Source: an optimization exercise on an open RTL-to-GDS flow (aim: a short achievable clock period and few clock cycles). Production flows keep margins and buffers that such runs may drop.
RTL that was checked went through simulation tests only; none was proved equivalent to the original.
The series may have gaps, and a smaller design here may also do less where the tests do not look.
Only the layout flow was run in runs 5 to 7; the RTL was not checked for function there.

## flow/design.v

```verilog
module main(clk, rst, mem_rdata, mem_addr, mem_wdata, mem_we);
	input clk, rst;
	input [15:0] mem_rdata;       
	output [7:0] mem_addr;
	output [7:0] mem_wdata;
	output mem_we;
	wire PCWrite, IRWrite, S, AdrSrc, MemWrite, RegSrc1, ExtenderShift, RegWrite;
	wire [1:0] RegSrc0, ALUSrcA, ALUSrcB, ResultSrc, ImmSrc;
	wire [3:0] ALUControl;
	wire [3:0] FLAGS;
	wire [15:0] Instr;
	wire [2:0] IMM_VAL_7;
	wire [7:0] IMM_VAL_1;
	assign ImmSrc = Instr[15:14];
	assign IMM_VAL_7 = 7;
	assign IMM_VAL_1 = 1;
	assign mem_we = MemWrite;
	controller CTRL(
		.clk(clk),
		.rst(rst),
		.FLAGS(FLAGS),
		.Instr(Instr),
		.PCWrite(PCWrite),
		.IRWrite(IRWrite),
		.S(S),
		.AdrSrc(AdrSrc),
		.MemWrite(MemWrite),
		.RegSrc1(RegSrc1),
		.ExtenderShift(ExtenderShift),
		.RegWrite(RegWrite),
		.RegSrc0(RegSrc0),
		.ALUSrcA(ALUSrcA),
		.ALUSrcB(ALUSrcB),
		.ResultSrc(ResultSrc),
		.ALUControl(ALUControl)
	);
	datapath DUT(
		AdrSrc,
		PCWrite,
		MemWrite,
		IRWrite,
		RegSrc1,
		ExtenderShift,
		RegWrite,
		clk,
		rst,
		S,
		ALUControl,
		ALUSrcA,
		ALUSrcB,
		IMM_VAL_1,
		IMM_VAL_7,
		ImmSrc,
		RegSrc0,
		ResultSrc,
		mem_rdata,
		FLAGS,
		Instr,
		mem_addr,
		mem_wdata
	);
endmodule
module controller(clk, rst, FLAGS, Instr, PCWrite, IRWrite, S, AdrSrc, MemWrite, RegSrc1, ExtenderShift, RegWrite, RegSrc0, ALUSrcA, ALUSrcB, ResultSrc, ALUControl);
	input clk, rst;
	input [3:0] FLAGS;
	input [15:0] Instr;
	reg [4:0] current_state, next_state;
	output reg PCWrite, IRWrite, S, AdrSrc, MemWrite, RegSrc1, ExtenderShift, RegWrite;
	output reg [1:0] RegSrc0, ALUSrcA, ALUSrcB, ResultSrc;
	output reg [3:0] ALUControl;
	wire [1:0] OP, CMD_00, B_type, B_flag;
	wire [2:0] CMD_01;
	wire logic_op;
	assign OP = Instr[15:14];
	assign CMD_00 = Instr[13:12];  
	assign CMD_01 = Instr[13:11];  
	assign B_type = Instr[13:12];
	assign B_flag = Instr[11:10];
	assign logic_op = (CMD_01 == 3'b000 | CMD_01 == 3'b001 | CMD_01 == 3'b010);
	parameter Fetch = 0;
	parameter Decode = 1;
	parameter MemAdr = 2;
	parameter MemRead = 3;
	parameter MemWB = 4;
	parameter MemW = 5;
	parameter ExecuteR = 6;
	parameter ExecuteI = 7;
	parameter ALUWB = 8;
	parameter Branch = 9;
	parameter BL = 10;
	parameter BI_MemAdr = 11;
	parameter BI_MemRead = 12;
	parameter BI_WritePC = 13;
	parameter BranchWithCondition = 14;
	always @(posedge clk)
	begin: STATE_MEMORY
		if (rst)
			current_state <= Fetch;
		else
			current_state <= next_state;
	end
	always @(*)
	begin: REGSRC_LOGIC
		RegSrc0 = 0;
		RegSrc1 = 0;
		ExtenderShift = 0;
		case (OP)
			2'b00: begin  
				if (Instr[11] == 1) begin
					RegSrc0 = 2;  
					ExtenderShift = 1;
				end
			end
			2'b01: begin  
				if (!logic_op) begin  
					RegSrc0 = 2;  
					ExtenderShift = 1;
				end
			end
			2'b10: begin  
				RegSrc1 = 1;  
			end
			2'b11: begin  
				RegSrc1 = 1;  
			end
		endcase
	end
	always @(*)
	begin: WRITE_CONTROLLER
		IRWrite = 0;
		PCWrite = 0;
		MemWrite = 0;
		RegWrite = 0;
		S = 0;
		case (current_state)
			Fetch: begin
				IRWrite = 1;
				PCWrite = 1;
			end
			Decode: begin
				PCWrite = 1;
				if (OP == 2'b11 && B_type == 2'b01)  
					RegWrite = 1;
			end
			ExecuteR: S = 1;
			ExecuteI: S = 1;
			ALUWB: RegWrite = 1;
			MemW: MemWrite = 1;
			MemWB: RegWrite = 1;
			Branch: PCWrite = 1;
			BL: PCWrite = 1;
			BI_WritePC: PCWrite = 1;
			BranchWithCondition: begin
				case (B_flag)
					2'b00: PCWrite = (FLAGS[2] == 1);  
					2'b01: PCWrite = (FLAGS[2] == 0);  
					2'b10: PCWrite = (FLAGS[1] == 1);  
					2'b11: PCWrite = (FLAGS[1] == 0);  
				endcase
			end
			default: ;
		endcase
	end
	always @(*)
	begin: OUTPUT_LOGIC
		AdrSrc = 0;
		ALUSrcA = 2'b01;
		ALUSrcB = 2'b10;
		ALUControl = 4'b0000;
		ResultSrc = 2'b10;
		case (current_state)
			Fetch: ;  
			Decode: ;  
			ExecuteR: begin 
				ALUSrcA = 0;  
				ALUSrcB = 2'b00;  
				if (OP == 2'b00) begin  
					if (CMD_00 == 2'b01)
						ALUControl = 4'b0001;  
					if (CMD_00 == 2'b10)
						ALUControl = 4'b0001;  
				end
				if (OP == 2'b01) begin  
					if (CMD_01 == 3'b000)  
						ALUControl = 4'b0100;
					if (CMD_01 == 3'b001)  
						ALUControl = 4'b0101;
					if (CMD_01 == 3'b010)  
						ALUControl = 4'b0110;
				end
			end
			ExecuteI: begin
				ALUSrcB = 2'b01;  
				ALUSrcA = 0;  
				if (OP == 2'b00) begin 
					if (CMD_00 == 2'b11)  
						ALUSrcA = 2'b10;  
					if (CMD_00 == 2'b01)
						ALUControl = 4'b0001;  
					if (CMD_00 == 2'b10)
						ALUControl = 4'b0001;  
				end
				if (OP == 2'b01) begin  
					if (CMD_01 == 3'b011)  
						ALUControl = 4'b1000;
					if (CMD_01 == 3'b100)  
						ALUControl = 4'b1001;
					if (CMD_01 == 3'b101)  
						ALUControl = 4'b1010;
					if (CMD_01 == 3'b110)  
						ALUControl = 4'b1011;
					if (CMD_01 == 3'b111)  
						ALUControl = 4'b1100;
				end
			end	
			ALUWB: ResultSrc = 2'b00;
			MemAdr: begin
				if (Instr[12] == 0)  
					ALUSrcA = 2'b00;	 
				else  
					ALUSrcA = 2'b10;	 
				ALUSrcB = 2'b01;
			end
			MemRead: begin
				ResultSrc = 2'b00;
				AdrSrc = 1;
			end
			MemW: begin
				ResultSrc = 2'b00;
				AdrSrc = 1;
			end
			MemWB: ResultSrc = 2'b01;
			Branch, BL, BI_MemAdr, BranchWithCondition: begin
				ALUSrcA = 2'b10;  
				ALUSrcB = 2'b01;  
			end
			BI_MemRead: begin
				ResultSrc = 2'b00;
				AdrSrc = 1;
			end
			BI_WritePC: ResultSrc = 2'b01;
			default: ;
		endcase
	end
	always @(*)
	begin: NEXT_STATE_LOGIC
		next_state = Fetch;
		case (current_state)
			Fetch: next_state = Decode;
			Decode: begin
				case (OP)
					2'b00: next_state = Instr[11] ? ExecuteI : ExecuteR;  
					2'b01: next_state = logic_op ? ExecuteR : ExecuteI;   
					2'b10: next_state = MemAdr;                           
					2'b11: begin  
						case (B_type)
							2'b00: next_state = Branch;
							2'b01: next_state = BL;
							2'b10: next_state = BI_MemAdr;
							2'b11: next_state = BranchWithCondition;
						endcase
					end
				endcase
			end
			ExecuteR, ExecuteI: begin
				if (OP == 2'b00 && CMD_00 == 2'b10)  
					next_state = Fetch;
				else
					next_state = ALUWB;
			end
			MemAdr: next_state = Instr[13] ? MemRead : MemW;
			MemRead: next_state = MemWB;
			BI_MemAdr: next_state = BI_MemRead;
			BI_MemRead: next_state = BI_WritePC;
			default: next_state = Fetch;
		endcase
	end
endmodule
module datapath(
	AdrSrc,
	PcWrite,
	MemWrite,
	IRWrite,
	RegSrc1,
	ExtenderShift,
	RegWrite,
	clk,
	rst,
	S,
	ALUControl,
	ALUSrcA,
	ALUSrcB,
	IMM_VAL_1,
	IMM_VAL_7,
	ImmSrc,
	RegSrc0,
	ResultSrc,
	M,
	FLAGS,
	Instr,
	MemAddr,
	WrittenData
);
input wire	AdrSrc;
input wire	PcWrite;
input wire	MemWrite;
input wire	IRWrite;
input wire	RegSrc1;
input wire	ExtenderShift;
input wire	RegWrite;
input wire	clk;
input wire	rst;
input wire	S;
input wire	[3:0] ALUControl;
input wire	[1:0] ALUSrcA;
input wire	[1:0] ALUSrcB;
input wire	[7:0] IMM_VAL_1;
input wire	[2:0] IMM_VAL_7;
input wire	[1:0] ImmSrc;
input wire	[1:0] RegSrc0;
input wire	[1:0] ResultSrc;
input wire	[15:0] M;
output wire	[3:0] FLAGS;
output wire	[15:0] Instr;
output wire	[7:0] MemAddr;
output wire	[7:0] WrittenData;
wire	[3:0] F;
wire	[3:3] FL;
wire	[15:0] Instr_ALTERA_SYNTHESIZED;
wire	[7:0] SYNTHESIZED_WIRE_0;
wire	[7:0] SYNTHESIZED_WIRE_1;
wire	[7:0] SYNTHESIZED_WIRE_27;
wire	[7:0] SYNTHESIZED_WIRE_3;
wire	[7:0] SYNTHESIZED_WIRE_4;
wire	[7:0] SYNTHESIZED_WIRE_28;
wire	[7:0] SYNTHESIZED_WIRE_29;
wire	[2:0] SYNTHESIZED_WIRE_8;
wire	[2:0] SYNTHESIZED_WIRE_9;
wire	[7:0] SYNTHESIZED_WIRE_12;
wire	[7:0] SYNTHESIZED_WIRE_30;
wire	[7:0] SYNTHESIZED_WIRE_31;
wire	[7:0] SYNTHESIZED_WIRE_16;
wire	[7:0] SYNTHESIZED_WIRE_32;
wire	[7:0] SYNTHESIZED_WIRE_18;
wire	[7:0] SYNTHESIZED_WIRE_22;
wire	[0:7] SYNTHESIZED_WIRE_24;
wire	[0:7] SYNTHESIZED_WIRE_25;
wire	[0:2] SYNTHESIZED_WIRE_26;
assign	WrittenData = SYNTHESIZED_WIRE_32;
assign	SYNTHESIZED_WIRE_24 = 0;
assign	SYNTHESIZED_WIRE_25 = 0;
assign	SYNTHESIZED_WIRE_26 = 0;
alu_with_shifter #(.W(8))	b2v_inst(
	.A(SYNTHESIZED_WIRE_0),
	.B(SYNTHESIZED_WIRE_1),
	.control(ALUControl),
	.N(F[3]),
	.Z(F[2]),
	.CO(F[1]),
	.OVF(F[0]),
	.out(SYNTHESIZED_WIRE_28));
mux_2x1 #(.W(3))	b2v_inst10(
	.sel(RegSrc1),
	.in0(Instr_ALTERA_SYNTHESIZED[2:0]),
	.in1(Instr_ALTERA_SYNTHESIZED[10:8]),
	.out(SYNTHESIZED_WIRE_9));
reg_w_rst_en #(.W(8))	b2v_inst12(
	.clk(clk),
	.rst(rst),
	.en(PcWrite),
	.inp(SYNTHESIZED_WIRE_27),
	.out(SYNTHESIZED_WIRE_29));
reg_w_rst_en #(.W(4))	b2v_inst13(
	.clk(clk),
	.rst(rst),
	.en(S),
	.inp(F),
	.out(FLAGS));
reg_w_res #(.W(8))	b2v_inst14(
	.clk(clk),
	.rst(rst),
	.inp(SYNTHESIZED_WIRE_3),
	.out(SYNTHESIZED_WIRE_22));
reg_w_res #(.W(8))	b2v_inst15(
	.clk(clk),
	.rst(rst),
	.inp(SYNTHESIZED_WIRE_4),
	.out(SYNTHESIZED_WIRE_32));
reg_w_res #(.W(8))	b2v_inst16(
	.clk(clk),
	.rst(rst),
	.inp(SYNTHESIZED_WIRE_28),
	.out(SYNTHESIZED_WIRE_12));
reg_w_res #(.W(8))	b2v_inst18(
	.clk(clk),
	.rst(rst),
	.inp(M[7:0]),
	.out(SYNTHESIZED_WIRE_30));
mux_2x1 #(.W(8))	b2v_inst19(
	.sel(AdrSrc),
	.in0(SYNTHESIZED_WIRE_29),
	.in1(SYNTHESIZED_WIRE_27),
	.out(SYNTHESIZED_WIRE_16));
reg_file_8	b2v_inst2(
	.clk(clk),
	.rst(rst),
	.WE3(RegWrite),
	.A1(SYNTHESIZED_WIRE_8),
	.A2(SYNTHESIZED_WIRE_9),
	.A3(Instr_ALTERA_SYNTHESIZED[10:8]),
	.R7_in(SYNTHESIZED_WIRE_27),
	.WD3(SYNTHESIZED_WIRE_27),
	.RD1(SYNTHESIZED_WIRE_3),
	.RD2(SYNTHESIZED_WIRE_4));
reg_w_rst_en #(.W(16))	b2v_inst20(
	.clk(clk),
	.rst(rst),
	.en(IRWrite),
	.inp(M),
	.out(Instr_ALTERA_SYNTHESIZED));
mux_4x1 #(.W(8))	b2v_inst22(
	.in0(SYNTHESIZED_WIRE_12),
	.in1(SYNTHESIZED_WIRE_30),
	.in2(SYNTHESIZED_WIRE_28),
	.in3(SYNTHESIZED_WIRE_31),
	.sel(ResultSrc),
	.out(SYNTHESIZED_WIRE_27));
assign	MemAddr = SYNTHESIZED_WIRE_16;
extend	b2v_inst4(
	.ImmSrc(ImmSrc),
	.inp(Instr_ALTERA_SYNTHESIZED[11:0]),
	.out(SYNTHESIZED_WIRE_18));
left_shifter	b2v_inst5(
	.en(ExtenderShift),
	.inp(SYNTHESIZED_WIRE_18),
	.rot(Instr_ALTERA_SYNTHESIZED[7:5]),
	.out(SYNTHESIZED_WIRE_31));
mux_4x1 #(.W(8))	b2v_inst7(
	.in0(SYNTHESIZED_WIRE_32),
	.in1(SYNTHESIZED_WIRE_31),
	.in2(IMM_VAL_1),
	.in3(SYNTHESIZED_WIRE_30),
	.sel(ALUSrcB),
	.out(SYNTHESIZED_WIRE_1));
mux_4x1 #(.W(8))	b2v_inst8(
	.in0(SYNTHESIZED_WIRE_22),
	.in1(SYNTHESIZED_WIRE_29),
	.in2(SYNTHESIZED_WIRE_24),
	.in3(SYNTHESIZED_WIRE_25),
	.sel(ALUSrcA),
	.out(SYNTHESIZED_WIRE_0));
mux_4x1 #(.W(3))	b2v_inst9(
	.in0(Instr_ALTERA_SYNTHESIZED[7:5]),
	.in1(IMM_VAL_7),
	.in2(Instr_ALTERA_SYNTHESIZED[10:8]),
	.in3(SYNTHESIZED_WIRE_26),
	.sel(RegSrc0),
	.out(SYNTHESIZED_WIRE_8));
assign	Instr = Instr_ALTERA_SYNTHESIZED;
endmodule
module dec_3x8(inp, out);
	input [2:0] inp;
	output [7:0] out;
	assign out[7] = (inp[2]) & (inp[1]) & (inp[0]);
	assign out[6] = (inp[2]) & (inp[1]) & (~inp[0]);
	assign out[5] = (inp[2]) & (~inp[1]) & (inp[0]);
	assign out[4] = (inp[2]) & (~inp[1]) & (~inp[0]);
	assign out[3] = (~inp[2]) & (inp[1]) & (inp[0]);
	assign out[2] = (~inp[2]) & (inp[1]) & (~inp[0]);
	assign out[1] = (~inp[2]) & (~inp[1]) & (inp[0]);
	assign out[0] = (~inp[2]) & (~inp[1]) & (~inp[0]);
endmodule
module mux_2x1 #(parameter W=8)(in0, in1, sel, out);
	input [W-1:0] in0, in1;
	input sel;
	output reg [W-1:0] out;
	always @(in0, in1, sel)
		case(sel)
			1'b0: out = in0;
			1'b1: out = in1;
		endcase
endmodule
module mux_4x1 #(parameter W=8)(in0, in1, in2, in3, sel, out);
	input [W-1:0] in0, in1, in2, in3;
	input [1:0] sel;
	output reg [W-1:0] out;
	always @(in0, in1, in2, in3, sel)
		case(sel)
			2'b00: out = in0;
			2'b01: out = in1;
			2'b10: out = in2;
			2'b11: out = in3;
		endcase
endmodule
module mux_8x1 #(parameter W=8)(in0, in1, in2, in3, in4, in5, in6, in7, sel, out);
	input [W-1:0] in0, in1, in2, in3, in4, in5, in6, in7;
	input [2:0] sel;
	wire [W-1:0] middle_out0, middle_out1;
	output [W-1:0] out;
	mux_4x1 #(W) mux1 (in0, in1, in2, in3, sel[1:0], middle_out0);
	mux_4x1 #(W) mux2 (in4, in5, in6, in7, sel[1:0], middle_out1);
	mux_2x1 #(W) mux3 (middle_out0, middle_out1, sel[2], out);
endmodule
module reg_w_res #(parameter W=8) (clk, rst, inp, out);
	input clk, rst;
	input [W-1:0] inp;
	output reg [W-1:0] out;
	always @(posedge clk)
	begin
		if (rst) begin
			out <= 0;
		end else begin
			out <= inp;
		end
	end
endmodule
module reg_w_rst_en #(parameter W=8) (clk, rst, en, inp, out);
	input clk, rst, en;
	input [W-1:0] inp;
	output reg [W-1:0] out;
	always @(posedge clk)
	begin
		if (rst) begin
			out <= 0;
		end else if (en) begin
			out <= inp;
		end
	end
endmodule
module bit_8_reg_w_rst_en #(parameter D=0) (clk, rst, en, inp, out);
	input clk, rst, en;
	input [7:0] inp;
	output reg [7:0] out;
	always @(posedge clk)
	begin
		if (rst) begin
			out <= D;
		end else if (en) begin
			out <= inp;
		end
	end
endmodule
module reg_file_8(clk, rst, A1, A2, A3, WD3, R7_in, RD1, RD2, WE3);
	input clk, rst, WE3;
	input[2:0] A1, A2, A3;
	input[7:0] WD3, R7_in;
	output [7:0] RD1, RD2;
	wire [7:0] R_OUT[7:0];
	wire [7:0] DEC_WR_OUT, WRITE_SELECT;
	dec_3x8 dec_write_en(.inp(A3), .out(DEC_WR_OUT));
	assign WRITE_SELECT[0] = DEC_WR_OUT[0] & WE3;
	assign WRITE_SELECT[1] = DEC_WR_OUT[1] & WE3;
	assign WRITE_SELECT[2] = DEC_WR_OUT[2] & WE3;
	assign WRITE_SELECT[3] = DEC_WR_OUT[3] & WE3;
	assign WRITE_SELECT[4] = DEC_WR_OUT[4] & WE3;
	assign WRITE_SELECT[5] = DEC_WR_OUT[5] & WE3;
	assign WRITE_SELECT[6] = DEC_WR_OUT[6] & WE3;
	assign WRITE_SELECT[7] = DEC_WR_OUT[7] & WE3;
	bit_8_reg_w_rst_en #(0) R0(.clk(clk), .rst(rst), .en(WRITE_SELECT[0]), .inp(WD3), .out(R_OUT[0]));
	bit_8_reg_w_rst_en #(1) R1(.clk(clk), .rst(rst), .en(WRITE_SELECT[1]), .inp(WD3), .out(R_OUT[1]));
	bit_8_reg_w_rst_en #(2) R2(.clk(clk), .rst(rst), .en(WRITE_SELECT[2]), .inp(WD3), .out(R_OUT[2]));
	bit_8_reg_w_rst_en #(3) R3(.clk(clk), .rst(rst), .en(WRITE_SELECT[3]), .inp(WD3), .out(R_OUT[3]));
	bit_8_reg_w_rst_en #(4) R4(.clk(clk), .rst(rst), .en(WRITE_SELECT[4]), .inp(WD3), .out(R_OUT[4]));
	bit_8_reg_w_rst_en #(5) R5(.clk(clk), .rst(rst), .en(WRITE_SELECT[5]), .inp(WD3), .out(R_OUT[5]));
	bit_8_reg_w_rst_en #(6) R6(.clk(clk), .rst(rst), .en(WRITE_SELECT[6]), .inp(WD3), .out(R_OUT[6]));
	bit_8_reg_w_rst_en #(0) R7(.clk(clk), .rst(rst), .en(WRITE_SELECT[7]), .inp(R7_in), .out(R_OUT[7]));
	mux_8x1 #(8) mux_A1(R_OUT[0], R_OUT[1], R_OUT[2], R_OUT[3],
								 R_OUT[4], R_OUT[5], R_OUT[6], R_OUT[7],
								 A1, RD1);
	mux_8x1 #(8) mux_A2(R_OUT[0], R_OUT[1], R_OUT[2], R_OUT[3],
								 R_OUT[4], R_OUT[5], R_OUT[6], R_OUT[7],
								 A2, RD2);
endmodule
module extend(inp, out, ImmSrc);
	input [11:0] inp;
	input [1:0] ImmSrc;
	output reg [7:0] out;
	always @(inp, ImmSrc)
	begin
		case (ImmSrc)
			2'b10: out = {2'b0, inp[11], inp[4:0]};  
			2'b11: out = {2'b0, inp[5:0]};           
			default: out = {3'b0, inp[4:0]};         
		endcase
	end
endmodule
module left_shifter(inp, rot, en, out);
	input [7:0] inp;
	input [2:0] rot;
	input en;
	output reg [7:0] out;
	always @(*)
	begin
	if (en)
	begin
		out = inp << rot;
	end
	else
		out = inp;
	end
endmodule
module alu_with_shifter #(parameter W=8)(A, B, out, control, N, Z, CO, OVF);
	input [W-1:0] A, B;
	input [3:0] control;
	output reg N,Z,CO,OVF;
	output reg [W-1:0] out;
	reg [2*W-1:0] A_A;
	always @(*)
	begin
		CO = 0;
		OVF = 0;
		out = 0;
		A_A = 0;
		case(control)
		4'b0000:	begin  
					{CO, out} = A + B;
					OVF = (A[W-1] ~^ B[W-1]) & (A[W-1] ^ out[W-1]);
					end
		4'b0001:	begin  
					{CO, out} = A - B;
					OVF = (A[W-1] ^ out[W-1]) & (A[W-1] ^ B[W-1]);
					end
		4'b0010:	begin  
					{CO, out} = B - A;
					OVF = (B[W-1] ^ out[W-1]) & (A[W-1] ^ B[W-1]);
					end
		4'b0011:	out = A & (~B);
		4'b0100:	out = A & B;   
		4'b0101:	out = A | B;   
		4'b0110:	out = A ^ B;   
		4'b0111:	out = A ~^ B;
		4'b1000: begin  
					A_A = {A,A};
					A_A = A_A << B;
					out = A_A[2*W-1:W];
					end
		4'b1001: begin  
					A_A = {A,A};
					A_A = A_A >> B;
					out = A_A[W-1:0];
					end
		4'b1010: out = A << B;    
		4'b1011: out = A >> B;    
		4'b1100: out = A >>> B;   
		default: out = 0;
		endcase
		N = out[W-1];
		Z = (out == 0);
	end
endmodule
```

## flow/run.sh

```bash
#!/bin/bash
# synth_recipe.tcl (not shown) runs the flow's synth.tcl, then flattens the netlist and writes it again
# the make line also repeats each setting of config.mk as NAME=value (left out here)
make -C /OpenROAD-flow-scripts/flow DESIGN_CONFIG=/design/flow/config.mk WORK_HOME=/design/flow/orfs CLKGATE_MAP_FILE= SYNTH_SCRIPT=/design/flow/synth_recipe.tcl finish
```

## flow/config.mk

```make
export PLATFORM = sky130hd
export DESIGN_NAME = main
export DESIGN_NICKNAME = main
export VERILOG_FILES = /design/flow/design.v
export SDC_FILE = /design/flow/constraint.sdc
export NUM_CORES = 4
export LEC_CHECK = 0
export CAP_MARGIN = 20
export CORE_MARGIN = 2
export CORE_UTILIZATION = 40
export SLEW_MARGIN = 20
```

## flow/constraint.sdc

```tcl
create_clock -name core_clock -period 5.5 [get_ports {clk}]
set_input_delay 1.1000 -clock core_clock [delete_from_list [all_inputs] [get_ports {clk}]]
set_output_delay 1.1000 -clock core_clock [all_outputs]
set_load 0.01 [all_outputs]
```

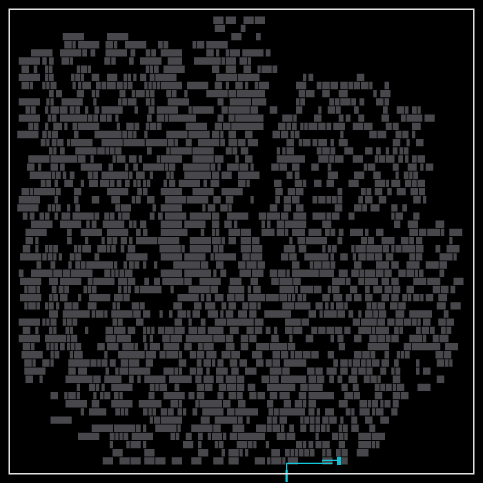
Run 1: wires at chosen ports, followed through buffers
Drawn at 3 px/um.
legend:
  cyan:
    port: `mem_we`
    bits: 1
    direction: output
    edge: south
    end_cells: 1
    buffers: 1
    wire: 23.9 um

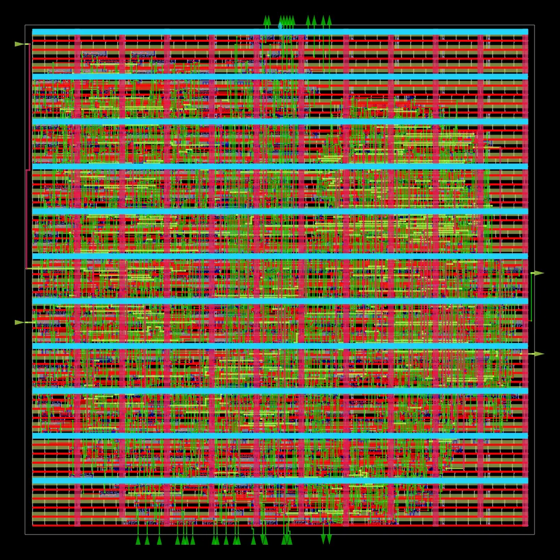
Run 1: final layout
row cnt: 55
final instance area: 0.0116 sq mm

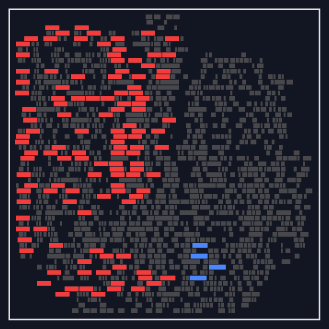
Run 1: flops by top-level scope
Drawn at 2 px/um. Other cells in gray.
legend:
  blue:
    scope: `CTRL`
    placed_flops: 4
    where: south
  red:
    scope: `DUT`
    placed_flops: 122
final non-filler cell total: 1677
post-layout util: 51.5%
die area: 0.0238 sq mm

==> results.cfg, run 1 <==
[setup_path]
max_stage_delay_ns = 0.34
required_ns = 4.40
worstSetupPathType = reg -> out
path_cells = and3b_2 -> a21o_1 -> mux2_4 -> a21oi_4 -> ha_1 -> nand2b_4 -> a221oi_2 -> o21ai_1 -> and4_1 -> o31ai_4 -> o311ai_4 -> a311oi_2 -> o211ai_1 -> nor2b_4 -> a221oi_4 -> mux2i_1 -> buf_2
path_max_fanout = 4
cp_slowest_cell = dfxtp_2
critPathCaptureType = output port
start_kind = flop

[timing]
rsz0062_at_grt = yes
finalCriticalPeriod_ns = 5.44
fmax_mhz = 184
fin_skew_ns = 0.00785
worst_pin_slew_ns = 1.11
finalMaxSlewViolations = 0
whs_ns = 0.464
fin_crit_sh_pct = 98.8
timing.final.ws_setup_ns = 0.0637
setup_tns_ns = 0

[worst_hold_path]
hold_path_class = reg -> reg

[clocking]
cts_hold_buf = 0
path_clk_slew_ns = 0.06
numClockSinks = 126
cts_max_path_buffers = 2
post_cts_buffers = 15
clock_latency_ns = 0.42
root_buffer = clkbuf_16
cts_tree = built
cts_buffers = 17
htreeDepth = 4
cts_resized = 31

[layout]
buffer_area_share_pct = 14.5
final_common_cell = nand2_1
seq_cell_count = 126
seq_area_sq_mm = 0.00254
biggestCellCategory = multi-input combinational cells
n_antenna_cell = 0
largest_reg_flops = 16
fin_nets = 1435
regMostFlops = DUT.b2v_inst20.out
final-clk-cell-share_pct = 4.95
multi_input_gates = 982
syn_to_final_growth_pct = 27.8
nClkBuffers = 18
signal_buffers = 212
sh_seq_area_pct = 22.0
multi_input_area_share_pct = 54.2

[logic_synthesis]
synth_async_sr_flop_share_pct = 0
muxShareOfSynthArea_pct = 3.94
ys.warnings.count = 20
synth_top_cell_by_area = dfxtp_1
synthAdderAreaFrac_pct = 5.51
synth_cell_types = 85
syn-num-nets = 1296
synth-seq-cells = 126
synth_area_sq_mm = 0.00904
synth-xor-area-share_pct = 0.484
syn_inst = 1240
synth_top_family_by_area = compound AO/OA/AOI/OAI gates
yosysSeqAreaShare_pct = 27.9
avgSynthCellArea_sq_um = 7.29

[routing]
wl_mm = 35.9
wl_met2_mm = 16.7
avgRoutedWirePerCell_um = 21.4
first_pass_iters = 7
via_count = 10162
vias_per_cell = 6.06
drtIter0Drc = 1038
drc = 0
drtAntennaViolNets = 0
highest_layer = met4

[global_routing]
grt.total_usage_pct = 29.5
grt_pass1_vias = 9578
grt_max_degree = 53
met1_usage_pct = 36.3
grt.busiest_layer = met2
gr-total-overflow = 0

[die]
coreArea_sq_mm = 0.0224
die_y_um = 154
die_w_um = 154
taps = 285

[placement]
dp.cells = 1622
place.gp.congestion = 1.00
place_ws_ns = -0.125
dp_hpwl_mm = 26.5
placed_area_sq_mm = 0.0106

[flow_run]
drv_cap = 0

[status]
status = no timing/DRC/antenna violations
Testbench counts for the RTL of run 1, summed over its fixed seeds: cycles 248,895.
[run 1: critical path: cells and delay by family (launching register included)]
family	cells	cell delay (ns)
flops	1	0.34
compound gates	9	1.86
buf+inv	1	0.19
simple gates	4	0.82
mux	2	0.43
fa+ha+maj	1	0.27
[run 1: path summary, 6_finish.rpt]
kind	from	end	slack, ns	depth (start not counted)
setup / recovery	DUT.b2v_inst20.out[15]$_SDFFE_PP0P_	mem_addr[5]	0.06	17
hold / removal	DUT.b2v_inst20.out[12]$_SDFFE_PP0P_	DUT.b2v_inst20.out[12]$_SDFFE_PP0P_	0.46	2
setup reg to reg	DUT.b2v_inst20.out[12]$_SDFFE_PP0P_	DUT.b2v_inst2.R3.out[3]$_SDFFE_PP0P_	0.22	32
hold reg to reg	DUT.b2v_inst20.out[12]$_SDFFE_PP0P_	DUT.b2v_inst20.out[12]$_SDFFE_PP0P_	0.46	2
--- run 2 (changed files replaced; the others as in run 1) ---
==> flow/design.v <==
module main(clk, rst, mem_rdata, mem_addr, mem_wdata, mem_we);
	input clk, rst;
	input [15:0] mem_rdata;       
	output [7:0] mem_addr;
	output [7:0] mem_wdata;
	output mem_we;
	reg k_fetch, k_ld, k_st, k_bip;    
	reg [7:0] addr_q, wdata_q;
	reg we_q;
	reg [7:0] fpc;                     
	reg fpc_bip;                       
	reg [7:0] sfa;                     
	reg [2:0] ld_rd;
	reg [63:0] rf;
	reg [7:0] res_q;                   
	reg fz, fc;
	reg v;
	reg e_wr, e_setf, e_arith, e_sub, e_and, e_or, e_xor, e_shf, e_passb;
	reg e_ld, e_st, e_bc, e_pred;
	reg [1:0] e_cc;
	reg [2:0] e_rd;
	reg [7:0] e_alt;
	reg [7:0] opA, opB, opS;
	reg fwdA, fwdB, fwdS;
	reg [2:0] iA, iB, iS;
	reg uA, uB, uS;
	reg [2:0] ramt;
	reg [7:0] smask;
	assign mem_addr = addr_q;
	assign mem_wdata = wdata_q;
	assign mem_we = we_q;
	wire exec = v & k_fetch;
	wire [7:0] A = fwdA ? res_q : opA;
	wire [7:0] B = fwdB ? (e_sub ? ~res_q : res_q) : opB;
	wire [7:0] S = fwdS ? res_q : opS;
	wire [8:0] sum = {1'b0, A} + {1'b0, B} + {8'b0, e_sub};
	wire [7:0] pg = A ^ B;
	wire [7:0] cz = {A[6:0] | B[6:0], e_sub};
	wire z_add = &(~(pg ^ cz));
	wire [7:0] rot1 = ramt[0] ? {A[6:0], A[7]} : A;
	wire [7:0] rot2 = ramt[1] ? {rot1[5:0], rot1[7:6]} : rot1;
	wire [7:0] rot4 = ramt[2] ? {rot2[3:0], rot2[7:4]} : rot2;
	wire [7:0] r_oth = ({8{e_and}} & (A & B)) | ({8{e_or}} & (A | B)) | ({8{e_xor}} & (A ^ B)) |
	                   ({8{e_shf}} & rot4 & smask) | ({8{e_passb}} & B);
	wire [7:0] result = e_arith ? sum[7:0] : r_oth;
	wire z_new = e_arith ? z_add : ~|r_oth;
	wire c_new = e_arith & (sum[8] ^ e_sub);
	reg taken_e;
	always @(*)
		case (e_cc)
			2'b00: taken_e = fz;
			2'b01: taken_e = ~fz;
			2'b10: taken_e = fc;
			default: taken_e = ~fc;
		endcase
	wire mispred = exec & e_bc & (taken_e ^ e_pred);
	wire e_mem = exec & (e_ld | e_st);
	wire [15:0] I = mem_rdata;
	wire d_alu0 = (I[15:14] == 2'b00);
	wire d_alu1 = (I[15:14] == 2'b01);
	wire d_mem  = (I[15:14] == 2'b10);
	wire d_br   = (I[15:14] == 2'b11);
	wire d_imm  = I[11];
	wire d_mov  = d_alu0 & (I[13:12] == 2'b11) & d_imm;
	wire d_sub  = d_alu0 & (I[13:12] == 2'b01 || I[13:12] == 2'b10);
	wire d_cmp  = d_alu0 & (I[13:12] == 2'b10);
	wire d_logic = d_alu1 & (I[13:11] <= 3'd2);
	wire d_shift = d_alu1 & (I[13:11] >= 3'd3);
	wire d_b    = d_br & (I[13:12] == 2'b00);
	wire d_bl   = d_br & (I[13:12] == 2'b01);
	wire d_bi   = d_br & (I[13:12] == 2'b10);
	wire d_bc   = d_br & (I[13:12] == 2'b11);
	wire [7:0] fa = addr_q;
	wire [7:0] fa2 = {addr_q[7:1] + 7'd1, addr_q[0]};
	wire [7:0] target = {2'b00, I[5:0]};
	wire d_back = (target <= fa);               
	wire d_taken = d_b | d_bl | d_bi | (d_bc & d_back);
	wire [7:0] succ = d_taken ? target : fa2;
	wire [7:0] ext = {3'b000, I[4:0]} << I[7:5];
	wire [7:0] rRn = rf[I[7:5]*8 +: 8];
	wire [7:0] rRd = rf[I[10:8]*8 +: 8];
	wire [7:0] rRm = rf[I[2:0]*8 +: 8];
	wire selA_rd = (d_alu0 & d_imm) | d_shift;
	wire selA_0  = d_mem & I[12];
	wire [2:0] d_iA = selA_rd ? I[10:8] : I[7:5];
	wire d_uA = (d_alu0 & ~d_mov) | d_alu1 | (d_mem & ~I[12]);
	wire d_uB = (d_alu0 & ~d_imm) | d_logic;
	wire d_uS = d_mem & ~I[13];
	wire [7:0] d_opA = selA_0 ? 8'd0 : (selA_rd ? rRd : rRn);
	wire [7:0] d_opB0 = d_mem ? {2'b00, I[11], I[4:0]} :
	                    d_br  ? fa2 :
	                    (d_alu0 & d_imm) ? ext : rRm;
	wire [7:0] d_opB = d_sub ? ~d_opB0 : d_opB0;
	wire d_right = (I[13:11] == 3'b100) | (I[13:11] == 3'b110) | (I[13:11] == 3'b111);
	wire d_rotop = (I[13:11] == 3'b011) | (I[13:11] == 3'b100);
	wire [2:0] d_ramt = d_right ? (3'd0 - ext[2:0]) : ext[2:0];
	wire d_zero = d_rotop ? (ext[7:4] != 4'd0) : (ext[7:3] != 5'd0);
	wire d_full = d_rotop & ~ext[3] & (ext[7:4] == 4'd0);
	wire [7:0] d_mask = d_zero ? 8'h00 : d_full ? 8'hFF :
	                    d_right ? (8'hFF >> ext[2:0]) : (8'hFF << ext[2:0]);
	wire fwd_en = exec & e_wr;
	wire smc = (addr_q == sfa) | (addr_q == sfa + 8'd1);
	wire [7:0] ld_data = mem_rdata[7:0];
	wire rf_we_e = exec & e_wr;
	wire rf_we_l = k_ld;
	wire [2:0] rf_wa = k_ld ? ld_rd : e_rd;
	wire [7:0] rf_wd = k_ld ? ld_data : result;
	integer i;
	always @(posedge clk) begin
		if (rst) begin
			k_fetch <= 1'b1; k_ld <= 1'b0; k_st <= 1'b0; k_bip <= 1'b0;
			addr_q <= 8'd0;
			we_q <= 1'b0;
			v <= 1'b0;
			fpc_bip <= 1'b0;
			fz <= 1'b0; fc <= 1'b0;
			rf <= {8'd0, 8'd6, 8'd5, 8'd4, 8'd3, 8'd2, 8'd1, 8'd0};
		end else begin
			if (rf_we_e | rf_we_l) begin
				for (i = 0; i < 8; i = i + 1)
					if (rf_wa == i) rf[i*8 +: 8] <= rf_wd;
				res_q <= rf_wd;
			end
			if (exec & e_setf) begin
				fz <= z_new;
				fc <= c_new;
			end
			we_q <= 1'b0;
			if (k_fetch) begin
				if (mispred) begin
					addr_q <= e_alt;
					v <= 1'b0;
					k_fetch <= 1'b1; k_ld <= 1'b0; k_st <= 1'b0; k_bip <= 1'b0;
				end else begin
					v <= ~(d_b | d_bi);
					e_wr <= (d_alu0 & ~d_cmp) | d_alu1 | d_bl;
					e_setf <= d_alu0 | d_alu1;
					e_arith <= (d_alu0 & ~d_mov) | d_mem;
					e_sub <= d_sub;
					e_and <= d_alu1 & (I[13:11] == 3'b000);
					e_or  <= d_alu1 & (I[13:11] == 3'b001);
					e_xor <= d_alu1 & (I[13:11] == 3'b010);
					e_shf <= d_shift;
					e_passb <= d_mov | d_bl;
					e_ld <= d_mem & I[13];
					e_st <= d_mem & ~I[13];
					e_bc <= d_bc;
					e_pred <= d_back;
					e_cc <= I[11:10];
					e_rd <= I[10:8];
					e_alt <= d_back ? fa2 : target;
					opA <= d_opA;
					opB <= d_opB;
					opS <= rRd;
					iA <= d_iA; iB <= I[2:0]; iS <= I[10:8];
					uA <= d_uA; uB <= d_uB; uS <= d_uS;
					fwdA <= fwd_en & d_uA & (e_rd == d_iA);
					fwdB <= fwd_en & d_uB & (e_rd == I[2:0]);
					fwdS <= fwd_en & d_uS & (e_rd == I[10:8]);
					ramt <= d_ramt;
					smask <= d_mask;
					if (e_mem) begin
						addr_q <= sum[7:0];
						we_q <= e_st;
						wdata_q <= S;
						ld_rd <= e_rd;
						fpc <= succ;
						fpc_bip <= d_bi;
						sfa <= fa;
						k_fetch <= 1'b0; k_ld <= e_ld; k_st <= e_st; k_bip <= 1'b0;
					end else begin
						addr_q <= succ;
						k_fetch <= ~d_bi; k_ld <= 1'b0; k_st <= 1'b0; k_bip <= d_bi;
					end
				end
			end else if (k_bip) begin
				addr_q <= ld_data;
				k_fetch <= 1'b1; k_ld <= 1'b0; k_st <= 1'b0; k_bip <= 1'b0;
			end else begin
				if (k_ld) begin
					fwdA <= uA & (iA == ld_rd);
					fwdB <= uB & (iB == ld_rd);
					fwdS <= uS & (iS == ld_rd);
				end
				if (k_st & smc) begin
					v <= 1'b0;
					addr_q <= sfa;
					k_fetch <= 1'b1; k_ld <= 1'b0; k_st <= 1'b0; k_bip <= 1'b0;
				end else begin
					addr_q <= fpc;
					k_fetch <= ~fpc_bip; k_ld <= 1'b0; k_st <= 1'b0; k_bip <= fpc_bip;
				end
			end
		end
	end
endmodule
==> flow/config.mk <==
export PLATFORM = sky130hd
export DESIGN_NAME = main
export DESIGN_NICKNAME = main
export VERILOG_FILES = /design/flow/design.v
export SDC_FILE = /design/flow/constraint.sdc
export NUM_CORES = 4
export LEC_CHECK = 0
export ABC_CLOCK_PERIOD_IN_PS = 1800
export CAP_MARGIN = 20
export CORE_MARGIN = 2
export CORE_UTILIZATION = 40
export GPL_TIMING_DRIVEN = 1
export SETUP_SLACK_MARGIN = 3.6
export SLEW_MARGIN = 20
export TNS_END_PERCENT = 100
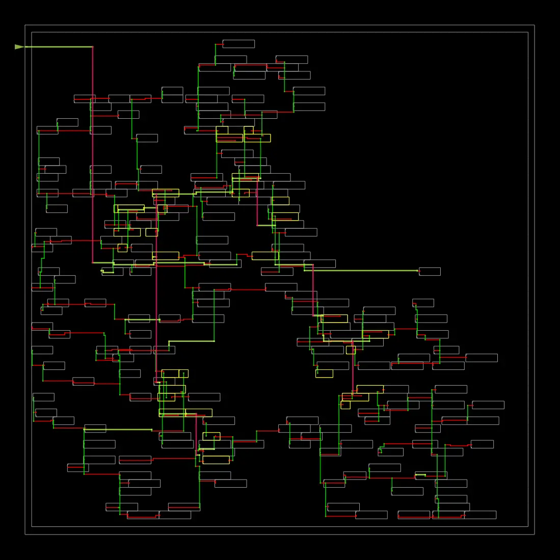
Run 2: clock nets
layout sequential cell count: 186
Num CTS Buffers: 17

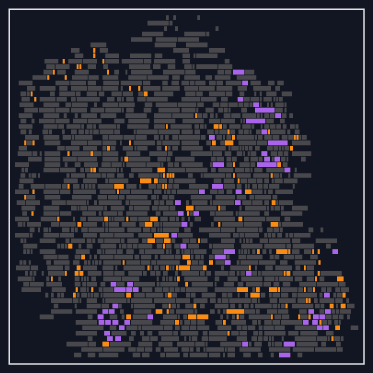
Run 2: gate-type map
Drawn at 2 px/um.
legend:
  purple:
    family: XOR/XNOR gates
    cells: 61
  orange:
    family: NOR gates
    cells: 144
final non-filler cell total: 1764
most common cell after layout, fill and taps aside: buf_4

==> results.cfg, run 2 <==
[timing]
fmax_mhz = 323
fin_crit_sh_pct = 56.3
fin_skew_ns = 0.0196
finalMaxSlewViolations = 0
timing.final.ws_setup_ns = 2.40

[clocking]
path_clk_slew_ns = 0.09
cts_hold_buf = 0
root_buffer = clkbuf_16
cts_max_path_buffers = 2
cts_resized = 426
post_cts_buffers = 128
numClockSinks = 186
htreeDepth = 4

[die]
dieArea_sq_mm = 0.0312
core.rowCount = 63
taps = 390

[routing]
first_pass_iters = 6
drtIter0Drc = 1227
via_count = 11002
wl_mm = 44.6
avgRoutedWirePerCell_um = 25.3
vias_per_cell = 6.24
drtAntennaViolNets = 0

[setup_path]
worstSetupPathType = reg -> reg
reg2reg_depth = 13
r2r_slack_ns = 2.40
crit_start = fwdA$_DFFE_PP_
cp.depth = 13
max_stage_delay_ns = 0.43
critPathCaptureType = flop
path_cells = buf_12 -> mux2i_4 -> inv_2 -> fa_2 -> fa_2 -> a21o_1 -> a21oi_2 -> o21ai_2 -> a211o_1 -> o221a_4 -> mux2i_4 -> buf_6 -> a211oi_1
endpoint = rf[46]$_SDFFE_PP0P_
start_kind = flop
path_max_fanout = 8

[layout]
finish.instance_area_sq_mm = 0.0173
multi_input_area_share_pct = 47.5
nClkBuffers = 17
n_antenna_cell = 2
syn_to_final_growth_pct = 45.6
final-clk-cell-share_pct = 3.47
fin_nets = 1412
final_util_pct = 58.8
signal_buffers = 249
multi_input_gates = 842
sh_seq_area_pct = 27.8
largest_reg_flops = 64
seq_area_sq_mm = 0.00482
biggestCellCategory = multi-input combinational cells

[global_routing]
grt_max_degree = 30
grt_pass1_vias = 10610
grt.total_usage_pct = 27.2

[placement]
dp_hpwl_mm = 25.3
place.gp.congestion = 0.884
placed_area_sq_mm = 0.0129

[logic_synthesis]
synth_area_sq_mm = 0.0119
syn-num-nets = 1231
syn_inst = 1178
synth_cell_types = 78
yosysSeqAreaShare_pct = 40.2
synth_async_sr_flop_share_pct = 0

[flow_run]
drv_cap = 0

[worst_hold_path]
min-delay-start = fpc_bip$_SDFFE_PP0P_
min_to = fpc_bip$_SDFFE_PP0P_
hold_path_depth = 2
hold_path_class = reg -> reg

[status]
status = no timing/DRC/antenna violations
Testbench counts for the RTL of run 2, summed over its fixed seeds: cycles 89,804.
[run 2: cell count changes after synthesis, sizes merged, moves of 23 or more]
cell / before / now
edfxtp: 0 / 106
nand2: 193 / 90
mux4: 0 / 56
dfxtp: 126 / 80
mux2: 10 / 46
xor2: 1 / 31
xnor2: 4 / 30
a21oi: 98 / 74
inv: 39 / 62
[run 2: cell families after synthesis]
family          Yosys count  synth area share, %
mux                     143                 18.5
compound gates          290                 16.1
fa+ha+maj                35                 3.80
xor+xnor                 61                 4.49
flops                   186                 40.2
simple gates            311                 11.9
buf+inv                 152                 5.09
[run 2: per-layer routing]
layer	track usage, %	routed length [um]
met5	0	0
met4	14.3	2640
met3	3.75	3520
met2	44.6	21500
met1	34.9	16900
==> inputs of run 3 (changes only) <==
--- a/flow/config.mk
+++ b/flow/config.mk
@@ -7,3 +7,2 @@
 export LEC_CHECK = 0
-export ABC_CLOCK_PERIOD_IN_PS = 1800
 export CAP_MARGIN = 20
@@ -11,5 +10,2 @@
 export CORE_UTILIZATION = 40
-export GPL_TIMING_DRIVEN = 1
-export SETUP_SLACK_MARGIN = 3.6
 export SLEW_MARGIN = 20
-export TNS_END_PERCENT = 100
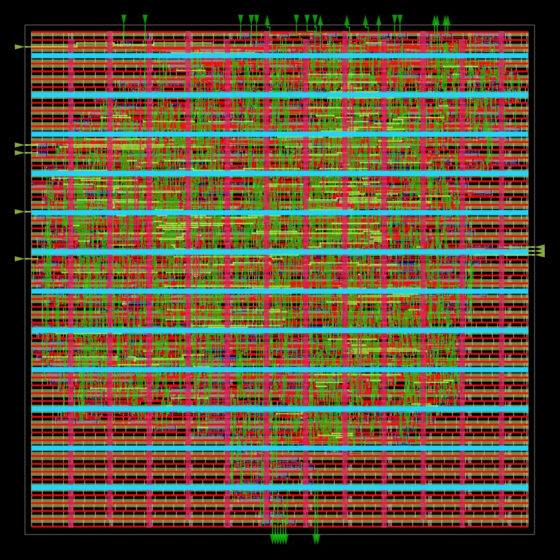
Run 3: final layout
IO Count: 35
post-layout util: 44.7%
final non-filler cell total: 1563

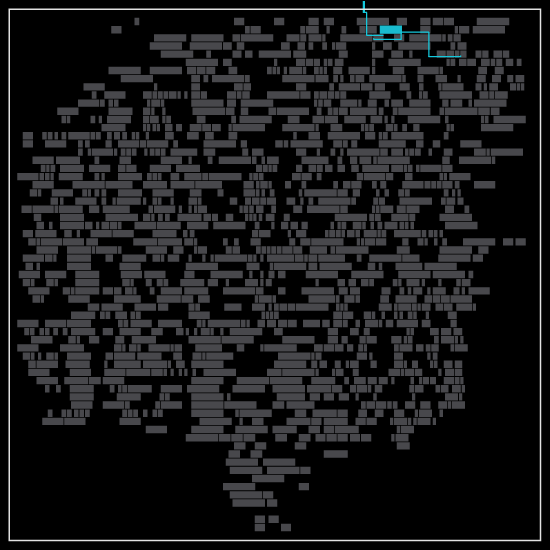
Run 3: wires at chosen ports, followed through buffers
Drawn at 3 px/um.
legend:
  cyan:
    port: `mem_we`
    bits: 1
    direction: output
    edge: north
    end_cells: 1
    buffers: 1
    wire: 54.8 um

==> results.cfg, run 3 <==
[global_routing]
grt_max_degree = 50
grt.total_usage_pct = 23.3
grt_util_met2_pct = 37.4
gr-total-overflow = 0
grt.busiest_layer = met2
use_met3_pct = 3.23
grt_pass1_vias = 9055

[routing]
drtIter0Drc = 1144
first_pass_iters = 5
via_count = 9297
drc = 0
drtAntennaViolNets = 0
wl_mm = 35.5
avgRoutedWirePerCell_um = 22.7
vias_per_cell = 5.95

[setup_path]
critPathCaptureType = flop
required_ns = 5.68
rr_startpoint = e_sub$_DFFE_PP_
endpoint = res_q[6]$_DFFE_PP_
r2r_slack_ns = 1.61
crit_start = e_sub$_DFFE_PP_
path_max_fanout = 11
start_kind = flop
reg2reg_to = res_q[6]$_DFFE_PP_
reg2reg_depth = 11

[layout]
seq_area_sq_mm = 0.00478
biggestCellCategory = multi-input combinational cells
buffer_area_share_pct = 3.49
syn_to_final_growth_pct = 10.6
multi_input_gates = 840
multi_input_area_share_pct = 49.6
final-clk-cell-share_pct = 5.11
regMostFlops = rf
seq_cell_count = 186
nClkBuffers = 17
sh_seq_area_pct = 36.3
largest_reg_flops = 64
final_common_cell = edfxtp_1
n_antenna_cell = 0

[timing]
fin_skew_ns = 0.0234
worst_pin_slew_ns = 1.12
finalCriticalPeriod_ns = 3.89
fin_crit_sh_pct = 70.7
fmax_mhz = 257
setup_tns_ns = 0
rsz0062_at_grt = no

[die]
taps = 390
core.rowCount = 63
die_w_um = 177
die_y_um = 177
coreArea_sq_mm = 0.0295
dieArea_sq_mm = 0.0312

[logic_synthesis]
synth_simple_gate_area_share_pct = 11.9
netlist_top_cells_count = 106 x edfxtp_1, 100 x nor2_1, 90 x nand2_1
syn-num-nets = 1231
avgSynthCellArea_sq_um = 10.1
muxShareOfSynthArea_pct = 18.5
synth-seq-cells = 186
synth_async_sr_flop_share_pct = 0
synth_compound_area_share_pct = 16.1
syn_inst = 1178
ys.warnings.count = 1
synth-xor-area-share_pct = 4.49
synth_area_sq_mm = 0.0119
synthAdderAreaFrac_pct = 3.80
synth_top_family_by_area = multiplexers
synth_top_cell_by_area = edfxtp_1
synth_top_area_share_pct = 26.7
synth_cell_types = 78
yosysSeqAreaShare_pct = 40.2

[clocking]
clock_latency_ns = 0.45
cts_tree = built
post_cts_buffers = 0
cts_resized = 0
cts_hold_buf = 0
cts_max_path_buffers = 2
numClockSinks = 186
cts_buffers = 17
path_clk_slew_ns = 0.08

[worst_hold_path]
hold_path_depth = 2
min-delay-start = fz$_SDFFE_PP0P_
min_to = fz$_SDFFE_PP0P_
hold_path_class = reg -> reg

[placement]
dp_hpwl_mm = 25.4
place.gp.congestion = 0.884

[flow_run]
drv_cap = 0

[status]
status = no timing/DRC/antenna violations
==> run 3: cell counts after synthesis <==
Identical to the previous run, type by type.
==> run 3: metrics by stage <==
step | instance area [sq um] | worst slack (ns) | instances | hold slack, ns
after floorplan | 11900 | 1.53 | 1178 | 0.424
after global placement | 12500 | 1.30 | 1531 | 0.460
after detailed placement | 12500 | 1.24 | 1531 | 0.465
after CTS | 13200 | 1.65 | 1563 | 0.474
after global routing | 13200 | 1.32 | 1563 | 0.483
final | 13200 | 1.61 | 1563 | 0.471
==> run 3: layer usage <==
metal / vias to the layer above / routed length (um)
met5: - / 0
met4: 0 / 606
met3: 41 / 2260
met2: 369 / 17000
met1: 4539 / 15700
li1: 4348 / -
==> run 3: worst max-delay path, stage by stage, from the launching register on <==
cell and delay [ns]:
edfxtp_1 0.77, xnor2_1 0.19, a21oi_1 0.17, fa_1 0.48
fa_1 0.44, a21o_1 0.18, a21oi_1 0.21, o21ai_0 0.18
a211o_1 0.29, o221a_2 0.14, mux2i_2 0.52, inv_1 0.08
==> inputs of run 4 (changes only) <==
--- a/flow/design.v
+++ b/flow/design.v
@@ -23,3 +23,4 @@
 	reg [7:0] opA, opB, opS;
-	reg fwdA, fwdB, fwdS;
+	reg fwdA, fwdBp, fwdBn, fwdS;
+	reg [5:0] e_off;
 	reg [2:0] iA, iB, iS;
@@ -33,5 +34,11 @@
 	wire [7:0] A = fwdA ? res_q : opA;
-	wire [7:0] B = fwdB ? (e_sub ? ~res_q : res_q) : opB;
+	wire [7:0] B = ({8{fwdBp}} & res_q) | ({8{fwdBn}} & ~res_q) | ({8{~(fwdBp | fwdBn)}} & opB);
 	wire [7:0] S = fwdS ? res_q : opS;
-	wire [8:0] sum = {1'b0, A} + {1'b0, B} + {8'b0, e_sub};
+	wire [8:0] sum;
+	wire co;
+	cla8 alu_add(.a(A), .b(B), .cin(e_sub), .s(sum[7:0]), .co(co));
+	assign sum[8] = co;
+	wire [7:0] mar;
+	wire mar_co;
+	cla8 adr_add(.a(A), .b({2'b00, e_off}), .cin(1'b0), .s(mar), .co(mar_co));
 	wire [7:0] pg = A ^ B;
@@ -157,3 +164,5 @@
 					fwdA <= fwd_en & d_uA & (e_rd == d_iA);
-					fwdB <= fwd_en & d_uB & (e_rd == I[2:0]);
+					fwdBp <= fwd_en & d_uB & ~d_sub & (e_rd == I[2:0]);
+					fwdBn <= fwd_en & d_uB & d_sub & (e_rd == I[2:0]);
+					e_off <= {I[11], I[4:0]};
 					fwdS <= fwd_en & d_uS & (e_rd == I[10:8]);
@@ -162,3 +171,3 @@
 					if (e_mem) begin
-						addr_q <= sum[7:0];
+						addr_q <= mar;
 						we_q <= e_st;
@@ -181,3 +190,4 @@
 					fwdA <= uA & (iA == ld_rd);
-					fwdB <= uB & (iB == ld_rd);
+					fwdBp <= uB & ~e_sub & (iB == ld_rd);
+					fwdBn <= uB & e_sub & (iB == ld_rd);
 					fwdS <= uS & (iS == ld_rd);
@@ -196 +206,41 @@
 endmodule
+module cla8(a, b, cin, s, co);
+	input [7:0] a, b;
+	input cin;
+	output [7:0] s;
+	output co;
+	wire [7:0] p = a ^ b;
+	wire [7:0] g = {a[7:1] & b[7:1], (a[0] & b[0]) | (p[0] & cin)};
+	wire [7:0] g1, p1;
+	assign g1[0] = g[0];
+	assign p1[0] = 1'b0;
+	genvar i;
+	generate
+		for (i = 1; i < 8; i = i + 1) begin : l1
+			assign g1[i] = g[i] | (p[i] & g[i-1]);
+			assign p1[i] = p[i] & p[i-1];
+		end
+	endgenerate
+	wire [7:0] g2, p2;
+	assign g2[0] = g1[0];
+	assign p2[0] = 1'b0;
+	assign g2[1] = g1[1] | (p1[1] & g1[0]);
+	assign p2[1] = 1'b0;
+	generate
+		for (i = 2; i < 8; i = i + 1) begin : l2
+			assign g2[i] = g1[i] | (p1[i] & g1[i-2]);
+			assign p2[i] = p1[i] & p1[i-2];
+		end
+	endgenerate
+	wire [7:0] g3;
+	generate
+		for (i = 0; i < 4; i = i + 1) begin : l3a
+			assign g3[i] = g2[i];
+		end
+		for (i = 4; i < 8; i = i + 1) begin : l3b
+			assign g3[i] = g2[i] | (p2[i] & g2[i-4]);
+		end
+	endgenerate
+	assign s = p ^ {g3[6:0], cin};
+	assign co = g3[7];
+endmodule
--- a/flow/config.mk
+++ b/flow/config.mk
@@ -7,2 +7,3 @@
 export LEC_CHECK = 0
+export ABC_CLOCK_PERIOD_IN_PS = 1800
 export CAP_MARGIN = 20
@@ -10,2 +11,5 @@
 export CORE_UTILIZATION = 40
+export GPL_TIMING_DRIVEN = 1
+export SETUP_SLACK_MARGIN = 3.6
 export SLEW_MARGIN = 20
+export TNS_END_PERCENT = 100
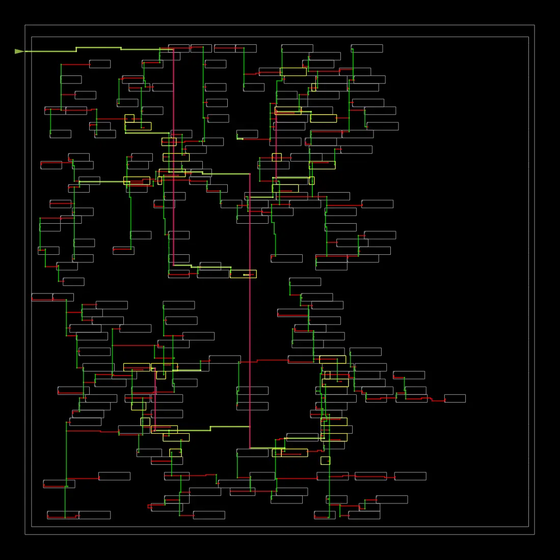
Run 4: clock nets
layout sequential cell count: 189
Worst Skew: 0.00955 ns

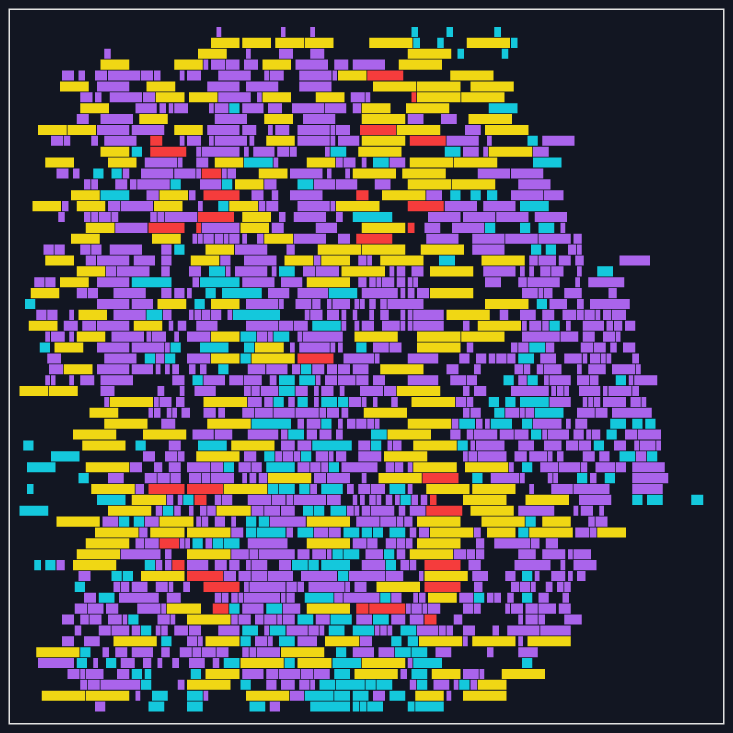
Run 4: cell classes on the final placement
Drawn at 4 px/um.
legend:
  cyan:
    class: other buffers and delay cells
    cells: 223
    share_of_their_area: 14%
  yellow:
    class: flops
    cells: 189
    share_of_their_area: 30%
  red:
    class: clock drivers and dummy loads
    cells: 32
    share_of_their_area: 3.5%
  purple:
    class: combinational and other logic
    cells: 907
    share_of_their_area: 52%

==> results.cfg, run 4 <==
[status]
status = no timing/DRC/antenna violations

[logic_synthesis]
synth_top_area_share_pct = 27.0
synth_area_sq_mm = 0.0121
synth_async_sr_flop_share_pct = 0
yosysSeqAreaShare_pct = 40.1
synth_top_cell_by_area = edfxtp_1
syn_inst = 1184
avgSynthCellArea_sq_um = 10.3
netlist_top_cells_count = 109 x edfxtp_1, 88 x nand2_1, 82 x nor2_1
synth-seq-cells = 189
ys.warnings.count = 1
syn-num-nets = 1244
synth_cell_types = 69

[setup_path]
cp_num_buf_inv = 3
critPathCaptureType = flop
worstSetupPathType = reg -> reg
rr_startpoint = fwdA$_DFFE_PP_
cp_slowest_cell = fa_2
start_kind = flop
max_stage_delay_ns = 0.43
path_max_fanout = 8
path_cells = buf_12 -> mux2i_4 -> inv_2 -> fa_2 -> fa_2 -> a31oi_4 -> o21bai_2 -> a41oi_2 -> xor2_1 -> and2_4 -> o32ai_4 -> buf_12 -> a21o_1

[placement]
place_ws_ns = 1.29
placed_area_sq_mm = 0.0132
place.gp.congestion = 0.883
dp_hpwl_mm = 26.2

[timing]
setup_tns_ns = 0
worst_pin_slew_ns = 1.01
fmax_mhz = 320
timing.final.ws_setup_ns = 2.38
whs_ns = 0.472
finalMaxSlewViolations = 0
rsz0062_at_grt = yes
finalCriticalPeriod_ns = 3.12
fin_crit_sh_pct = 56.8

[routing]
wl_mm = 43.0
avgRoutedWirePerCell_um = 24.7
highest_layer = met4
vias_per_cell = 6.14
drc = 0
drtIter0Drc = 1265
first_pass_iters = 7
drtAntennaViolNets = 0
wl_met2_mm = 20.4
wl_met3_mm = 3.17

[layout]
stdcell_count = 1741
final_common_cell = buf_4
n_antenna_cell = 0
regMostFlops = rf
finish.instance_area_sq_mm = 0.0170
final_util_pct = 56.9
fin_nets = 1398
syn_to_final_growth_pct = 39.8

[clocking]
clock_latency_ns = 0.44
cts_buffers = 17
path_clk_slew_ns = 0.07
root_buffer = clkbuf_16
htreeDepth = 4
cts_max_path_buffers = 2
cts_tree = built

[flow_run]
drv_cap = 0

[die]
die_w_um = 178
die_y_um = 178
pin_count = 35
core.rowCount = 63
dieArea_sq_mm = 0.0318
coreArea_sq_mm = 0.0298

[global_routing]
use_met3_pct = 3.96
grt_max_degree = 46
grt.busiest_layer = met2
grt_util_met2_pct = 43.8
met1_usage_pct = 36.2
gr-total-overflow = 0
grt_pass1_vias = 10265
grt.total_usage_pct = 27.0

[worst_hold_path]
min-delay-start = fz$_SDFFE_PP0P_
Testbench counts for the RTL of run 4, summed over its fixed seeds: cycles 89,804.
run 4: final timing paths:
check	endpoint	slack [ns]	depth (start not counted)
worst max-delay path	rf[6]$_SDFFE_PP0P_	2.38	13
worst min-delay path	fz$_SDFFE_PP0P_	0.47	2
worst max register to register	rf[6]$_SDFFE_PP0P_	2.38	13
worst min register to register	fz$_SDFFE_PP0P_	0.47	2
run 4: kinds of logic (layout without fill, tap and decap cells):
group | count (synthesis) | after routing | synth area share (%)
AND/OR/NAND/NOR | 301 | 302 | 11.8
AO/OA/AOI/OAI | 286 | 288 | 15.1
flip-flops | 189 | 189 | 40.1
buffers and inverters | 154 | 318 | 4.88
multiplexers | 152 | 152 | 19.2
XOR/XNOR | 60 | 60 | 4.33
adder cells (fa/ha/maj) | 42 | 42 | 4.51
run 4: final cells by class:
type                            instances  area (sq um)
Multi-Input combinational cell        844          8360
Tap cell                              390           488
Fill cell                            2427         12800
Inverter                               63           275
Timing Repair Buffer                  223          2350
Sequential cell                       189          4910
Clock inverter                          9          73.8
Clock buffer                           23           510
run 4: repair_timing:
item	CTS	global route
setup buffers	128	28
resized for setup	427	94
hold buffers	0	0
gates cloned	11	1
pin swaps	84	52
endpoints found under the setup margin	280	270
==> run 5: a larger rewrite; changed files in full <==
==> flow/design.v <==
module main(clk, rst, mem_rdata, mem_addr, mem_wdata, mem_we);
	input clk, rst;
	input [15:0] mem_rdata;       
	output [7:0] mem_addr;
	output [7:0] mem_wdata;
	output mem_we;
	reg k_fetch, k_ld, k_st, k_bip;
	reg [7:0] addr_q, wdata_q;
	reg we_q;
	reg [7:0] fpc;                     
	reg fpc_bip;                       
	reg [2:0] ld_rd;
	reg [63:0] rf;
	reg [7:0] res_q;                   
	reg fz, fc;
	reg dv;
	reg [15:0] ir;
	reg [7:0] d_fa;
	reg d_pred;
	reg v;
	reg [7:0] e_fa;
	reg e_wr, e_setf, e_arith, e_sub, e_and, e_or, e_xor, e_shf, e_passb;
	reg e_ld, e_st, e_bc, e_pred;
	reg [1:0] e_cc;
	reg [2:0] e_rd;
	reg [7:0] e_alt;
	reg [5:0] e_off;
	reg [7:0] opA, opB, opS;
	reg fwdA, fwdBp, fwdBn, fwdS;
	reg [2:0] iA, iB, iS;
	reg uA, uB, uS;
	reg [2:0] ramt;
	reg [7:0] smask;
	assign mem_addr = addr_q;
	assign mem_wdata = wdata_q;
	assign mem_we = we_q;
	wire adv = ~(k_ld | k_st);
	wire exec = v & adv;
	wire [7:0] A = fwdA ? res_q : opA;
	wire [7:0] B = ({8{fwdBp}} & res_q) | ({8{fwdBn}} & ~res_q) | ({8{~(fwdBp | fwdBn)}} & opB);
	wire [7:0] S = fwdS ? res_q : opS;
	wire [8:0] sum;
	wire co;
	cla8 alu_add(.a(A), .b(B), .cin(e_sub), .s(sum[7:0]), .co(co));
	assign sum[8] = co;
	wire [7:0] mar;
	wire mar_co;
	cla8 adr_add(.a(A), .b({2'b00, e_off}), .cin(1'b0), .s(mar), .co(mar_co));
	wire [7:0] pg = A ^ B;
	wire [7:0] cz = {A[6:0] | B[6:0], e_sub};
	wire z_add = &(~(pg ^ cz));
	wire [7:0] rot1 = ramt[0] ? {A[6:0], A[7]} : A;
	wire [7:0] rot2 = ramt[1] ? {rot1[5:0], rot1[7:6]} : rot1;
	wire [7:0] rot4 = ramt[2] ? {rot2[3:0], rot2[7:4]} : rot2;
	wire [7:0] r_oth = ({8{e_and}} & (A & B)) | ({8{e_or}} & (A | B)) | ({8{e_xor}} & (A ^ B)) |
	                   ({8{e_shf}} & rot4 & smask) | ({8{e_passb}} & B);
	wire [7:0] result = e_arith ? sum[7:0] : r_oth;
	wire z_new = e_arith ? z_add : ~|r_oth;
	wire c_new = e_arith & (sum[8] ^ e_sub);
	reg taken_e;
	always @(*)
		case (e_cc)
			2'b00: taken_e = fz;
			2'b01: taken_e = ~fz;
			2'b10: taken_e = fc;
			default: taken_e = ~fc;
		endcase
	wire mispred = exec & e_bc & (taken_e ^ e_pred);
	wire e_mem = exec & (e_ld | e_st);
	wire [15:0] I = ir;
	wire d_alu0 = (I[15:14] == 2'b00);
	wire d_alu1 = (I[15:14] == 2'b01);
	wire d_mem  = (I[15:14] == 2'b10);
	wire d_br   = (I[15:14] == 2'b11);
	wire d_imm  = I[11];
	wire d_mov  = d_alu0 & (I[13:12] == 2'b11) & d_imm;
	wire d_sub  = d_alu0 & (I[13:12] == 2'b01 || I[13:12] == 2'b10);
	wire d_cmp  = d_alu0 & (I[13:12] == 2'b10);
	wire d_logic = d_alu1 & (I[13:11] <= 3'd2);
	wire d_shift = d_alu1 & (I[13:11] >= 3'd3);
	wire d_bl   = d_br & (I[13:12] == 2'b01);
	wire d_bc   = d_br & (I[13:12] == 2'b11);
	wire d_st   = d_mem & ~I[13];
	wire [7:0] d_fa2 = {d_fa[7:1] + 7'd1, d_fa[0]};
	wire [7:0] d_target = {2'b00, I[5:0]};
	wire [7:0] ext = {3'b000, I[4:0]} << I[7:5];
	wire [7:0] rRn = rf[I[7:5]*8 +: 8];
	wire [7:0] rRd = rf[I[10:8]*8 +: 8];
	wire [7:0] rRm = rf[I[2:0]*8 +: 8];
	wire selA_rd = (d_alu0 & d_imm) | d_shift;
	wire selA_0  = d_mem & I[12];
	wire [2:0] d_iA = selA_rd ? I[10:8] : I[7:5];
	wire d_uA = (d_alu0 & ~d_mov) | d_alu1 | (d_mem & ~I[12]);
	wire d_uB = (d_alu0 & ~d_imm) | d_logic;
	wire d_uS = d_st;
	wire [7:0] d_opA = selA_0 ? 8'd0 : (selA_rd ? rRd : rRn);
	wire [7:0] d_opB0 = d_mem ? {2'b00, I[11], I[4:0]} :
	                    d_br  ? d_fa2 :
	                    (d_alu0 & d_imm) ? ext : rRm;
	wire [7:0] d_opB = d_sub ? ~d_opB0 : d_opB0;
	wire d_right = (I[13:11] == 3'b100) | (I[13:11] == 3'b110) | (I[13:11] == 3'b111);
	wire d_rotop = (I[13:11] == 3'b011) | (I[13:11] == 3'b100);
	wire [2:0] d_ramt = d_right ? (3'd0 - ext[2:0]) : ext[2:0];
	wire d_zero = d_rotop ? (ext[7:4] != 4'd0) : (ext[7:3] != 5'd0);
	wire d_full = d_rotop & ~ext[3] & (ext[7:4] == 4'd0);
	wire [7:0] d_mask = d_zero ? 8'h00 : d_full ? 8'hFF :
	                    d_right ? (8'hFF >> ext[2:0]) : (8'hFF << ext[2:0]);
	wire fwd_en = exec & e_wr;
	wire [15:0] M = mem_rdata;
	wire f_br = (M[15:14] == 2'b11);
	wire f_bi = f_br & (M[13:12] == 2'b10);
	wire f_bc = f_br & (M[13:12] == 2'b11);
	wire [7:0] fa2 = {addr_q[7:1] + 7'd1, addr_q[0]};
	wire f_back = (addr_q[7:6] != 2'b00) | (M[5:0] <= addr_q[5:0]);
	wire f_taken = f_br & ~f_bi & (~f_bc | f_back);
	reg [7:0] own_a;
	reg own_bip;
	always @(*) begin
		if (k_fetch) begin
			own_a = f_taken | f_bi ? {2'b00, M[5:0]} : fa2;
			own_bip = f_bi;
		end else if (k_bip) begin
			own_a = M[7:0];
			own_bip = 1'b0;
		end else begin
			own_a = fpc;
			own_bip = fpc_bip;
		end
	end
	wire next_e_st = adv ? (dv & (ir[15:13] == 3'b100)) : (v & e_st);
	wire hitE = v & ((addr_q == e_fa) | (addr_q == e_fa + 8'd1));
	wire hitD = dv & ((addr_q == d_fa) | (addr_q == d_fa + 8'd1));
	wire [7:0] ld_data = mem_rdata[7:0];
	wire rf_we = (exec & e_wr) | k_ld;
	wire [2:0] rf_wa = k_ld ? ld_rd : e_rd;
	wire [7:0] rf_wd = k_ld ? ld_data : result;
	integer i;
	always @(posedge clk) begin
		if (rst) begin
			k_fetch <= 1'b1; k_ld <= 1'b0; k_st <= 1'b0; k_bip <= 1'b0;
			addr_q <= 8'd0;
			we_q <= 1'b0;
			v <= 1'b0;
			dv <= 1'b0;
			fpc_bip <= 1'b0;
			fz <= 1'b0; fc <= 1'b0;
			rf <= {8'd0, 8'd6, 8'd5, 8'd4, 8'd3, 8'd2, 8'd1, 8'd0};
		end else begin
			if (rf_we) begin
				for (i = 0; i < 8; i = i + 1)
					if (rf_wa == i) rf[i*8 +: 8] <= rf_wd;
				res_q <= rf_wd;
			end
			if (exec & e_setf) begin
				fz <= z_new;
				fc <= c_new;
			end
			we_q <= 1'b0;
			if (adv) begin
				v <= dv & ~mispred;
				e_fa <= d_fa;
				e_wr <= (d_alu0 & ~d_cmp) | d_alu1 | d_bl;
				e_setf <= d_alu0 | d_alu1;
				e_arith <= (d_alu0 & ~d_mov) | d_mem;
				e_sub <= d_sub;
				e_and <= d_alu1 & (I[13:11] == 3'b000);
				e_or  <= d_alu1 & (I[13:11] == 3'b001);
				e_xor <= d_alu1 & (I[13:11] == 3'b010);
				e_shf <= d_shift;
				e_passb <= d_mov | d_bl;
				e_ld <= d_mem & I[13];
				e_st <= d_st;
				e_bc <= d_bc;
				e_pred <= d_pred;
				e_cc <= I[11:10];
				e_rd <= I[10:8];
				e_alt <= d_pred ? d_fa2 : d_target;
				e_off <= {I[11], I[4:0]};
				opA <= d_opA;
				opB <= d_opB;
				opS <= rRd;
				iA <= d_iA; iB <= I[2:0]; iS <= I[10:8];
				uA <= d_uA; uB <= d_uB; uS <= d_uS;
				fwdA <= fwd_en & d_uA & (e_rd == d_iA);
				fwdBp <= fwd_en & d_uB & ~d_sub & (e_rd == I[2:0]);
				fwdBn <= fwd_en & d_uB & d_sub & (e_rd == I[2:0]);
				fwdS <= fwd_en & d_uS & (e_rd == I[10:8]);
				ramt <= d_ramt;
				smask <= d_mask;
				dv <= k_fetch & ~mispred;
				ir <= M;
				d_fa <= addr_q;
				d_pred <= f_bc & f_back;
				if (mispred) begin
					addr_q <= e_alt;
					k_fetch <= 1'b1; k_ld <= 1'b0; k_st <= 1'b0; k_bip <= 1'b0;
				end else if (e_mem) begin
					addr_q <= mar;
					we_q <= e_st;
					wdata_q <= S;
					ld_rd <= e_rd;
					fpc <= own_a;
					fpc_bip <= own_bip;
					k_fetch <= 1'b0; k_ld <= e_ld; k_st <= e_st; k_bip <= 1'b0;
				end else if (own_bip & next_e_st) begin
					fpc <= own_a;
					fpc_bip <= 1'b1;
					k_fetch <= 1'b0; k_ld <= 1'b0; k_st <= 1'b0; k_bip <= 1'b0;
				end else begin
					addr_q <= own_a;
					k_fetch <= ~own_bip; k_ld <= 1'b0; k_st <= 1'b0; k_bip <= own_bip;
				end
			end else begin
				if (k_ld) begin
					fwdA <= uA & (iA == ld_rd);
					fwdBp <= uB & ~e_sub & (iB == ld_rd);
					fwdBn <= uB & e_sub & (iB == ld_rd);
					fwdS <= uS & (iS == ld_rd);
				end
				if (k_st & (hitE | hitD)) begin
					v <= v & ~hitE;
					dv <= 1'b0;
					addr_q <= hitE ? e_fa : d_fa;
					k_fetch <= 1'b1; k_ld <= 1'b0; k_st <= 1'b0; k_bip <= 1'b0;
				end else if (fpc_bip & next_e_st) begin
					k_fetch <= 1'b0; k_ld <= 1'b0; k_st <= 1'b0; k_bip <= 1'b0;
				end else begin
					addr_q <= fpc;
					k_fetch <= ~fpc_bip; k_ld <= 1'b0; k_st <= 1'b0; k_bip <= fpc_bip;
				end
			end
		end
	end
endmodule
module cla8(a, b, cin, s, co);
	input [7:0] a, b;
	input cin;
	output [7:0] s;
	output co;
	wire [7:0] p = a ^ b;
	wire [7:0] g = {a[7:1] & b[7:1], (a[0] & b[0]) | (p[0] & cin)};
	wire [7:0] g1, p1;
	assign g1[0] = g[0];
	assign p1[0] = 1'b0;
	genvar i;
	generate
		for (i = 1; i < 8; i = i + 1) begin : l1
			assign g1[i] = g[i] | (p[i] & g[i-1]);
			assign p1[i] = p[i] & p[i-1];
		end
	endgenerate
	wire [7:0] g2, p2;
	assign g2[0] = g1[0];
	assign p2[0] = 1'b0;
	assign g2[1] = g1[1] | (p1[1] & g1[0]);
	assign p2[1] = 1'b0;
	generate
		for (i = 2; i < 8; i = i + 1) begin : l2
			assign g2[i] = g1[i] | (p1[i] & g1[i-2]);
			assign p2[i] = p1[i] & p1[i-2];
		end
	endgenerate
	wire [7:0] g3;
	generate
		for (i = 0; i < 4; i = i + 1) begin : l3a
			assign g3[i] = g2[i];
		end
		for (i = 4; i < 8; i = i + 1) begin : l3b
			assign g3[i] = g2[i] | (p2[i] & g2[i-4]);
		end
	endgenerate
	assign s = p ^ {g3[6:0], cin};
	assign co = g3[7];
endmodule
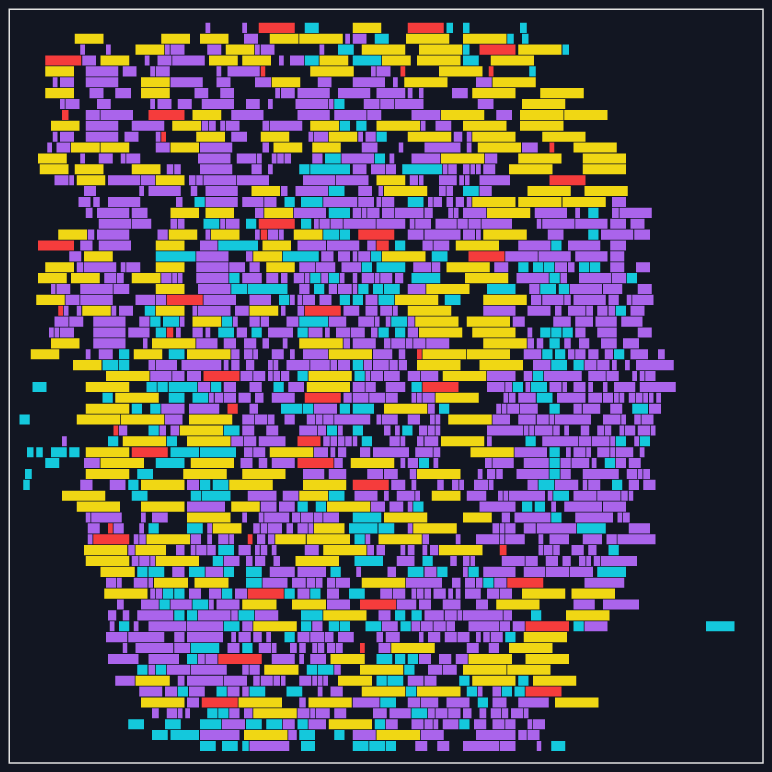
Run 5: cell classes on the final placement
Drawn at 4 px/um.
legend:
  yellow:
    class: flops
    cells: 215
    share_of_their_area: 31%
  red:
    class: clock drivers and dummy loads
    cells: 44
    share_of_their_area: 4.1%
  purple:
    class: combinational and other logic
    cells: 987
    share_of_their_area: 51%
  cyan:
    class: other buffers and delay cells
    cells: 265
    share_of_their_area: 14%

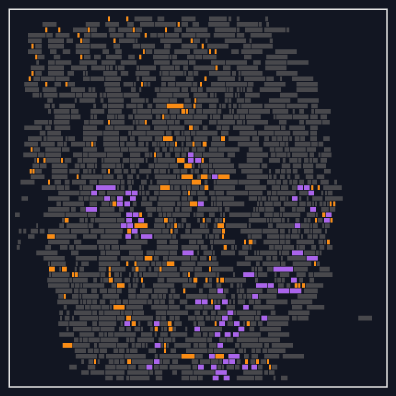
Run 5: gate-type map
Drawn at 2 px/um.
legend:
  orange:
    family: NOR gates
    cells: 138
  purple:
    family: XOR/XNOR gates
    cells: 76

==> results.cfg, run 5 <==
[die]
die_w_um = 188
die_y_um = 188
pin_count = 35
dieArea_sq_mm = 0.0354
coreArea_sq_mm = 0.0334

[logic_synthesis]
synthAdderAreaFrac_pct = 4.14
syn-num-nets = 1350
synth-xor-area-share_pct = 4.91
synth_top_cell_by_area = edfxtp_1
muxShareOfSynthArea_pct = 18.8
ys.warnings.count = 1
yosysSeqAreaShare_pct = 41.7
synth_compound_area_share_pct = 14.7
synth_top_area_share_pct = 29.7
synth_async_sr_flop_share_pct = 0
avgSynthCellArea_sq_um = 10.5
netlist_top_cells_count = 134 x edfxtp_1, 96 x nand2_1, 95 x nor2_1
syn_inst = 1289
synth_area_sq_mm = 0.0136
synth_simple_gate_area_share_pct = 11.6

[clocking]
htreeDepth = 1
path_clk_slew_ns = 0.06
cts_hold_buf = 0
cts_resized = 409
root_buffer = clkbuf_16
numClockSinks = 215
cts_max_path_buffers = 3
clock_latency_ns = 0.54
post_cts_buffers = 150
cts_buffers = 24

[timing]
fin_crit_sh_pct = 59.6
setup_tns_ns = 0
rsz0062_at_grt = yes
finalCriticalPeriod_ns = 3.28
fin_skew_ns = 0.0253
timing.final.ws_setup_ns = 2.22
fmax_mhz = 305
whs_ns = 0.483

[routing]
drc = 0
first_pass_iters = 6
drtIter0Drc = 1398
highest_layer = met5
avgRoutedWirePerCell_um = 25.2
wl_met2_mm = 22.5
via_count = 12149
route.layer.met1.wl_mm = 20.0
drtAntennaViolNets = 0
vias_per_cell = 6.20
wl_mm = 49.3

[setup_path]
required_ns = 5.91
cp_num_buf_inv = 3
cp_top_family = compound AO/OA/AOI/OAI gates
path_common_cell = a21o_1
path_max_fanout = 8
cp_slowest_cell = edfxtp_1
start_kind = flop
max_stage_delay_ns = 0.46

[layout]
largest_reg_flops = 64
syn_to_final_growth_pct = 41.2
stdcell_count = 1959
final_util_pct = 57.2
finish.instance_area_sq_mm = 0.0191
fin_nets = 1554
final_common_cell = buf_4
n_antenna_cell = 0

[global_routing]
grt.busiest_layer = met2
grt.total_usage_pct = 26.3
use_met3_pct = 4.12
met1_usage_pct = 36.7
gr-total-overflow = 0

[placement]
place_ws_ns = 0.955
placed_area_sq_mm = 0.0147
dp_hpwl_mm = 29.7
place.gp.congestion = 0.879

[worst_hold_path]
hold_path_class = reg -> reg

[status]
status = no timing/DRC/antenna violations

[flow_run]
drv_cap = 0
[run 5: changes by cell type in the layout (fill, tap and decap cells not counted), moves of 9 or more]
cell      previous run  this run
buf_4              114       152
mux2_2              12        25
nor3b_1             13         2
mux2i_1             42        73
nor2_1              62        84
mux2_4              23         7
nor2_2              14         5
o21ai_1             11        23
edfxtp_1           109       134
xor2_1              21        31
o21ai_0             46        16
[run 5: final cells by class]
| class | count | area, sq um | share of cell area, % |
|---|---|---|---|
| clock buffer | 28 | 616 | 3.22 |
| clock inverter | 16 | 139 | 0.726 |
| inverter | 57 | 225 | 1.18 |
| multi-input combinational | 930 | 9310 | 48.7 |
| sequential | 215 | 5680 | 29.7 |
| tap | 448 | 561 | 2.93 |
| timing repair buffer | 265 | 2600 | 13.6 |
[run 5: final timing paths]
check                      from                   to  slack [ns]  cells after the start
min reg2reg  rf[6]$_SDFFE_PP0P_   rf[6]$_SDFFE_PP0P_        0.48                      2
min          rf[6]$_SDFFE_PP0P_   rf[6]$_SDFFE_PP0P_        0.48                      2
max             fwdBn$_DFFE_PP_  rf[63]$_SDFFE_PP0P_        2.22                     14
max reg2reg     fwdBn$_DFFE_PP_  rf[63]$_SDFFE_PP0P_        2.22                     14
==> inputs of run 6 (changes only) <==
--- a/flow/design.v
+++ b/flow/design.v
@@ -13,3 +13,2 @@
 	reg [63:0] rf;
-	reg [7:0] res_q;                   
 	reg fz, fc;
@@ -28,3 +27,2 @@
 	reg [7:0] opA, opB, opS;
-	reg fwdA, fwdBp, fwdBn, fwdS;
 	reg [2:0] iA, iB, iS;
@@ -38,5 +36,5 @@
 	wire exec = v & adv;
-	wire [7:0] A = fwdA ? res_q : opA;
-	wire [7:0] B = ({8{fwdBp}} & res_q) | ({8{fwdBn}} & ~res_q) | ({8{~(fwdBp | fwdBn)}} & opB);
-	wire [7:0] S = fwdS ? res_q : opS;
+	wire [7:0] A = opA;
+	wire [7:0] B = opB;
+	wire [7:0] S = opS;
 	wire [8:0] sum;
@@ -95,7 +93,14 @@
 	wire d_uS = d_st;
-	wire [7:0] d_opA = selA_0 ? 8'd0 : (selA_rd ? rRd : rRn);
+	wire fwd_en = exec & e_wr;
+	wire bpA = fwd_en & (e_rd == d_iA);
+	wire bpB = fwd_en & (e_rd == I[2:0]);
+	wire bpS = fwd_en & (e_rd == I[10:8]);
+	wire [7:0] vA = bpA ? result : (selA_rd ? rRd : rRn);
+	wire [7:0] vB = bpB ? result : rRm;
+	wire [7:0] d_opA = selA_0 ? 8'd0 : vA;
 	wire [7:0] d_opB0 = d_mem ? {2'b00, I[11], I[4:0]} :
 	                    d_br  ? d_fa2 :
-	                    (d_alu0 & d_imm) ? ext : rRm;
+	                    (d_alu0 & d_imm) ? ext : vB;
 	wire [7:0] d_opB = d_sub ? ~d_opB0 : d_opB0;
+	wire [7:0] d_opS = bpS ? result : rRd;
 	wire d_right = (I[13:11] == 3'b100) | (I[13:11] == 3'b110) | (I[13:11] == 3'b111);
@@ -107,3 +112,2 @@
 	                    d_right ? (8'hFF >> ext[2:0]) : (8'hFF << ext[2:0]);
-	wire fwd_en = exec & e_wr;
 	wire [15:0] M = mem_rdata;
@@ -113,4 +117,4 @@
 	wire [7:0] fa2 = {addr_q[7:1] + 7'd1, addr_q[0]};
-	wire f_back = (addr_q[7:6] != 2'b00) | (M[5:0] <= addr_q[5:0]);
-	wire f_taken = f_br & ~f_bi & (~f_bc | f_back);
+	wire f_pbne = f_bc & (M[11:10] == 2'b01);
+	wire f_taken = f_br & ~f_bi & (~f_bc | f_pbne);
 	reg [7:0] own_a;
@@ -151,3 +155,2 @@
 					if (rf_wa == i) rf[i*8 +: 8] <= rf_wd;
-				res_q <= rf_wd;
 			end
@@ -180,9 +183,5 @@
 				opB <= d_opB;
-				opS <= rRd;
+				opS <= d_opS;
 				iA <= d_iA; iB <= I[2:0]; iS <= I[10:8];
 				uA <= d_uA; uB <= d_uB; uS <= d_uS;
-				fwdA <= fwd_en & d_uA & (e_rd == d_iA);
-				fwdBp <= fwd_en & d_uB & ~d_sub & (e_rd == I[2:0]);
-				fwdBn <= fwd_en & d_uB & d_sub & (e_rd == I[2:0]);
-				fwdS <= fwd_en & d_uS & (e_rd == I[10:8]);
 				ramt <= d_ramt;
@@ -192,3 +191,3 @@
 				d_fa <= addr_q;
-				d_pred <= f_bc & f_back;
+				d_pred <= f_pbne;
 				if (mispred) begin
@@ -214,6 +213,5 @@
 				if (k_ld) begin
-					fwdA <= uA & (iA == ld_rd);
-					fwdBp <= uB & ~e_sub & (iB == ld_rd);
-					fwdBn <= uB & e_sub & (iB == ld_rd);
-					fwdS <= uS & (iS == ld_rd);
+					if (uA & (iA == ld_rd)) opA <= ld_data;
+					if (uB & (iB == ld_rd)) opB <= e_sub ? ~ld_data : ld_data;
+					if (uS & (iS == ld_rd)) opS <= ld_data;
 				end
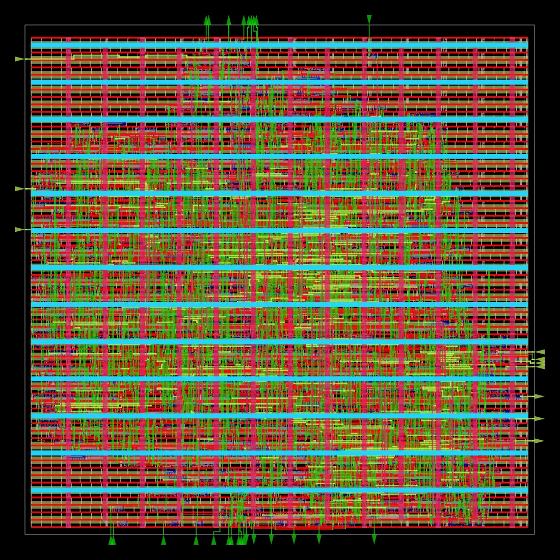
Run 6: final layout
final non-filler cell total: 1929
final instance area: 0.0176 sq mm
row cnt: 66
Die Width: 187 um
die area: 0.0349 sq mm

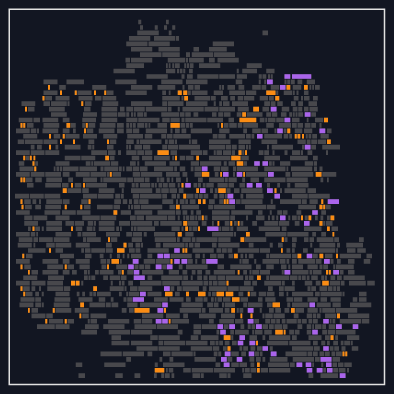
Run 6: gate-type map
Drawn at 2 px/um.
legend:
  orange:
    family: NOR gates
    cells: 161
  purple:
    family: XOR/XNOR gates
    cells: 83
fraction of area in multi-input gates: 49.9%

==> results.cfg, run 6 <==
[status]
status = no timing/DRC/antenna violations

[logic_synthesis]
synth_simple_gate_area_share_pct = 13.5
synth_cell_types = 86
synth_compound_area_share_pct = 15.5
netlist_top_cells_count = 122 x edfxtp_1, 122 x nand2_1, 105 x nor2_1
synthAdderAreaFrac_pct = 3.63
synth-seq-cells = 203
avgSynthCellArea_sq_um = 10.1
syn_inst = 1321
synth-edff-count = 122
muxShareOfSynthArea_pct = 18.0
synth-xor-area-share_pct = 5.49
ys.flop_type = edfxtp_1
yosys-top-cells-area = edfxtp_1 27%, dfxtp_1 12%, mux4_2 9.4%
syn-num-nets = 1376
ys.warnings.count = 1
yosysSeqAreaShare_pct = 39.5
synth_area_sq_mm = 0.0134
synth_async_sr_flop_share_pct = 0
synth_top_cell_by_area = edfxtp_1
synth_top_area_share_pct = 27.4
synth_top_family_by_area = multiplexers

[setup_path]
critPathArrivalTime_ns = 3.25
worstSetupPathType = reg -> reg
start_kind = flop
cp.depth = 9
cp_slowest_cell = edfxtp_1
crit_start = opA[2]$_DFFE_PP_
cp_top_family = compound AO/OA/AOI/OAI gates
path_cells = inv_1 -> ha_1 -> a211o_1 -> a2111o_1 -> a21o_1 -> a311o_1 -> a21oi_2 -> xor2_1 -> a21oi_1
rr_startpoint = opA[2]$_DFFE_PP_
reg2reg_depth = 9
max_stage_delay_ns = 0.54
r2r_slack_ns = 2.52
path_max_fanout = 7
cp_num_buf_inv = 1
critPathCaptureType = flop
required_ns = 5.77

[layout]
n_antenna_cell = 0
fin_nets = 1524
reg.largest.list = rf: 64 flops, ir: 16 flops
largest_reg_flops = 64
final_util_pct = 53.8
final_common_cell = buf_4
syn_to_final_growth_pct = 31.5
fillerInstances = 2852
regMostFlops = rf
drive_above_1_share_pct = 37.0

[clocking]
htreeDepth = 1
cts_max_path_buffers = 3
cts_tree = built
root_buffer = clkbuf_16
path_clk_slew_ns = 0.06
cts_buffers = 24
numClockSinks = 203
clock_latency_ns = 0.53
cts_hold_buf = 0

[timing]
setup_viol = 0
whs_ns = 0.419
finalCriticalPeriod_ns = 2.98
fin_crit_sh_pct = 54.1
setup_tns_ns = 0
worst_pin_slew_ns = 1.07
rsz0062_at_grt = yes
finalMaxSlewViolations = 0
fmax_mhz = 336
timing.final.ws_setup_ns = 2.52
fin_skew_ns = 0.0121

[worst_hold_path]
hold_path_depth = 0
min-delay-start = opS[0]$_DFFE_PP_
hold_path_class = reg -> reg

[routing]
drtAntennaViolNets = 0
highest_layer = met4
drtIter0Drc = 1169
wl_met2_mm = 20.9
vias_per_cell = 6.01
wl_met3_mm = 3.37
route.layer.met1.wl_mm = 18.2
drc = 0
first_pass_iters = 7
wl_mm = 44.5
via_count = 11590
avgRoutedWirePerCell_um = 23.1

[placement]
placed_area_sq_mm = 0.0144
dp.cells = 1719
place_ws_ns = 1.95
place.gp.congestion = 0.946
dp_hpwl_mm = 28.7

[global_routing]
grt_max_degree = 58
gr-total-overflow = 0
grt_pass1_vias = 11211
grt.total_usage_pct = 24.8

[flow_run]
drv_cap = 0

[die]
coreArea_sq_mm = 0.0327
pin_count = 35
-- run 6: metal layers --
metal / up-vias / GRT usage (%)
li1: 5231 / -
met1: 5674 / 33.0
met2: 561 / 40.5
met3: 124 / 3.40
met4: 0 / 10.3
met5: - / 0
-- run 6: timing repair --
action | 4_1_cts | 5_1_grt
cloned | 2 | 0
setup endpoints to repair | 268 | 182
pin swaps | 59 | 63
resized for setup | 272 | 94
buffers inserted | 144 | 20
-- run 6: worst paths after layout --
check                              end
hold / removal    wdata_q[0]$_DFFE_PP_
setup / recovery      opB[7]$_DFFE_PP_
hold reg to reg   wdata_q[0]$_DFFE_PP_
setup reg to reg      opB[7]$_DFFE_PP_
-- run 6: final cells by class --
class / count / area (sq um) / share of cell area (%)
multi-input cells: 978 / 8770 / 49.9
flip-flops and latches: 203 / 5330 / 30.3
repair buffers: 215 / 1930 / 11.0
clock buffers: 32 / 696 / 3.95
well taps: 442 / 553 / 3.14
inverters: 47 / 191 / 1.09
clock inverters: 12 / 120 / 0.683
==> inputs of run 7 (changes only) <==
--- a/flow/design.v
+++ b/flow/design.v
@@ -14,2 +14,5 @@
 	reg fz, fc;
+	reg [7:0] res_q;                   
+	reg [2:0] res_wa;
+	reg res_we;
 	reg dv;
@@ -46,5 +49,4 @@
 	cla8 adr_add(.a(A), .b({2'b00, e_off}), .cin(1'b0), .s(mar), .co(mar_co));
-	wire [7:0] pg = A ^ B;
 	wire [7:0] cz = {A[6:0] | B[6:0], e_sub};
-	wire z_add = &(~(pg ^ cz));
+	wire z_add = &(~((A ^ cz) ^ B));
 	wire [7:0] rot1 = ramt[0] ? {A[6:0], A[7]} : A;
@@ -84,5 +86,5 @@
 	wire [7:0] ext = {3'b000, I[4:0]} << I[7:5];
-	wire [7:0] rRn = rf[I[7:5]*8 +: 8];
-	wire [7:0] rRd = rf[I[10:8]*8 +: 8];
-	wire [7:0] rRm = rf[I[2:0]*8 +: 8];
+	wire [7:0] rRn = (res_we & (res_wa == I[7:5])) ? res_q : rf[I[7:5]*8 +: 8];
+	wire [7:0] rRd = (res_we & (res_wa == I[10:8])) ? res_q : rf[I[10:8]*8 +: 8];
+	wire [7:0] rRm = (res_we & (res_wa == I[2:0])) ? res_q : rf[I[2:0]*8 +: 8];
 	wire selA_rd = (d_alu0 & d_imm) | d_shift;
@@ -137,5 +139,14 @@
 	wire [7:0] ld_data = mem_rdata[7:0];
-	wire rf_we = (exec & e_wr) | k_ld;
-	wire [2:0] rf_wa = k_ld ? ld_rd : e_rd;
-	wire [7:0] rf_wd = k_ld ? ld_data : result;
+	wire hit_any = k_st & (hitE | hitD);
+	wire [7:0] oth_a = mispred ? e_alt :
+	                   e_mem ? mar :
+	                   hit_any ? (hitE ? e_fa : d_fa) :
+	                   k_fetch ? fa2 : fpc;
+	wire f_jump = f_br & ~(M[13] & M[12] & ~f_pbne);    
+	wire no_ovr = ~mispred & ~e_mem;
+	wire useM6 = k_fetch & no_ovr & f_jump;
+	wire useM8 = k_bip & no_ovr;
+	wire [7:0] addr_nx;
+	assign addr_nx[5:0] = (useM6 | useM8) ? M[5:0] : oth_a[5:0];
+	assign addr_nx[7:6] = useM8 ? M[7:6] : useM6 ? 2'b00 : oth_a[7:6];
 	integer i;
@@ -149,2 +160,3 @@
 			fpc_bip <= 1'b0;
+			res_we <= 1'b0;
 			fz <= 1'b0; fc <= 1'b0;
@@ -152,6 +164,10 @@
 		end else begin
-			if (rf_we) begin
+			if (res_we) begin
 				for (i = 0; i < 8; i = i + 1)
-					if (rf_wa == i) rf[i*8 +: 8] <= rf_wd;
-			end
+					if (res_wa == i) rf[i*8 +: 8] <= res_q;
+			end
+			res_we <= (exec & e_wr) | k_ld;
+			res_wa <= k_ld ? ld_rd : e_rd;
+			res_q <= k_ld ? ld_data : result;
+			addr_q <= addr_nx;
 			if (exec & e_setf) begin
@@ -193,6 +209,4 @@
 				if (mispred) begin
-					addr_q <= e_alt;
 					k_fetch <= 1'b1; k_ld <= 1'b0; k_st <= 1'b0; k_bip <= 1'b0;
 				end else if (e_mem) begin
-					addr_q <= mar;
 					we_q <= e_st;
@@ -208,3 +222,2 @@
 				end else begin
-					addr_q <= own_a;
 					k_fetch <= ~own_bip; k_ld <= 1'b0; k_st <= 1'b0; k_bip <= own_bip;
@@ -220,3 +233,2 @@
 					dv <= 1'b0;
-					addr_q <= hitE ? e_fa : d_fa;
 					k_fetch <= 1'b1; k_ld <= 1'b0; k_st <= 1'b0; k_bip <= 1'b0;
@@ -225,3 +237,2 @@
 				end else begin
-					addr_q <= fpc;
 					k_fetch <= ~fpc_bip; k_ld <= 1'b0; k_st <= 1'b0; k_bip <= fpc_bip;
@@ -237,36 +248,34 @@
 	output co;
-	wire [7:0] p = a ^ b;
-	wire [7:0] g = {a[7:1] & b[7:1], (a[0] & b[0]) | (p[0] & cin)};
-	wire [7:0] g1, p1;
-	assign g1[0] = g[0];
-	assign p1[0] = 1'b0;
+	wire [7:0] g0 = a & b;
+	wire [7:0] t0 = a | b;
+	wire [7:0] g1, t1, g2, t2, g3, t3;
 	genvar i;
 	generate
-		for (i = 1; i < 8; i = i + 1) begin : l1
-			assign g1[i] = g[i] | (p[i] & g[i-1]);
-			assign p1[i] = p[i] & p[i-1];
+		for (i = 0; i < 8; i = i + 1) begin : pre
+			if (i >= 1) begin : l1
+				assign g1[i] = g0[i] | (t0[i] & g0[i-1]);
+				assign t1[i] = t0[i] & t0[i-1];
+			end else begin : l1z
+				assign g1[i] = g0[i];
+				assign t1[i] = t0[i];
+			end
+			if (i >= 2) begin : l2
+				assign g2[i] = g1[i] | (t1[i] & g1[i-2]);
+				assign t2[i] = t1[i] & t1[i-2];
+			end else begin : l2z
+				assign g2[i] = g1[i];
+				assign t2[i] = t1[i];
+			end
+			if (i >= 4) begin : l3
+				assign g3[i] = g2[i] | (t2[i] & g2[i-4]);
+				assign t3[i] = t2[i] & t2[i-4];
+			end else begin : l3z
+				assign g3[i] = g2[i];
+				assign t3[i] = t2[i];
+			end
 		end
 	endgenerate
-	wire [7:0] g2, p2;
-	assign g2[0] = g1[0];
-	assign p2[0] = 1'b0;
-	assign g2[1] = g1[1] | (p1[1] & g1[0]);
-	assign p2[1] = 1'b0;
-	generate
-		for (i = 2; i < 8; i = i + 1) begin : l2
-			assign g2[i] = g1[i] | (p1[i] & g1[i-2]);
-			assign p2[i] = p1[i] & p1[i-2];
-		end
-	endgenerate
-	wire [7:0] g3;
-	generate
-		for (i = 0; i < 4; i = i + 1) begin : l3a
-			assign g3[i] = g2[i];
-		end
-		for (i = 4; i < 8; i = i + 1) begin : l3b
-			assign g3[i] = g2[i] | (p2[i] & g2[i-4]);
-		end
-	endgenerate
-	assign s = p ^ {g3[6:0], cin};
-	assign co = g3[7];
+	wire [8:0] c = {g3 | (t3 & {8{cin}}), cin};
+	assign s = (a ^ c[7:0]) ^ b;
+	assign co = c[8];
 endmodule
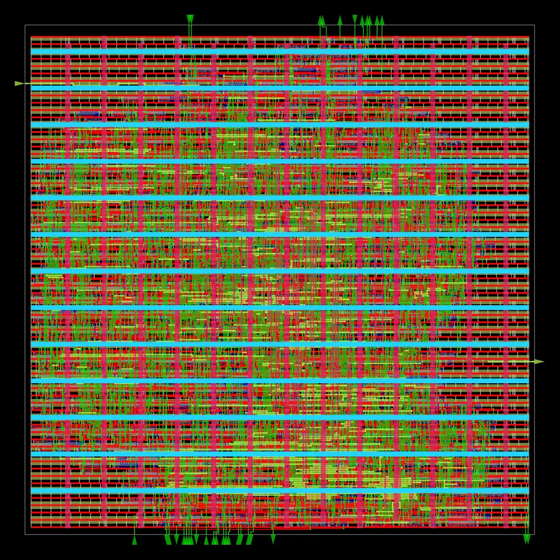
Run 7: final layout
die area: 0.0359 sq mm
Die Width: 189 um

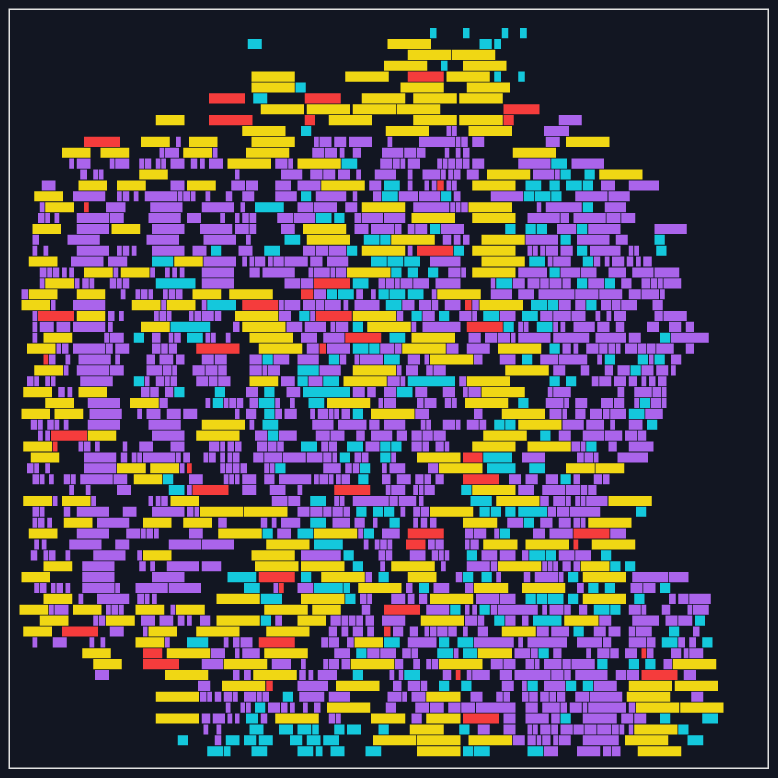
Run 7: cell classes on the final placement
Drawn at 4 px/um.
legend:
  red:
    class: clock drivers and dummy loads
    cells: 46
    share_of_their_area: 4.5%
  cyan:
    class: other buffers and delay cells
    cells: 249
    share_of_their_area: 13%
  yellow:
    class: flops
    cells: 215
    share_of_their_area: 32%
  purple:
    class: combinational and other logic
    cells: 1086
    share_of_their_area: 51%
final instance area: 0.0185 sq mm
sequential share of cell area: 30.7%
core box area: 0.0337 sq mm

==> results.cfg, run 7 <==
[status]
status = no timing/DRC/antenna violations

[global_routing]
grt_pass1_vias = 11801
gr-total-overflow = 0

[timing]
fin_skew_ns = 0.0241
fmax_mhz = 340
finalCriticalPeriod_ns = 2.94
rsz0062_at_grt = yes
whs_ns = 0.415
timing.final.ws_setup_ns = 2.56

[logic_synthesis]
netlist_top_cells_count = 215 x nand2_1, 133 x edfxtp_1, 95 x a21oi_1
syn-num-nets = 1444
synth_simple_gate_area_share_pct = 14.7
synth_compound_area_share_pct = 13.4
syn_inst = 1395
yosys-top-cells-area = edfxtp_1 29%, dfxtp_1 12%, mux4_2 9.2%
synth_top_cell_by_area = edfxtp_1
synth-xor-area-share_pct = 6.44

[routing]
wl_mm = 49.2
drtIter0Drc = 1186
via_count = 12318
drtAntennaViolNets = 0
vias_per_cell = 6.03

[layout]
biggestCellCategory = multi-input combinational cells
fillerInstances = 2930
inv_count = 49
multi_input_area_sq_mm = 0.00887
syn_to_final_growth_pct = 34.4
seq_cell_count = 215

[clocking]
post_cts_buffers = 149
cts_hold_buf = 0
numClockSinks = 215
htreeDepth = 1
path_clk_slew_ns = 0.06

[setup_path]
reg2reg_to = opA[6]$_DFFE_PP_
start_kind = flop
cp_slowest_cell = edfxtp_1
critPathCaptureType = flop
cp_num_buf_inv = 3
reg2reg_depth = 12

[worst_hold_path]
min_to = wdata_q[2]$_DFFE_PP_

[placement]
placed_area_sq_mm = 0.0147
place.gp.congestion = 0.937

[flow_run]
drv_cap = 0
run 7: how the worst max path moves through the flow:
stage | slack (ns) | cells past startpoint | endpoint | start
after floorplan | 2.54 | 11 | opA[5]$_DFFE_PP_ | ir[13]$_DFFE_PP_
after global placement | 2.17 | 8 | opA[2]$_DFFE_PP_ | ir[14]$_DFFE_PP_
after detailed placement | 2.12 | 8 | opA[5]$_DFFE_PP_ | ir[14]$_DFFE_PP_
after CTS | 2.73 | 12 | opA[6]$_DFFE_PP_ | ir[13]$_DFFE_PP_
after global routing | 2.46 | 12 | opA[6]$_DFFE_PP_ | ir[13]$_DFFE_PP_
final | 2.56 | 12 | opA[6]$_DFFE_PP_ | ir[13]$_DFFE_PP_
run 7: metal layers:
layer  global-route usage (%)  share of wire, %  up-vias
met1                     36.0                40     6052
met5                        0                 0        -
met3                     4.21               7.9      143
li1                         -                 -     5491
met4                     12.7               5.2        0
met2                     42.9                46      632
--- run 8: outline of the changes from run 7 ---
flow/design.v: 281 -> 294 lines; modules unchanged: 1
  main: edited, 243 -> 256 lines
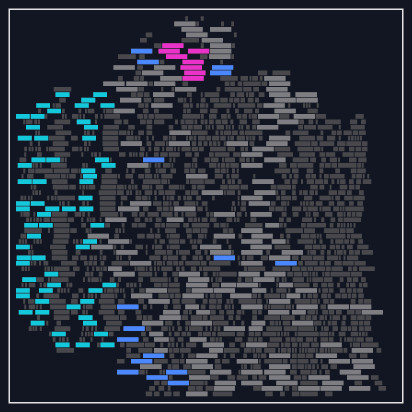
Run 8: where the registers sit
Drawn at 2 px/um. Other sequential cells in the stronger gray, the rest of the logic in the fainter gray.
legend:
  magenta:
    netlist_name: `opS`
    placed_flops: 8
    where: north
  blue:
    netlist_name: `ir`
    placed_flops: 16
  cyan:
    netlist_name: `rf`
    placed_flops: 64
not colored: 153
post-layout util: 53.4%
Sequential Area: 0.00642 sq mm
sequential share of cell area: 33.0%

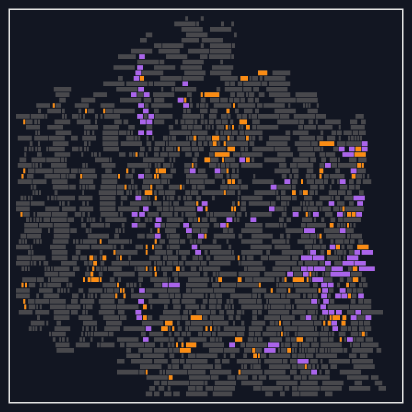
Run 8: gate-type map
Drawn at 2 px/um.
legend:
  purple:
    family: XOR/XNOR gates
    cells: 113
  orange:
    family: NOR gates
    cells: 155

==> results.cfg, run 8 <==
[setup_path]
max_stage_delay_ns = 0.49
reg2reg_depth = 12
r2r_slack_ns = 2.63
critPathCaptureType = flop
crit_start = opA[0]$_DFFE_PP_
critPathArrivalTime_ns = 3.16
endpoint = opB[5]$_DFFE_PP_
required_ns = 5.79
path_cells = inv_1 -> ha_2 -> nand2b_4 -> a2111o_1 -> buf_6 -> a31oi_2 -> xnor2_1 -> mux2i_2 -> buf_4 -> a311o_1 -> mux2i_1 -> a22oi_1
rr_startpoint = opA[0]$_DFFE_PP_
reg2reg_to = opB[5]$_DFFE_PP_
path_max_fanout = 4
worstSetupPathType = reg -> reg

[layout]
syn_to_final_growth_pct = 32.0
fin_nets = 1672
finish.instance_area_sq_mm = 0.0195
reg.largest.list = rf: 64 flops, ir: 16 flops
fillerInstances = 3096
drive_above_1_share_pct = 35.4
regMostFlops = rf
largest_reg_flops = 64
final_common_cell = nand2_1

[timing]
finalMaxSlewViolations = 0
fmax_mhz = 349
rsz0062_at_grt = yes
timing.final.ws_setup_ns = 2.63
fin_skew_ns = 0.0169
setup_viol = 0
worst_pin_slew_ns = 1.09
setup_tns_ns = 0

[logic_synthesis]
netlist_top_cells_count = 214 x nand2_1, 158 x edfxtp_1, 121 x a21oi_1
synth_async_sr_flop_share_pct = 0
synth_top_family_by_area = multiplexers
avgSynthCellArea_sq_um = 10.0
synth_simple_gate_area_share_pct = 13.9
yosys-top-cells-area = edfxtp_1 32%, dfxtp_1 11%, mux4_2 8.9%
synth_top_area_share_pct = 32.2
yosysSeqAreaShare_pct = 43.4
synth_top_cell_by_area = edfxtp_1
synth-edff-count = 158
ys.flop_type = edfxtp_1
synth-xor-area-share_pct = 6.91
synth_area_sq_mm = 0.0147
synth_compound_area_share_pct = 12.7
muxShareOfSynthArea_pct = 16.2
synth-seq-cells = 241
synth_cell_types = 77
syn-num-nets = 1517
ys.warnings.count = 1

[placement]
dp.cells = 1880
placed_area_sq_mm = 0.0158
place_ws_ns = 2.30
place.gp.congestion = 0.929

[routing]
drtIter0Drc = 1139
wl_mm = 51.4
avgRoutedWirePerCell_um = 24.3
via_count = 12725

[clocking]
root_buffer = clkbuf_16
cts_tree = built
cts_max_path_buffers = 3
path_clk_slew_ns = 0.06
clock_latency_ns = 0.56
cts_buffers = 28
numClockSinks = 241

[die]
core.rowCount = 70
pin_count = 35
coreArea_sq_mm = 0.0364
die_y_um = 196

[global_routing]
gr-total-overflow = 0
grt.total_usage_pct = 26.1
grt_pass1_vias = 12223
grt_max_degree = 61

[worst_hold_path]
min_to = wdata_q[3]$_DFFE_PP_
hold_path_depth = 0

[status]
status = no timing/DRC/antenna violations
Testbench counts for the RTL of run 8, summed over its fixed seeds: cycles 92,371.
run 8: worst max-delay path: cells and delay by family (launching register included):
family | cells | cell delay, ns
AO/OA/AOI/OAI | 4 | 0.99
buffers and inverters | 3 | 0.43
flip-flops | 1 | 0.43
multiplexers | 2 | 0.25
adder cells (fa/ha/maj) | 1 | 0.17
XOR/XNOR | 1 | 0.17
AND/OR/NAND/NOR | 1 | 0.15
run 8: area by class of cell:
| class | instances | area, sq um | share of cell area, % |
|---|---|---|---|
| clock buffers | 33 | 751 | 3.86 |
| clock inverters | 19 | 169 | 0.868 |
| flip-flops and latches | 241 | 6420 | 33.0 |
| repair buffers | 229 | 2210 | 11.4 |
| well taps | 468 | 586 | 3.01 |
| multi-input cells | 1074 | 9120 | 46.9 |
| inverters | 49 | 199 | 1.02 |
run 8: what timing repair did:
action / CTS / global route
setup endpoints to repair: 302 / 139
pin swaps: 75 / 57
buffers inserted: 135 / 40
cloned: 4 / 2
gates resized for setup: 265 / 131
run 8: routing by layer:
metal  track usage [%]  up-vias  share of wire (%)
met3              3.85      186                7.8
met1              33.4     6201                 39
met4              13.7        0                6.5
met5                 0        -                  0
met2              42.9      677                 47
li1                  -     5661                  -
==> inputs of run 9 (changes only) <==
--- a/flow/design.v
+++ b/flow/design.v
@@ -15,3 +15,4 @@
 	reg [2:0] ld_rd;
-	reg hitE_q, hitD_q;                
+	reg smc_q;                         
+	reg [7:0] smc_a;                   
 	reg [63:0] rf;
@@ -45,3 +46,3 @@
 	wire adv = ~(k_ld | k_st);
-	wire exec = v & adv;
+	wire exec = v & adv & ~smc_q;
 	wire [7:0] A = opA;
@@ -125,3 +126,13 @@
 	wire f_jump = f_br & ~(M[13] & M[12] & ~f_pbne);    
-	wire [7:0] fa2 = {addr[7:1] + 7'd1, addr[0]};
+	function [7:0] inc8;
+		input [7:0] x;
+		integer k;
+		begin
+			for (k = 0; k < 8; k = k + 1)
+				inc8[k] = x[k] ^ ((x & ((8'd1 << k) - 8'd1)) == ((8'd1 << k) - 8'd1));
+		end
+	endfunction
+	wire [7:0] a_oth2 = {inc8({1'b0, a_oth[7:1]}), a_oth[0]};
+	wire [7:0] a_m2 = {inc8({1'b0, a_m[7:1]}), a_m[0]};
+	wire [7:0] fa2 = a_selm ? a_m2 : a_oth2;
 	wire [7:0] m_a = {M[7:6] & {2{k_bip}}, M[5:0]};
@@ -131,5 +142,4 @@
 	wire next_e_st = adv ? (dv & (ir[15:13] == 3'b100)) : (v & e_st);
-	wire hitE = v & hitE_q;
-	wire hitD = dv & hitD_q;
-	wire hit_any = k_st & (hitE | hitD);
+	wire hitE = v & ((a_oth == e_fa) | (a_oth == inc8(e_fa)));
+	wire hitD = dv & ((a_oth == d_fa) | (a_oth == inc8(d_fa)));
 	wire [7:0] ld_data = mem_rdata[7:0];
@@ -141,2 +151,3 @@
 			a_selm <= 1'b0;
+			smc_q <= 1'b0;
 			we_q <= 1'b0;
@@ -148,2 +159,5 @@
 			rf <= {8'd0, 8'd6, 8'd5, 8'd4, 8'd3, 8'd2, 8'd1, 8'd0};
+			opA <= 8'd0; opB <= 8'd0; opS <= 8'd0;
+			e_arith <= 1'b0; e_sub <= 1'b0; e_and <= 1'b0; e_or <= 1'b0; e_xor <= 1'b0; e_shf <= 1'b0; e_passb <= 1'b0;
+			ramt <= 3'd0; smask <= 8'd0;
 		end else begin
@@ -163,2 +177,3 @@
 			if (adv) begin
+				smc_q <= 1'b0;
 				v <= dv & ~mispred;
@@ -199,5 +214,13 @@
 				mR_m <= exec & e_wr & (e_rd == M[2:0]);
-				hitE_q <= (mar == d_fa) | (mar == d_fa + 8'd1);
-				hitD_q <= (mar == addr) | (mar == addr + 8'd1);
-				if (mispred) begin
+				fpc_oth <= own_oth;
+				fpc_m <= m_a;
+				fpc_selm <= own_selm;
+				fpc_bip <= own_bip;
+				if (smc_q) begin
+					v <= 1'b0;
+					dv <= 1'b0;
+					a_oth <= smc_a;
+					a_selm <= 1'b0;
+					k_fetch <= 1'b1; k_ld <= 1'b0; k_st <= 1'b0; k_bip <= 1'b0;
+				end else if (mispred) begin
 					a_oth <= e_alt;
@@ -211,6 +234,2 @@
 					ld_rd <= e_rd;
-					fpc_oth <= own_oth;
-					fpc_m <= m_a;
-					fpc_selm <= own_selm;
-					fpc_bip <= own_bip;
 					k_fetch <= 1'b0; k_ld <= e_ld; k_st <= e_st; k_bip <= 1'b0;
@@ -220,6 +239,2 @@
 					if (own_bip & next_e_st) begin
-						fpc_oth <= own_oth;
-						fpc_m <= m_a;
-						fpc_selm <= own_selm;
-						fpc_bip <= 1'b1;
 						k_fetch <= 1'b0; k_ld <= 1'b0; k_st <= 1'b0; k_bip <= 1'b0;
@@ -239,14 +254,9 @@
 				a_selm <= 1'b0;
-				if (hit_any) begin
-					v <= v & ~hitE;
-					dv <= 1'b0;
-					a_oth <= hitE ? e_fa : d_fa;
-					k_fetch <= 1'b1; k_ld <= 1'b0; k_st <= 1'b0; k_bip <= 1'b0;
+				smc_q <= k_st & (hitE | hitD);
+				smc_a <= v ? e_fa : d_fa;       
+				a_oth <= fpc;
+				if (fpc_bip & next_e_st) begin
+					k_fetch <= 1'b0; k_ld <= 1'b0; k_st <= 1'b0; k_bip <= 1'b0;
 				end else begin
-					a_oth <= fpc;
-					if (fpc_bip & next_e_st) begin
-						k_fetch <= 1'b0; k_ld <= 1'b0; k_st <= 1'b0; k_bip <= 1'b0;
-					end else begin
-						k_fetch <= ~fpc_bip; k_ld <= 1'b0; k_st <= 1'b0; k_bip <= fpc_bip;
-					end
+					k_fetch <= ~fpc_bip; k_ld <= 1'b0; k_st <= 1'b0; k_bip <= fpc_bip;
 				end
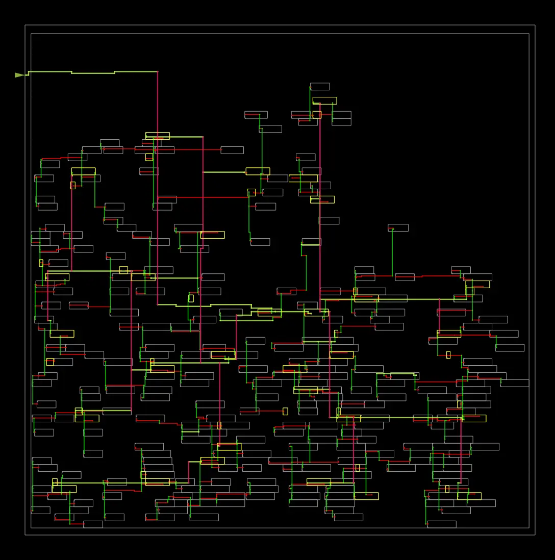
Run 9: clock nets
Clock Latency Late Sink: 0.56 ns
Num CTS Buffers: 28

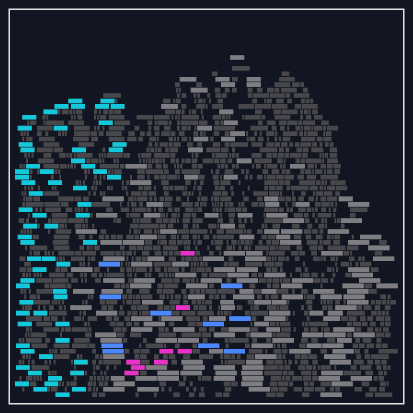
Run 9: where the registers sit
Drawn at 2 px/um. Other sequential cells in the stronger gray, the rest of the logic in the fainter gray.
legend:
  magenta:
    netlist_name: `opS`
    placed_flops: 8
    where: south
  blue:
    netlist_name: `ir`
    placed_flops: 10
    where: south
  cyan:
    netlist_name: `rf`
    placed_flops: 64
    where: a vertical strip on the left
not colored: 160

==> results.cfg, run 9 <==
[setup_path]
path_common_cell = maj3_2
path_max_fanout = 2
required_ns = 5.89
critPathCaptureType = flop
worstSetupPathType = reg -> reg
cp.depth = 11
cp_num_buf_inv = 2
r2r_slack_ns = 2.78
cp_top_family = adder cells
cp_slowest_cell = edfxtp_1
max_stage_delay_ns = 0.41
reg2reg_to = a_oth[6]$_SDFF_PP0_
rr_startpoint = iB[0]$_DFFE_PP_

[logic_synthesis]
synth_cell_types = 73
netlist_top_cells_count = 222 x nand2_1, 126 x dfxtp_1, 116 x edfxtp_1
synth_top_cell_by_area = edfxtp_1
synth_area_sq_mm = 0.0148
synth-edff-count = 116
yosysSeqAreaShare_pct = 40.5
ys.warnings.count = 1
avgSynthCellArea_sq_um = 9.82
syn-num-nets = 1566
synth-seq-cells = 242
yosys-top-cells-area = edfxtp_1 24%, dfxtp_1 17%, mux4_2 8.2%
syn_inst = 1508
synth_async_sr_flop_share_pct = 0

[layout]
final_util_pct = 52.4
seq_area_sq_mm = 0.00608
drive_above_1_share_pct = 34.1
n_antenna_cell = 1
syn_to_final_growth_pct = 29.3
buffer_area_share_pct = 10.8
nClkBuffers = 36
final-clk-cell-share_pct = 4.57
fillerInstances = 3074
inv_count = 43
signal_buffers = 214
seq_cell_count = 242
stdcell_count = 2131
sh_seq_area_pct = 31.8
largest_reg_flops = 64
final_common_cell = nand2_1
regMostFlops = rf
biggestCellCategory = multi-input combinational cells
multi_input_area_sq_mm = 0.00935
multi_input_area_share_pct = 48.8

[die]
dieArea_sq_mm = 0.0386
taps = 468
die_y_um = 196
coreArea_sq_mm = 0.0365
die_w_um = 196
core.rowCount = 70

[clocking]
cts_resized = 326
numClockSinks = 242
htreeDepth = 1
path_clk_slew_ns = 0.06
cts_tree = built
cts_max_path_buffers = 3
post_cts_buffers = 110
root_buffer = clkbuf_16

[placement]
place_ws_ns = 2.00
place.gp.congestion = 0.932
placed_area_sq_mm = 0.0156
dp_hpwl_mm = 32.4
dp.cells = 1913

[timing]
setup_tns_ns = 0
rsz0062_at_grt = yes
worst_pin_slew_ns = 1.03
fmax_mhz = 368
setup_viol = 0
finalMaxSlewViolations = 0
timing.final.ws_setup_ns = 2.78
fin_crit_sh_pct = 49.4

[global_routing]
grt_util_met2_pct = 41.7
use_met3_pct = 3.92
grt.busiest_layer = met2
grt.total_usage_pct = 25.8
gr-total-overflow = 0
met1_usage_pct = 34.6
grt_pass1_vias = 12390

[routing]
highest_layer = met4
via_count = 12993
drtAntennaViolNets = 0
wl_mm = 51.7
vias_per_cell = 6.10
wl_met3_mm = 4.13
wl_met2_mm = 24.2
first_pass_iters = 7
drc = 0
drtIter0Drc = 1325
avgRoutedWirePerCell_um = 24.3

[status]
status = no timing/DRC/antenna violations

[worst_hold_path]
hold_path_class = reg -> reg
hold_path_depth = 0
min_to = wdata_q[7]$_DFFE_PP_

[flow_run]
drv_cap = 0
Testbench counts for the RTL of run 9, summed over its fixed seeds: cycles 92,371.
-- run 9: cell count changes in the layout (fill, tap and decap cells not counted), sizes merged, moves of 12 or more --
cell	previous run	this run
a211oi	10	28
buf	212	197
edfxtp	158	116
dfxtp	83	126
xnor2	70	57
xor2	42	62
o211ai	17	5
a21oi	121	106
nor2	108	89
-- run 9: kinds of logic after synthesis --
family	after synthesis	synth area share, %
simple gates	451	13.6
compound gates	308	12.8
flops	242	40.5
mux	182	17.8
buf+inv	158	4.17
xor+xnor	119	7.04
fa+ha+maj	48	4.05
-- run 9: how the worst max path moves through the flow --
stage	startpoint	to	slack [ns]
finish	iB[0]$_DFFE_PP_	a_oth[6]$_SDFF_PP0_	2.78
global route	iB[0]$_DFFE_PP_	a_oth[6]$_SDFF_PP0_	2.68
CTS	iB[0]$_DFFE_PP_	a_oth[6]$_SDFF_PP0_	2.81
detailed placement	rst	wdata_q[7]$_DFFE_PP_	2.00
global placement	k_ld$_SDFF_PP0_	opA[4]$_SDFFE_PP0P_	2.14
floorplan	rst	opA[7]$_SDFFE_PP0P_	2.39

==> notes/layouts.md <==
Pictures saved along the way, in no particular order.

Where the registers sit.
panel A
Drawn at 2 px/um. Other sequential cells in the stronger gray, the rest of the logic in the fainter gray.
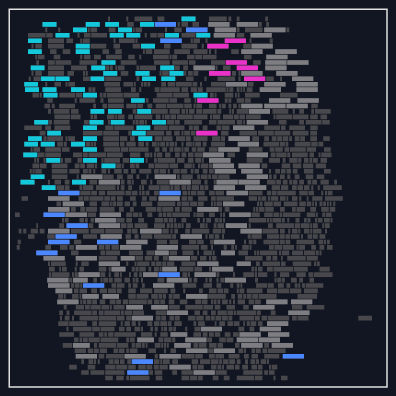
panel B
Drawn at 3 px/um. Other sequential cells in the stronger gray, the rest of the logic in the fainter gray.
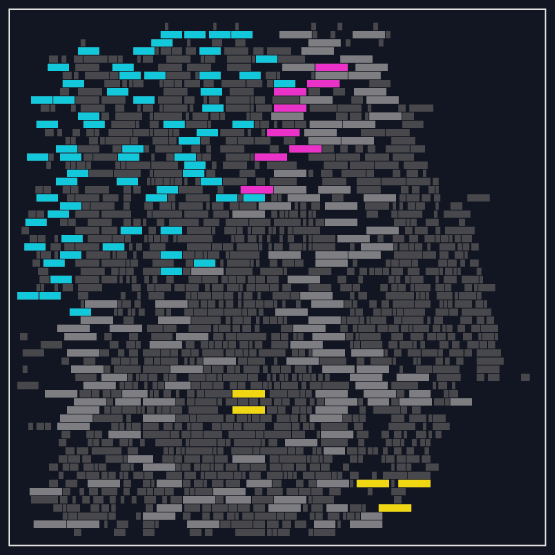
panel C
Drawn at 3 px/um. Other sequential cells in the stronger gray, the rest of the logic in the fainter gray.
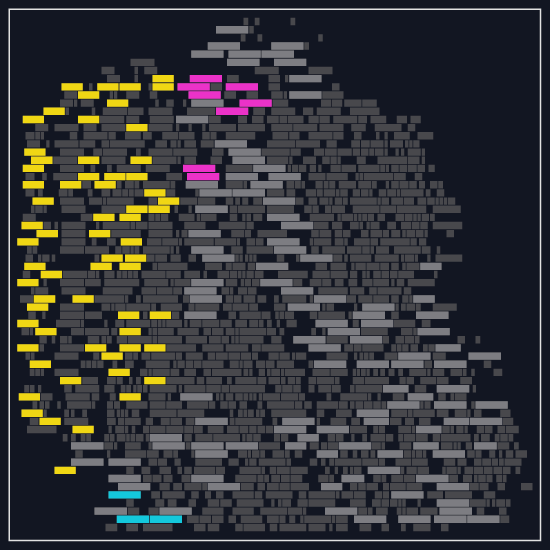
panel D
Drawn at 2 px/um. Other sequential cells in the stronger gray, the rest of the logic in the fainter gray.
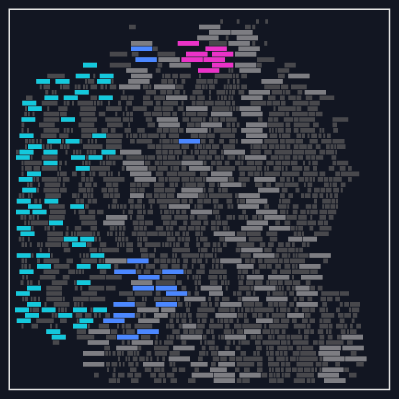
panel E
Drawn at 3 px/um. Other sequential cells in the stronger gray, the rest of the logic in the fainter gray.
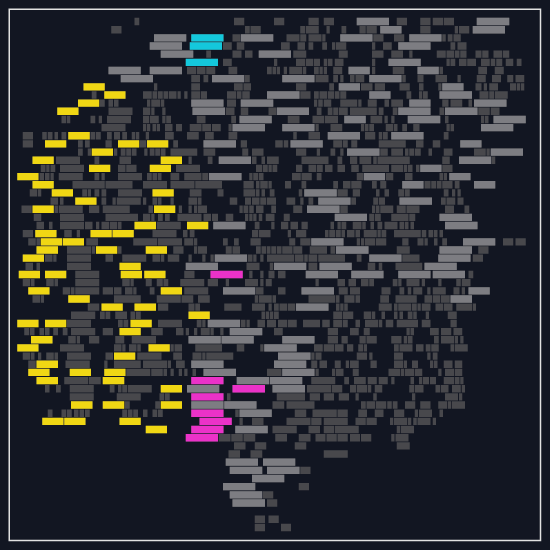
panel F
Drawn at 2 px/um. Other sequential cells in the stronger gray, the rest of the logic in the fainter gray.
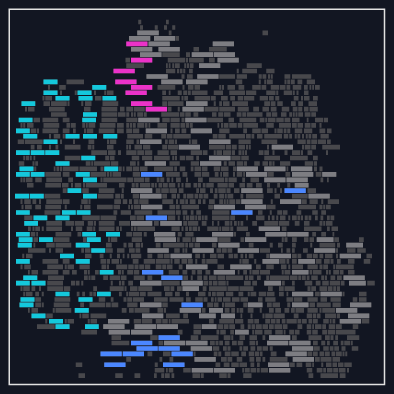
Panel D is run 7.
Panel B is run 4.
Panel C is run 2.
Panel F is run 6.
Panel E is run 3.
Panel A is run 5.

Key to panel C:
legend:
  cyan:
    netlist_name: `iB`
    placed_flops: 3
  yellow:
    netlist_name: `rf`
    placed_flops: 64
  magenta:
    netlist_name: `opS`
    placed_flops: 8


==> gallery <==
Cell classes on the final placement.
(a)
Drawn at 4 px/um.
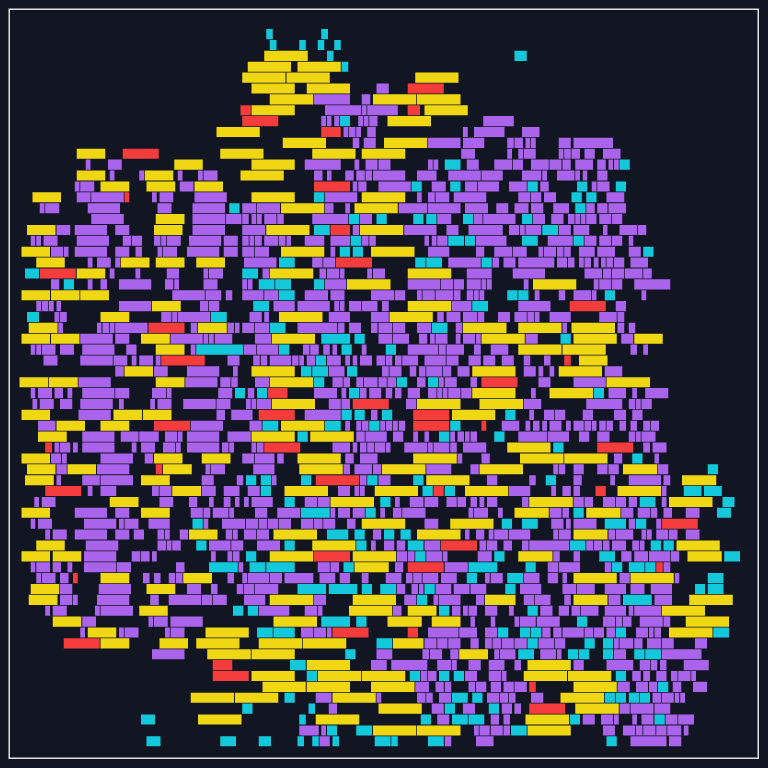
(b)
Drawn at 3 px/um.
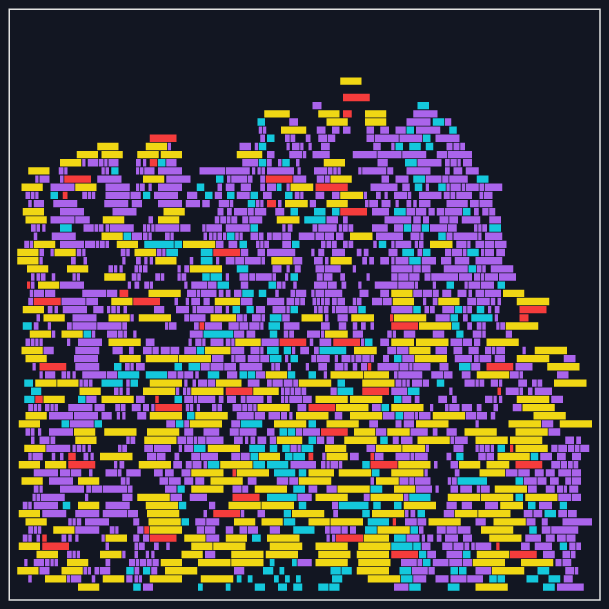
(c)
Drawn at 4 px/um.
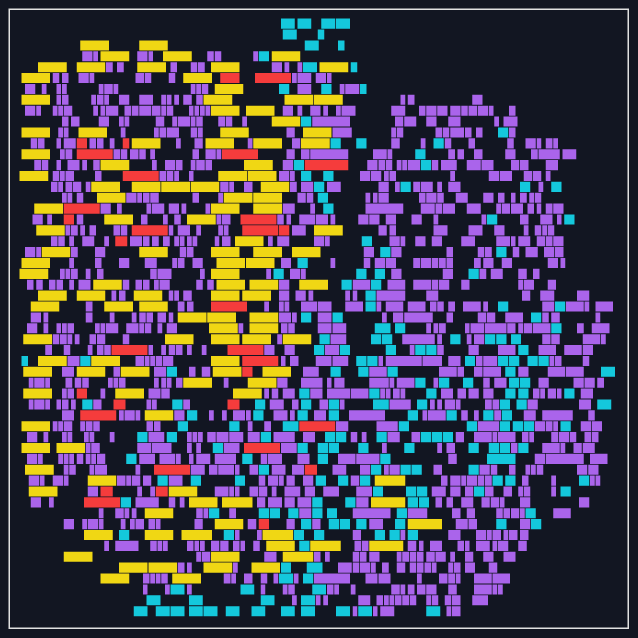
(d)
Drawn at 4 px/um.
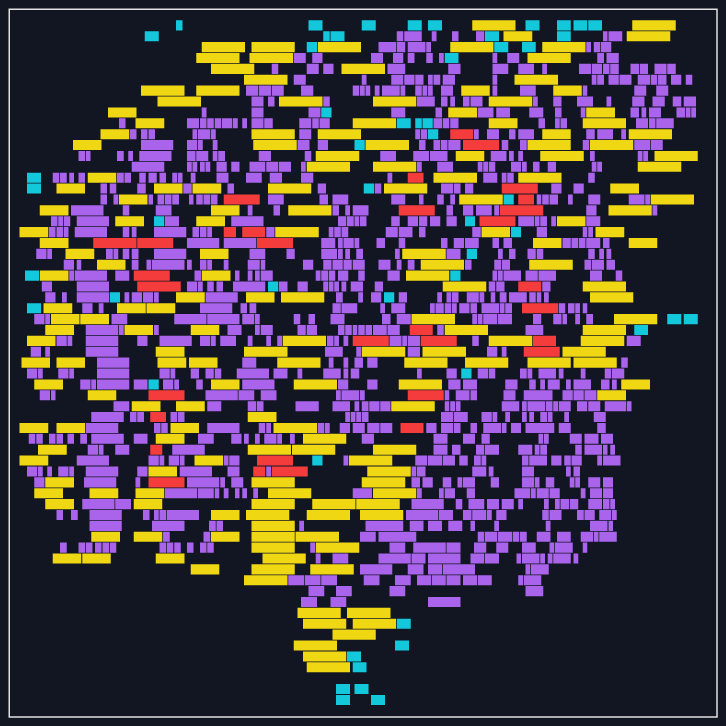
(e)
Drawn at 3 px/um.
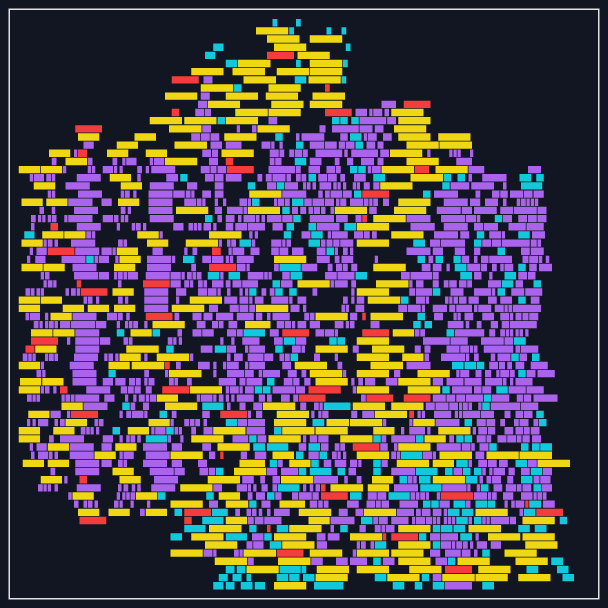
(b): run 9
(a): run 6
(e): run 8
(c): run 1
(d): run 3

## port drivers added, routing unchanged
In the flow no input, the clock included, has a driving cell. The finished layouts below were timed again as built, in two steps. Step 1 assumes that a clkbuf_16 drives the clock port and a buf_2 every other input. Step 2 adds t to the input delays and takes it off the output delays; t is the mean of the earliest and latest rising clock arrival at the registers after step 1. Input paths then give back, and output paths get back, about the clock's delay inside the block. Three values: no drivers, after step 1, after step 2; two values: the first two.
run | shift t [ns] | slack for setup (ns) | hold WS [ns] | slew at the worst register clock pin (ns)
run 1 | 0.459 | 0.064 / 0.024 / 0.223 | 0.464 / 0.464 / 0.464 | 0.06 / 0.06
run 2 | 0.486 | 2.405 / 2.405 / 2.197 | 0.481 / 0.481 / 0.481 | 0.09 / 0.09
run 3 | 0.487 | 1.609 / 1.609 / 1.143 | 0.471 / 0.471 / 0.471 | 0.08 / 0.08
run 4 | 0.485 | 2.377 / 2.377 / 2.052 | 0.472 / 0.472 / 0.472 | 0.07 / 0.07
run 5 | 0.581 | 2.223 / 2.223 / 2.009 | 0.483 / 0.483 / 0.483 | 0.06 / 0.06
run 6 | 0.575 | 2.524 / 2.524 / 2.524 | 0.419 / 0.419 / 0.419 | 0.06 / 0.06
run 7 | 0.575 | 2.562 / 2.562 / 2.562 | 0.415 / 0.415 / 0.415 | 0.06 / 0.06
run 8 | 0.608 | 2.631 / 2.631 / 2.631 | 0.429 / 0.429 / 0.429 | 0.07 / 0.07
run 9 | 0.606 | 2.781 / 2.781 / 2.781 | 0.436 / 0.436 / 0.436 | 0.07 / 0.07
After both steps setup and hold are still met in every run listed. For run 3, which loses most, drivers alone change the setup slack by 0.000 ns; drivers and shift together by -0.466 ns.
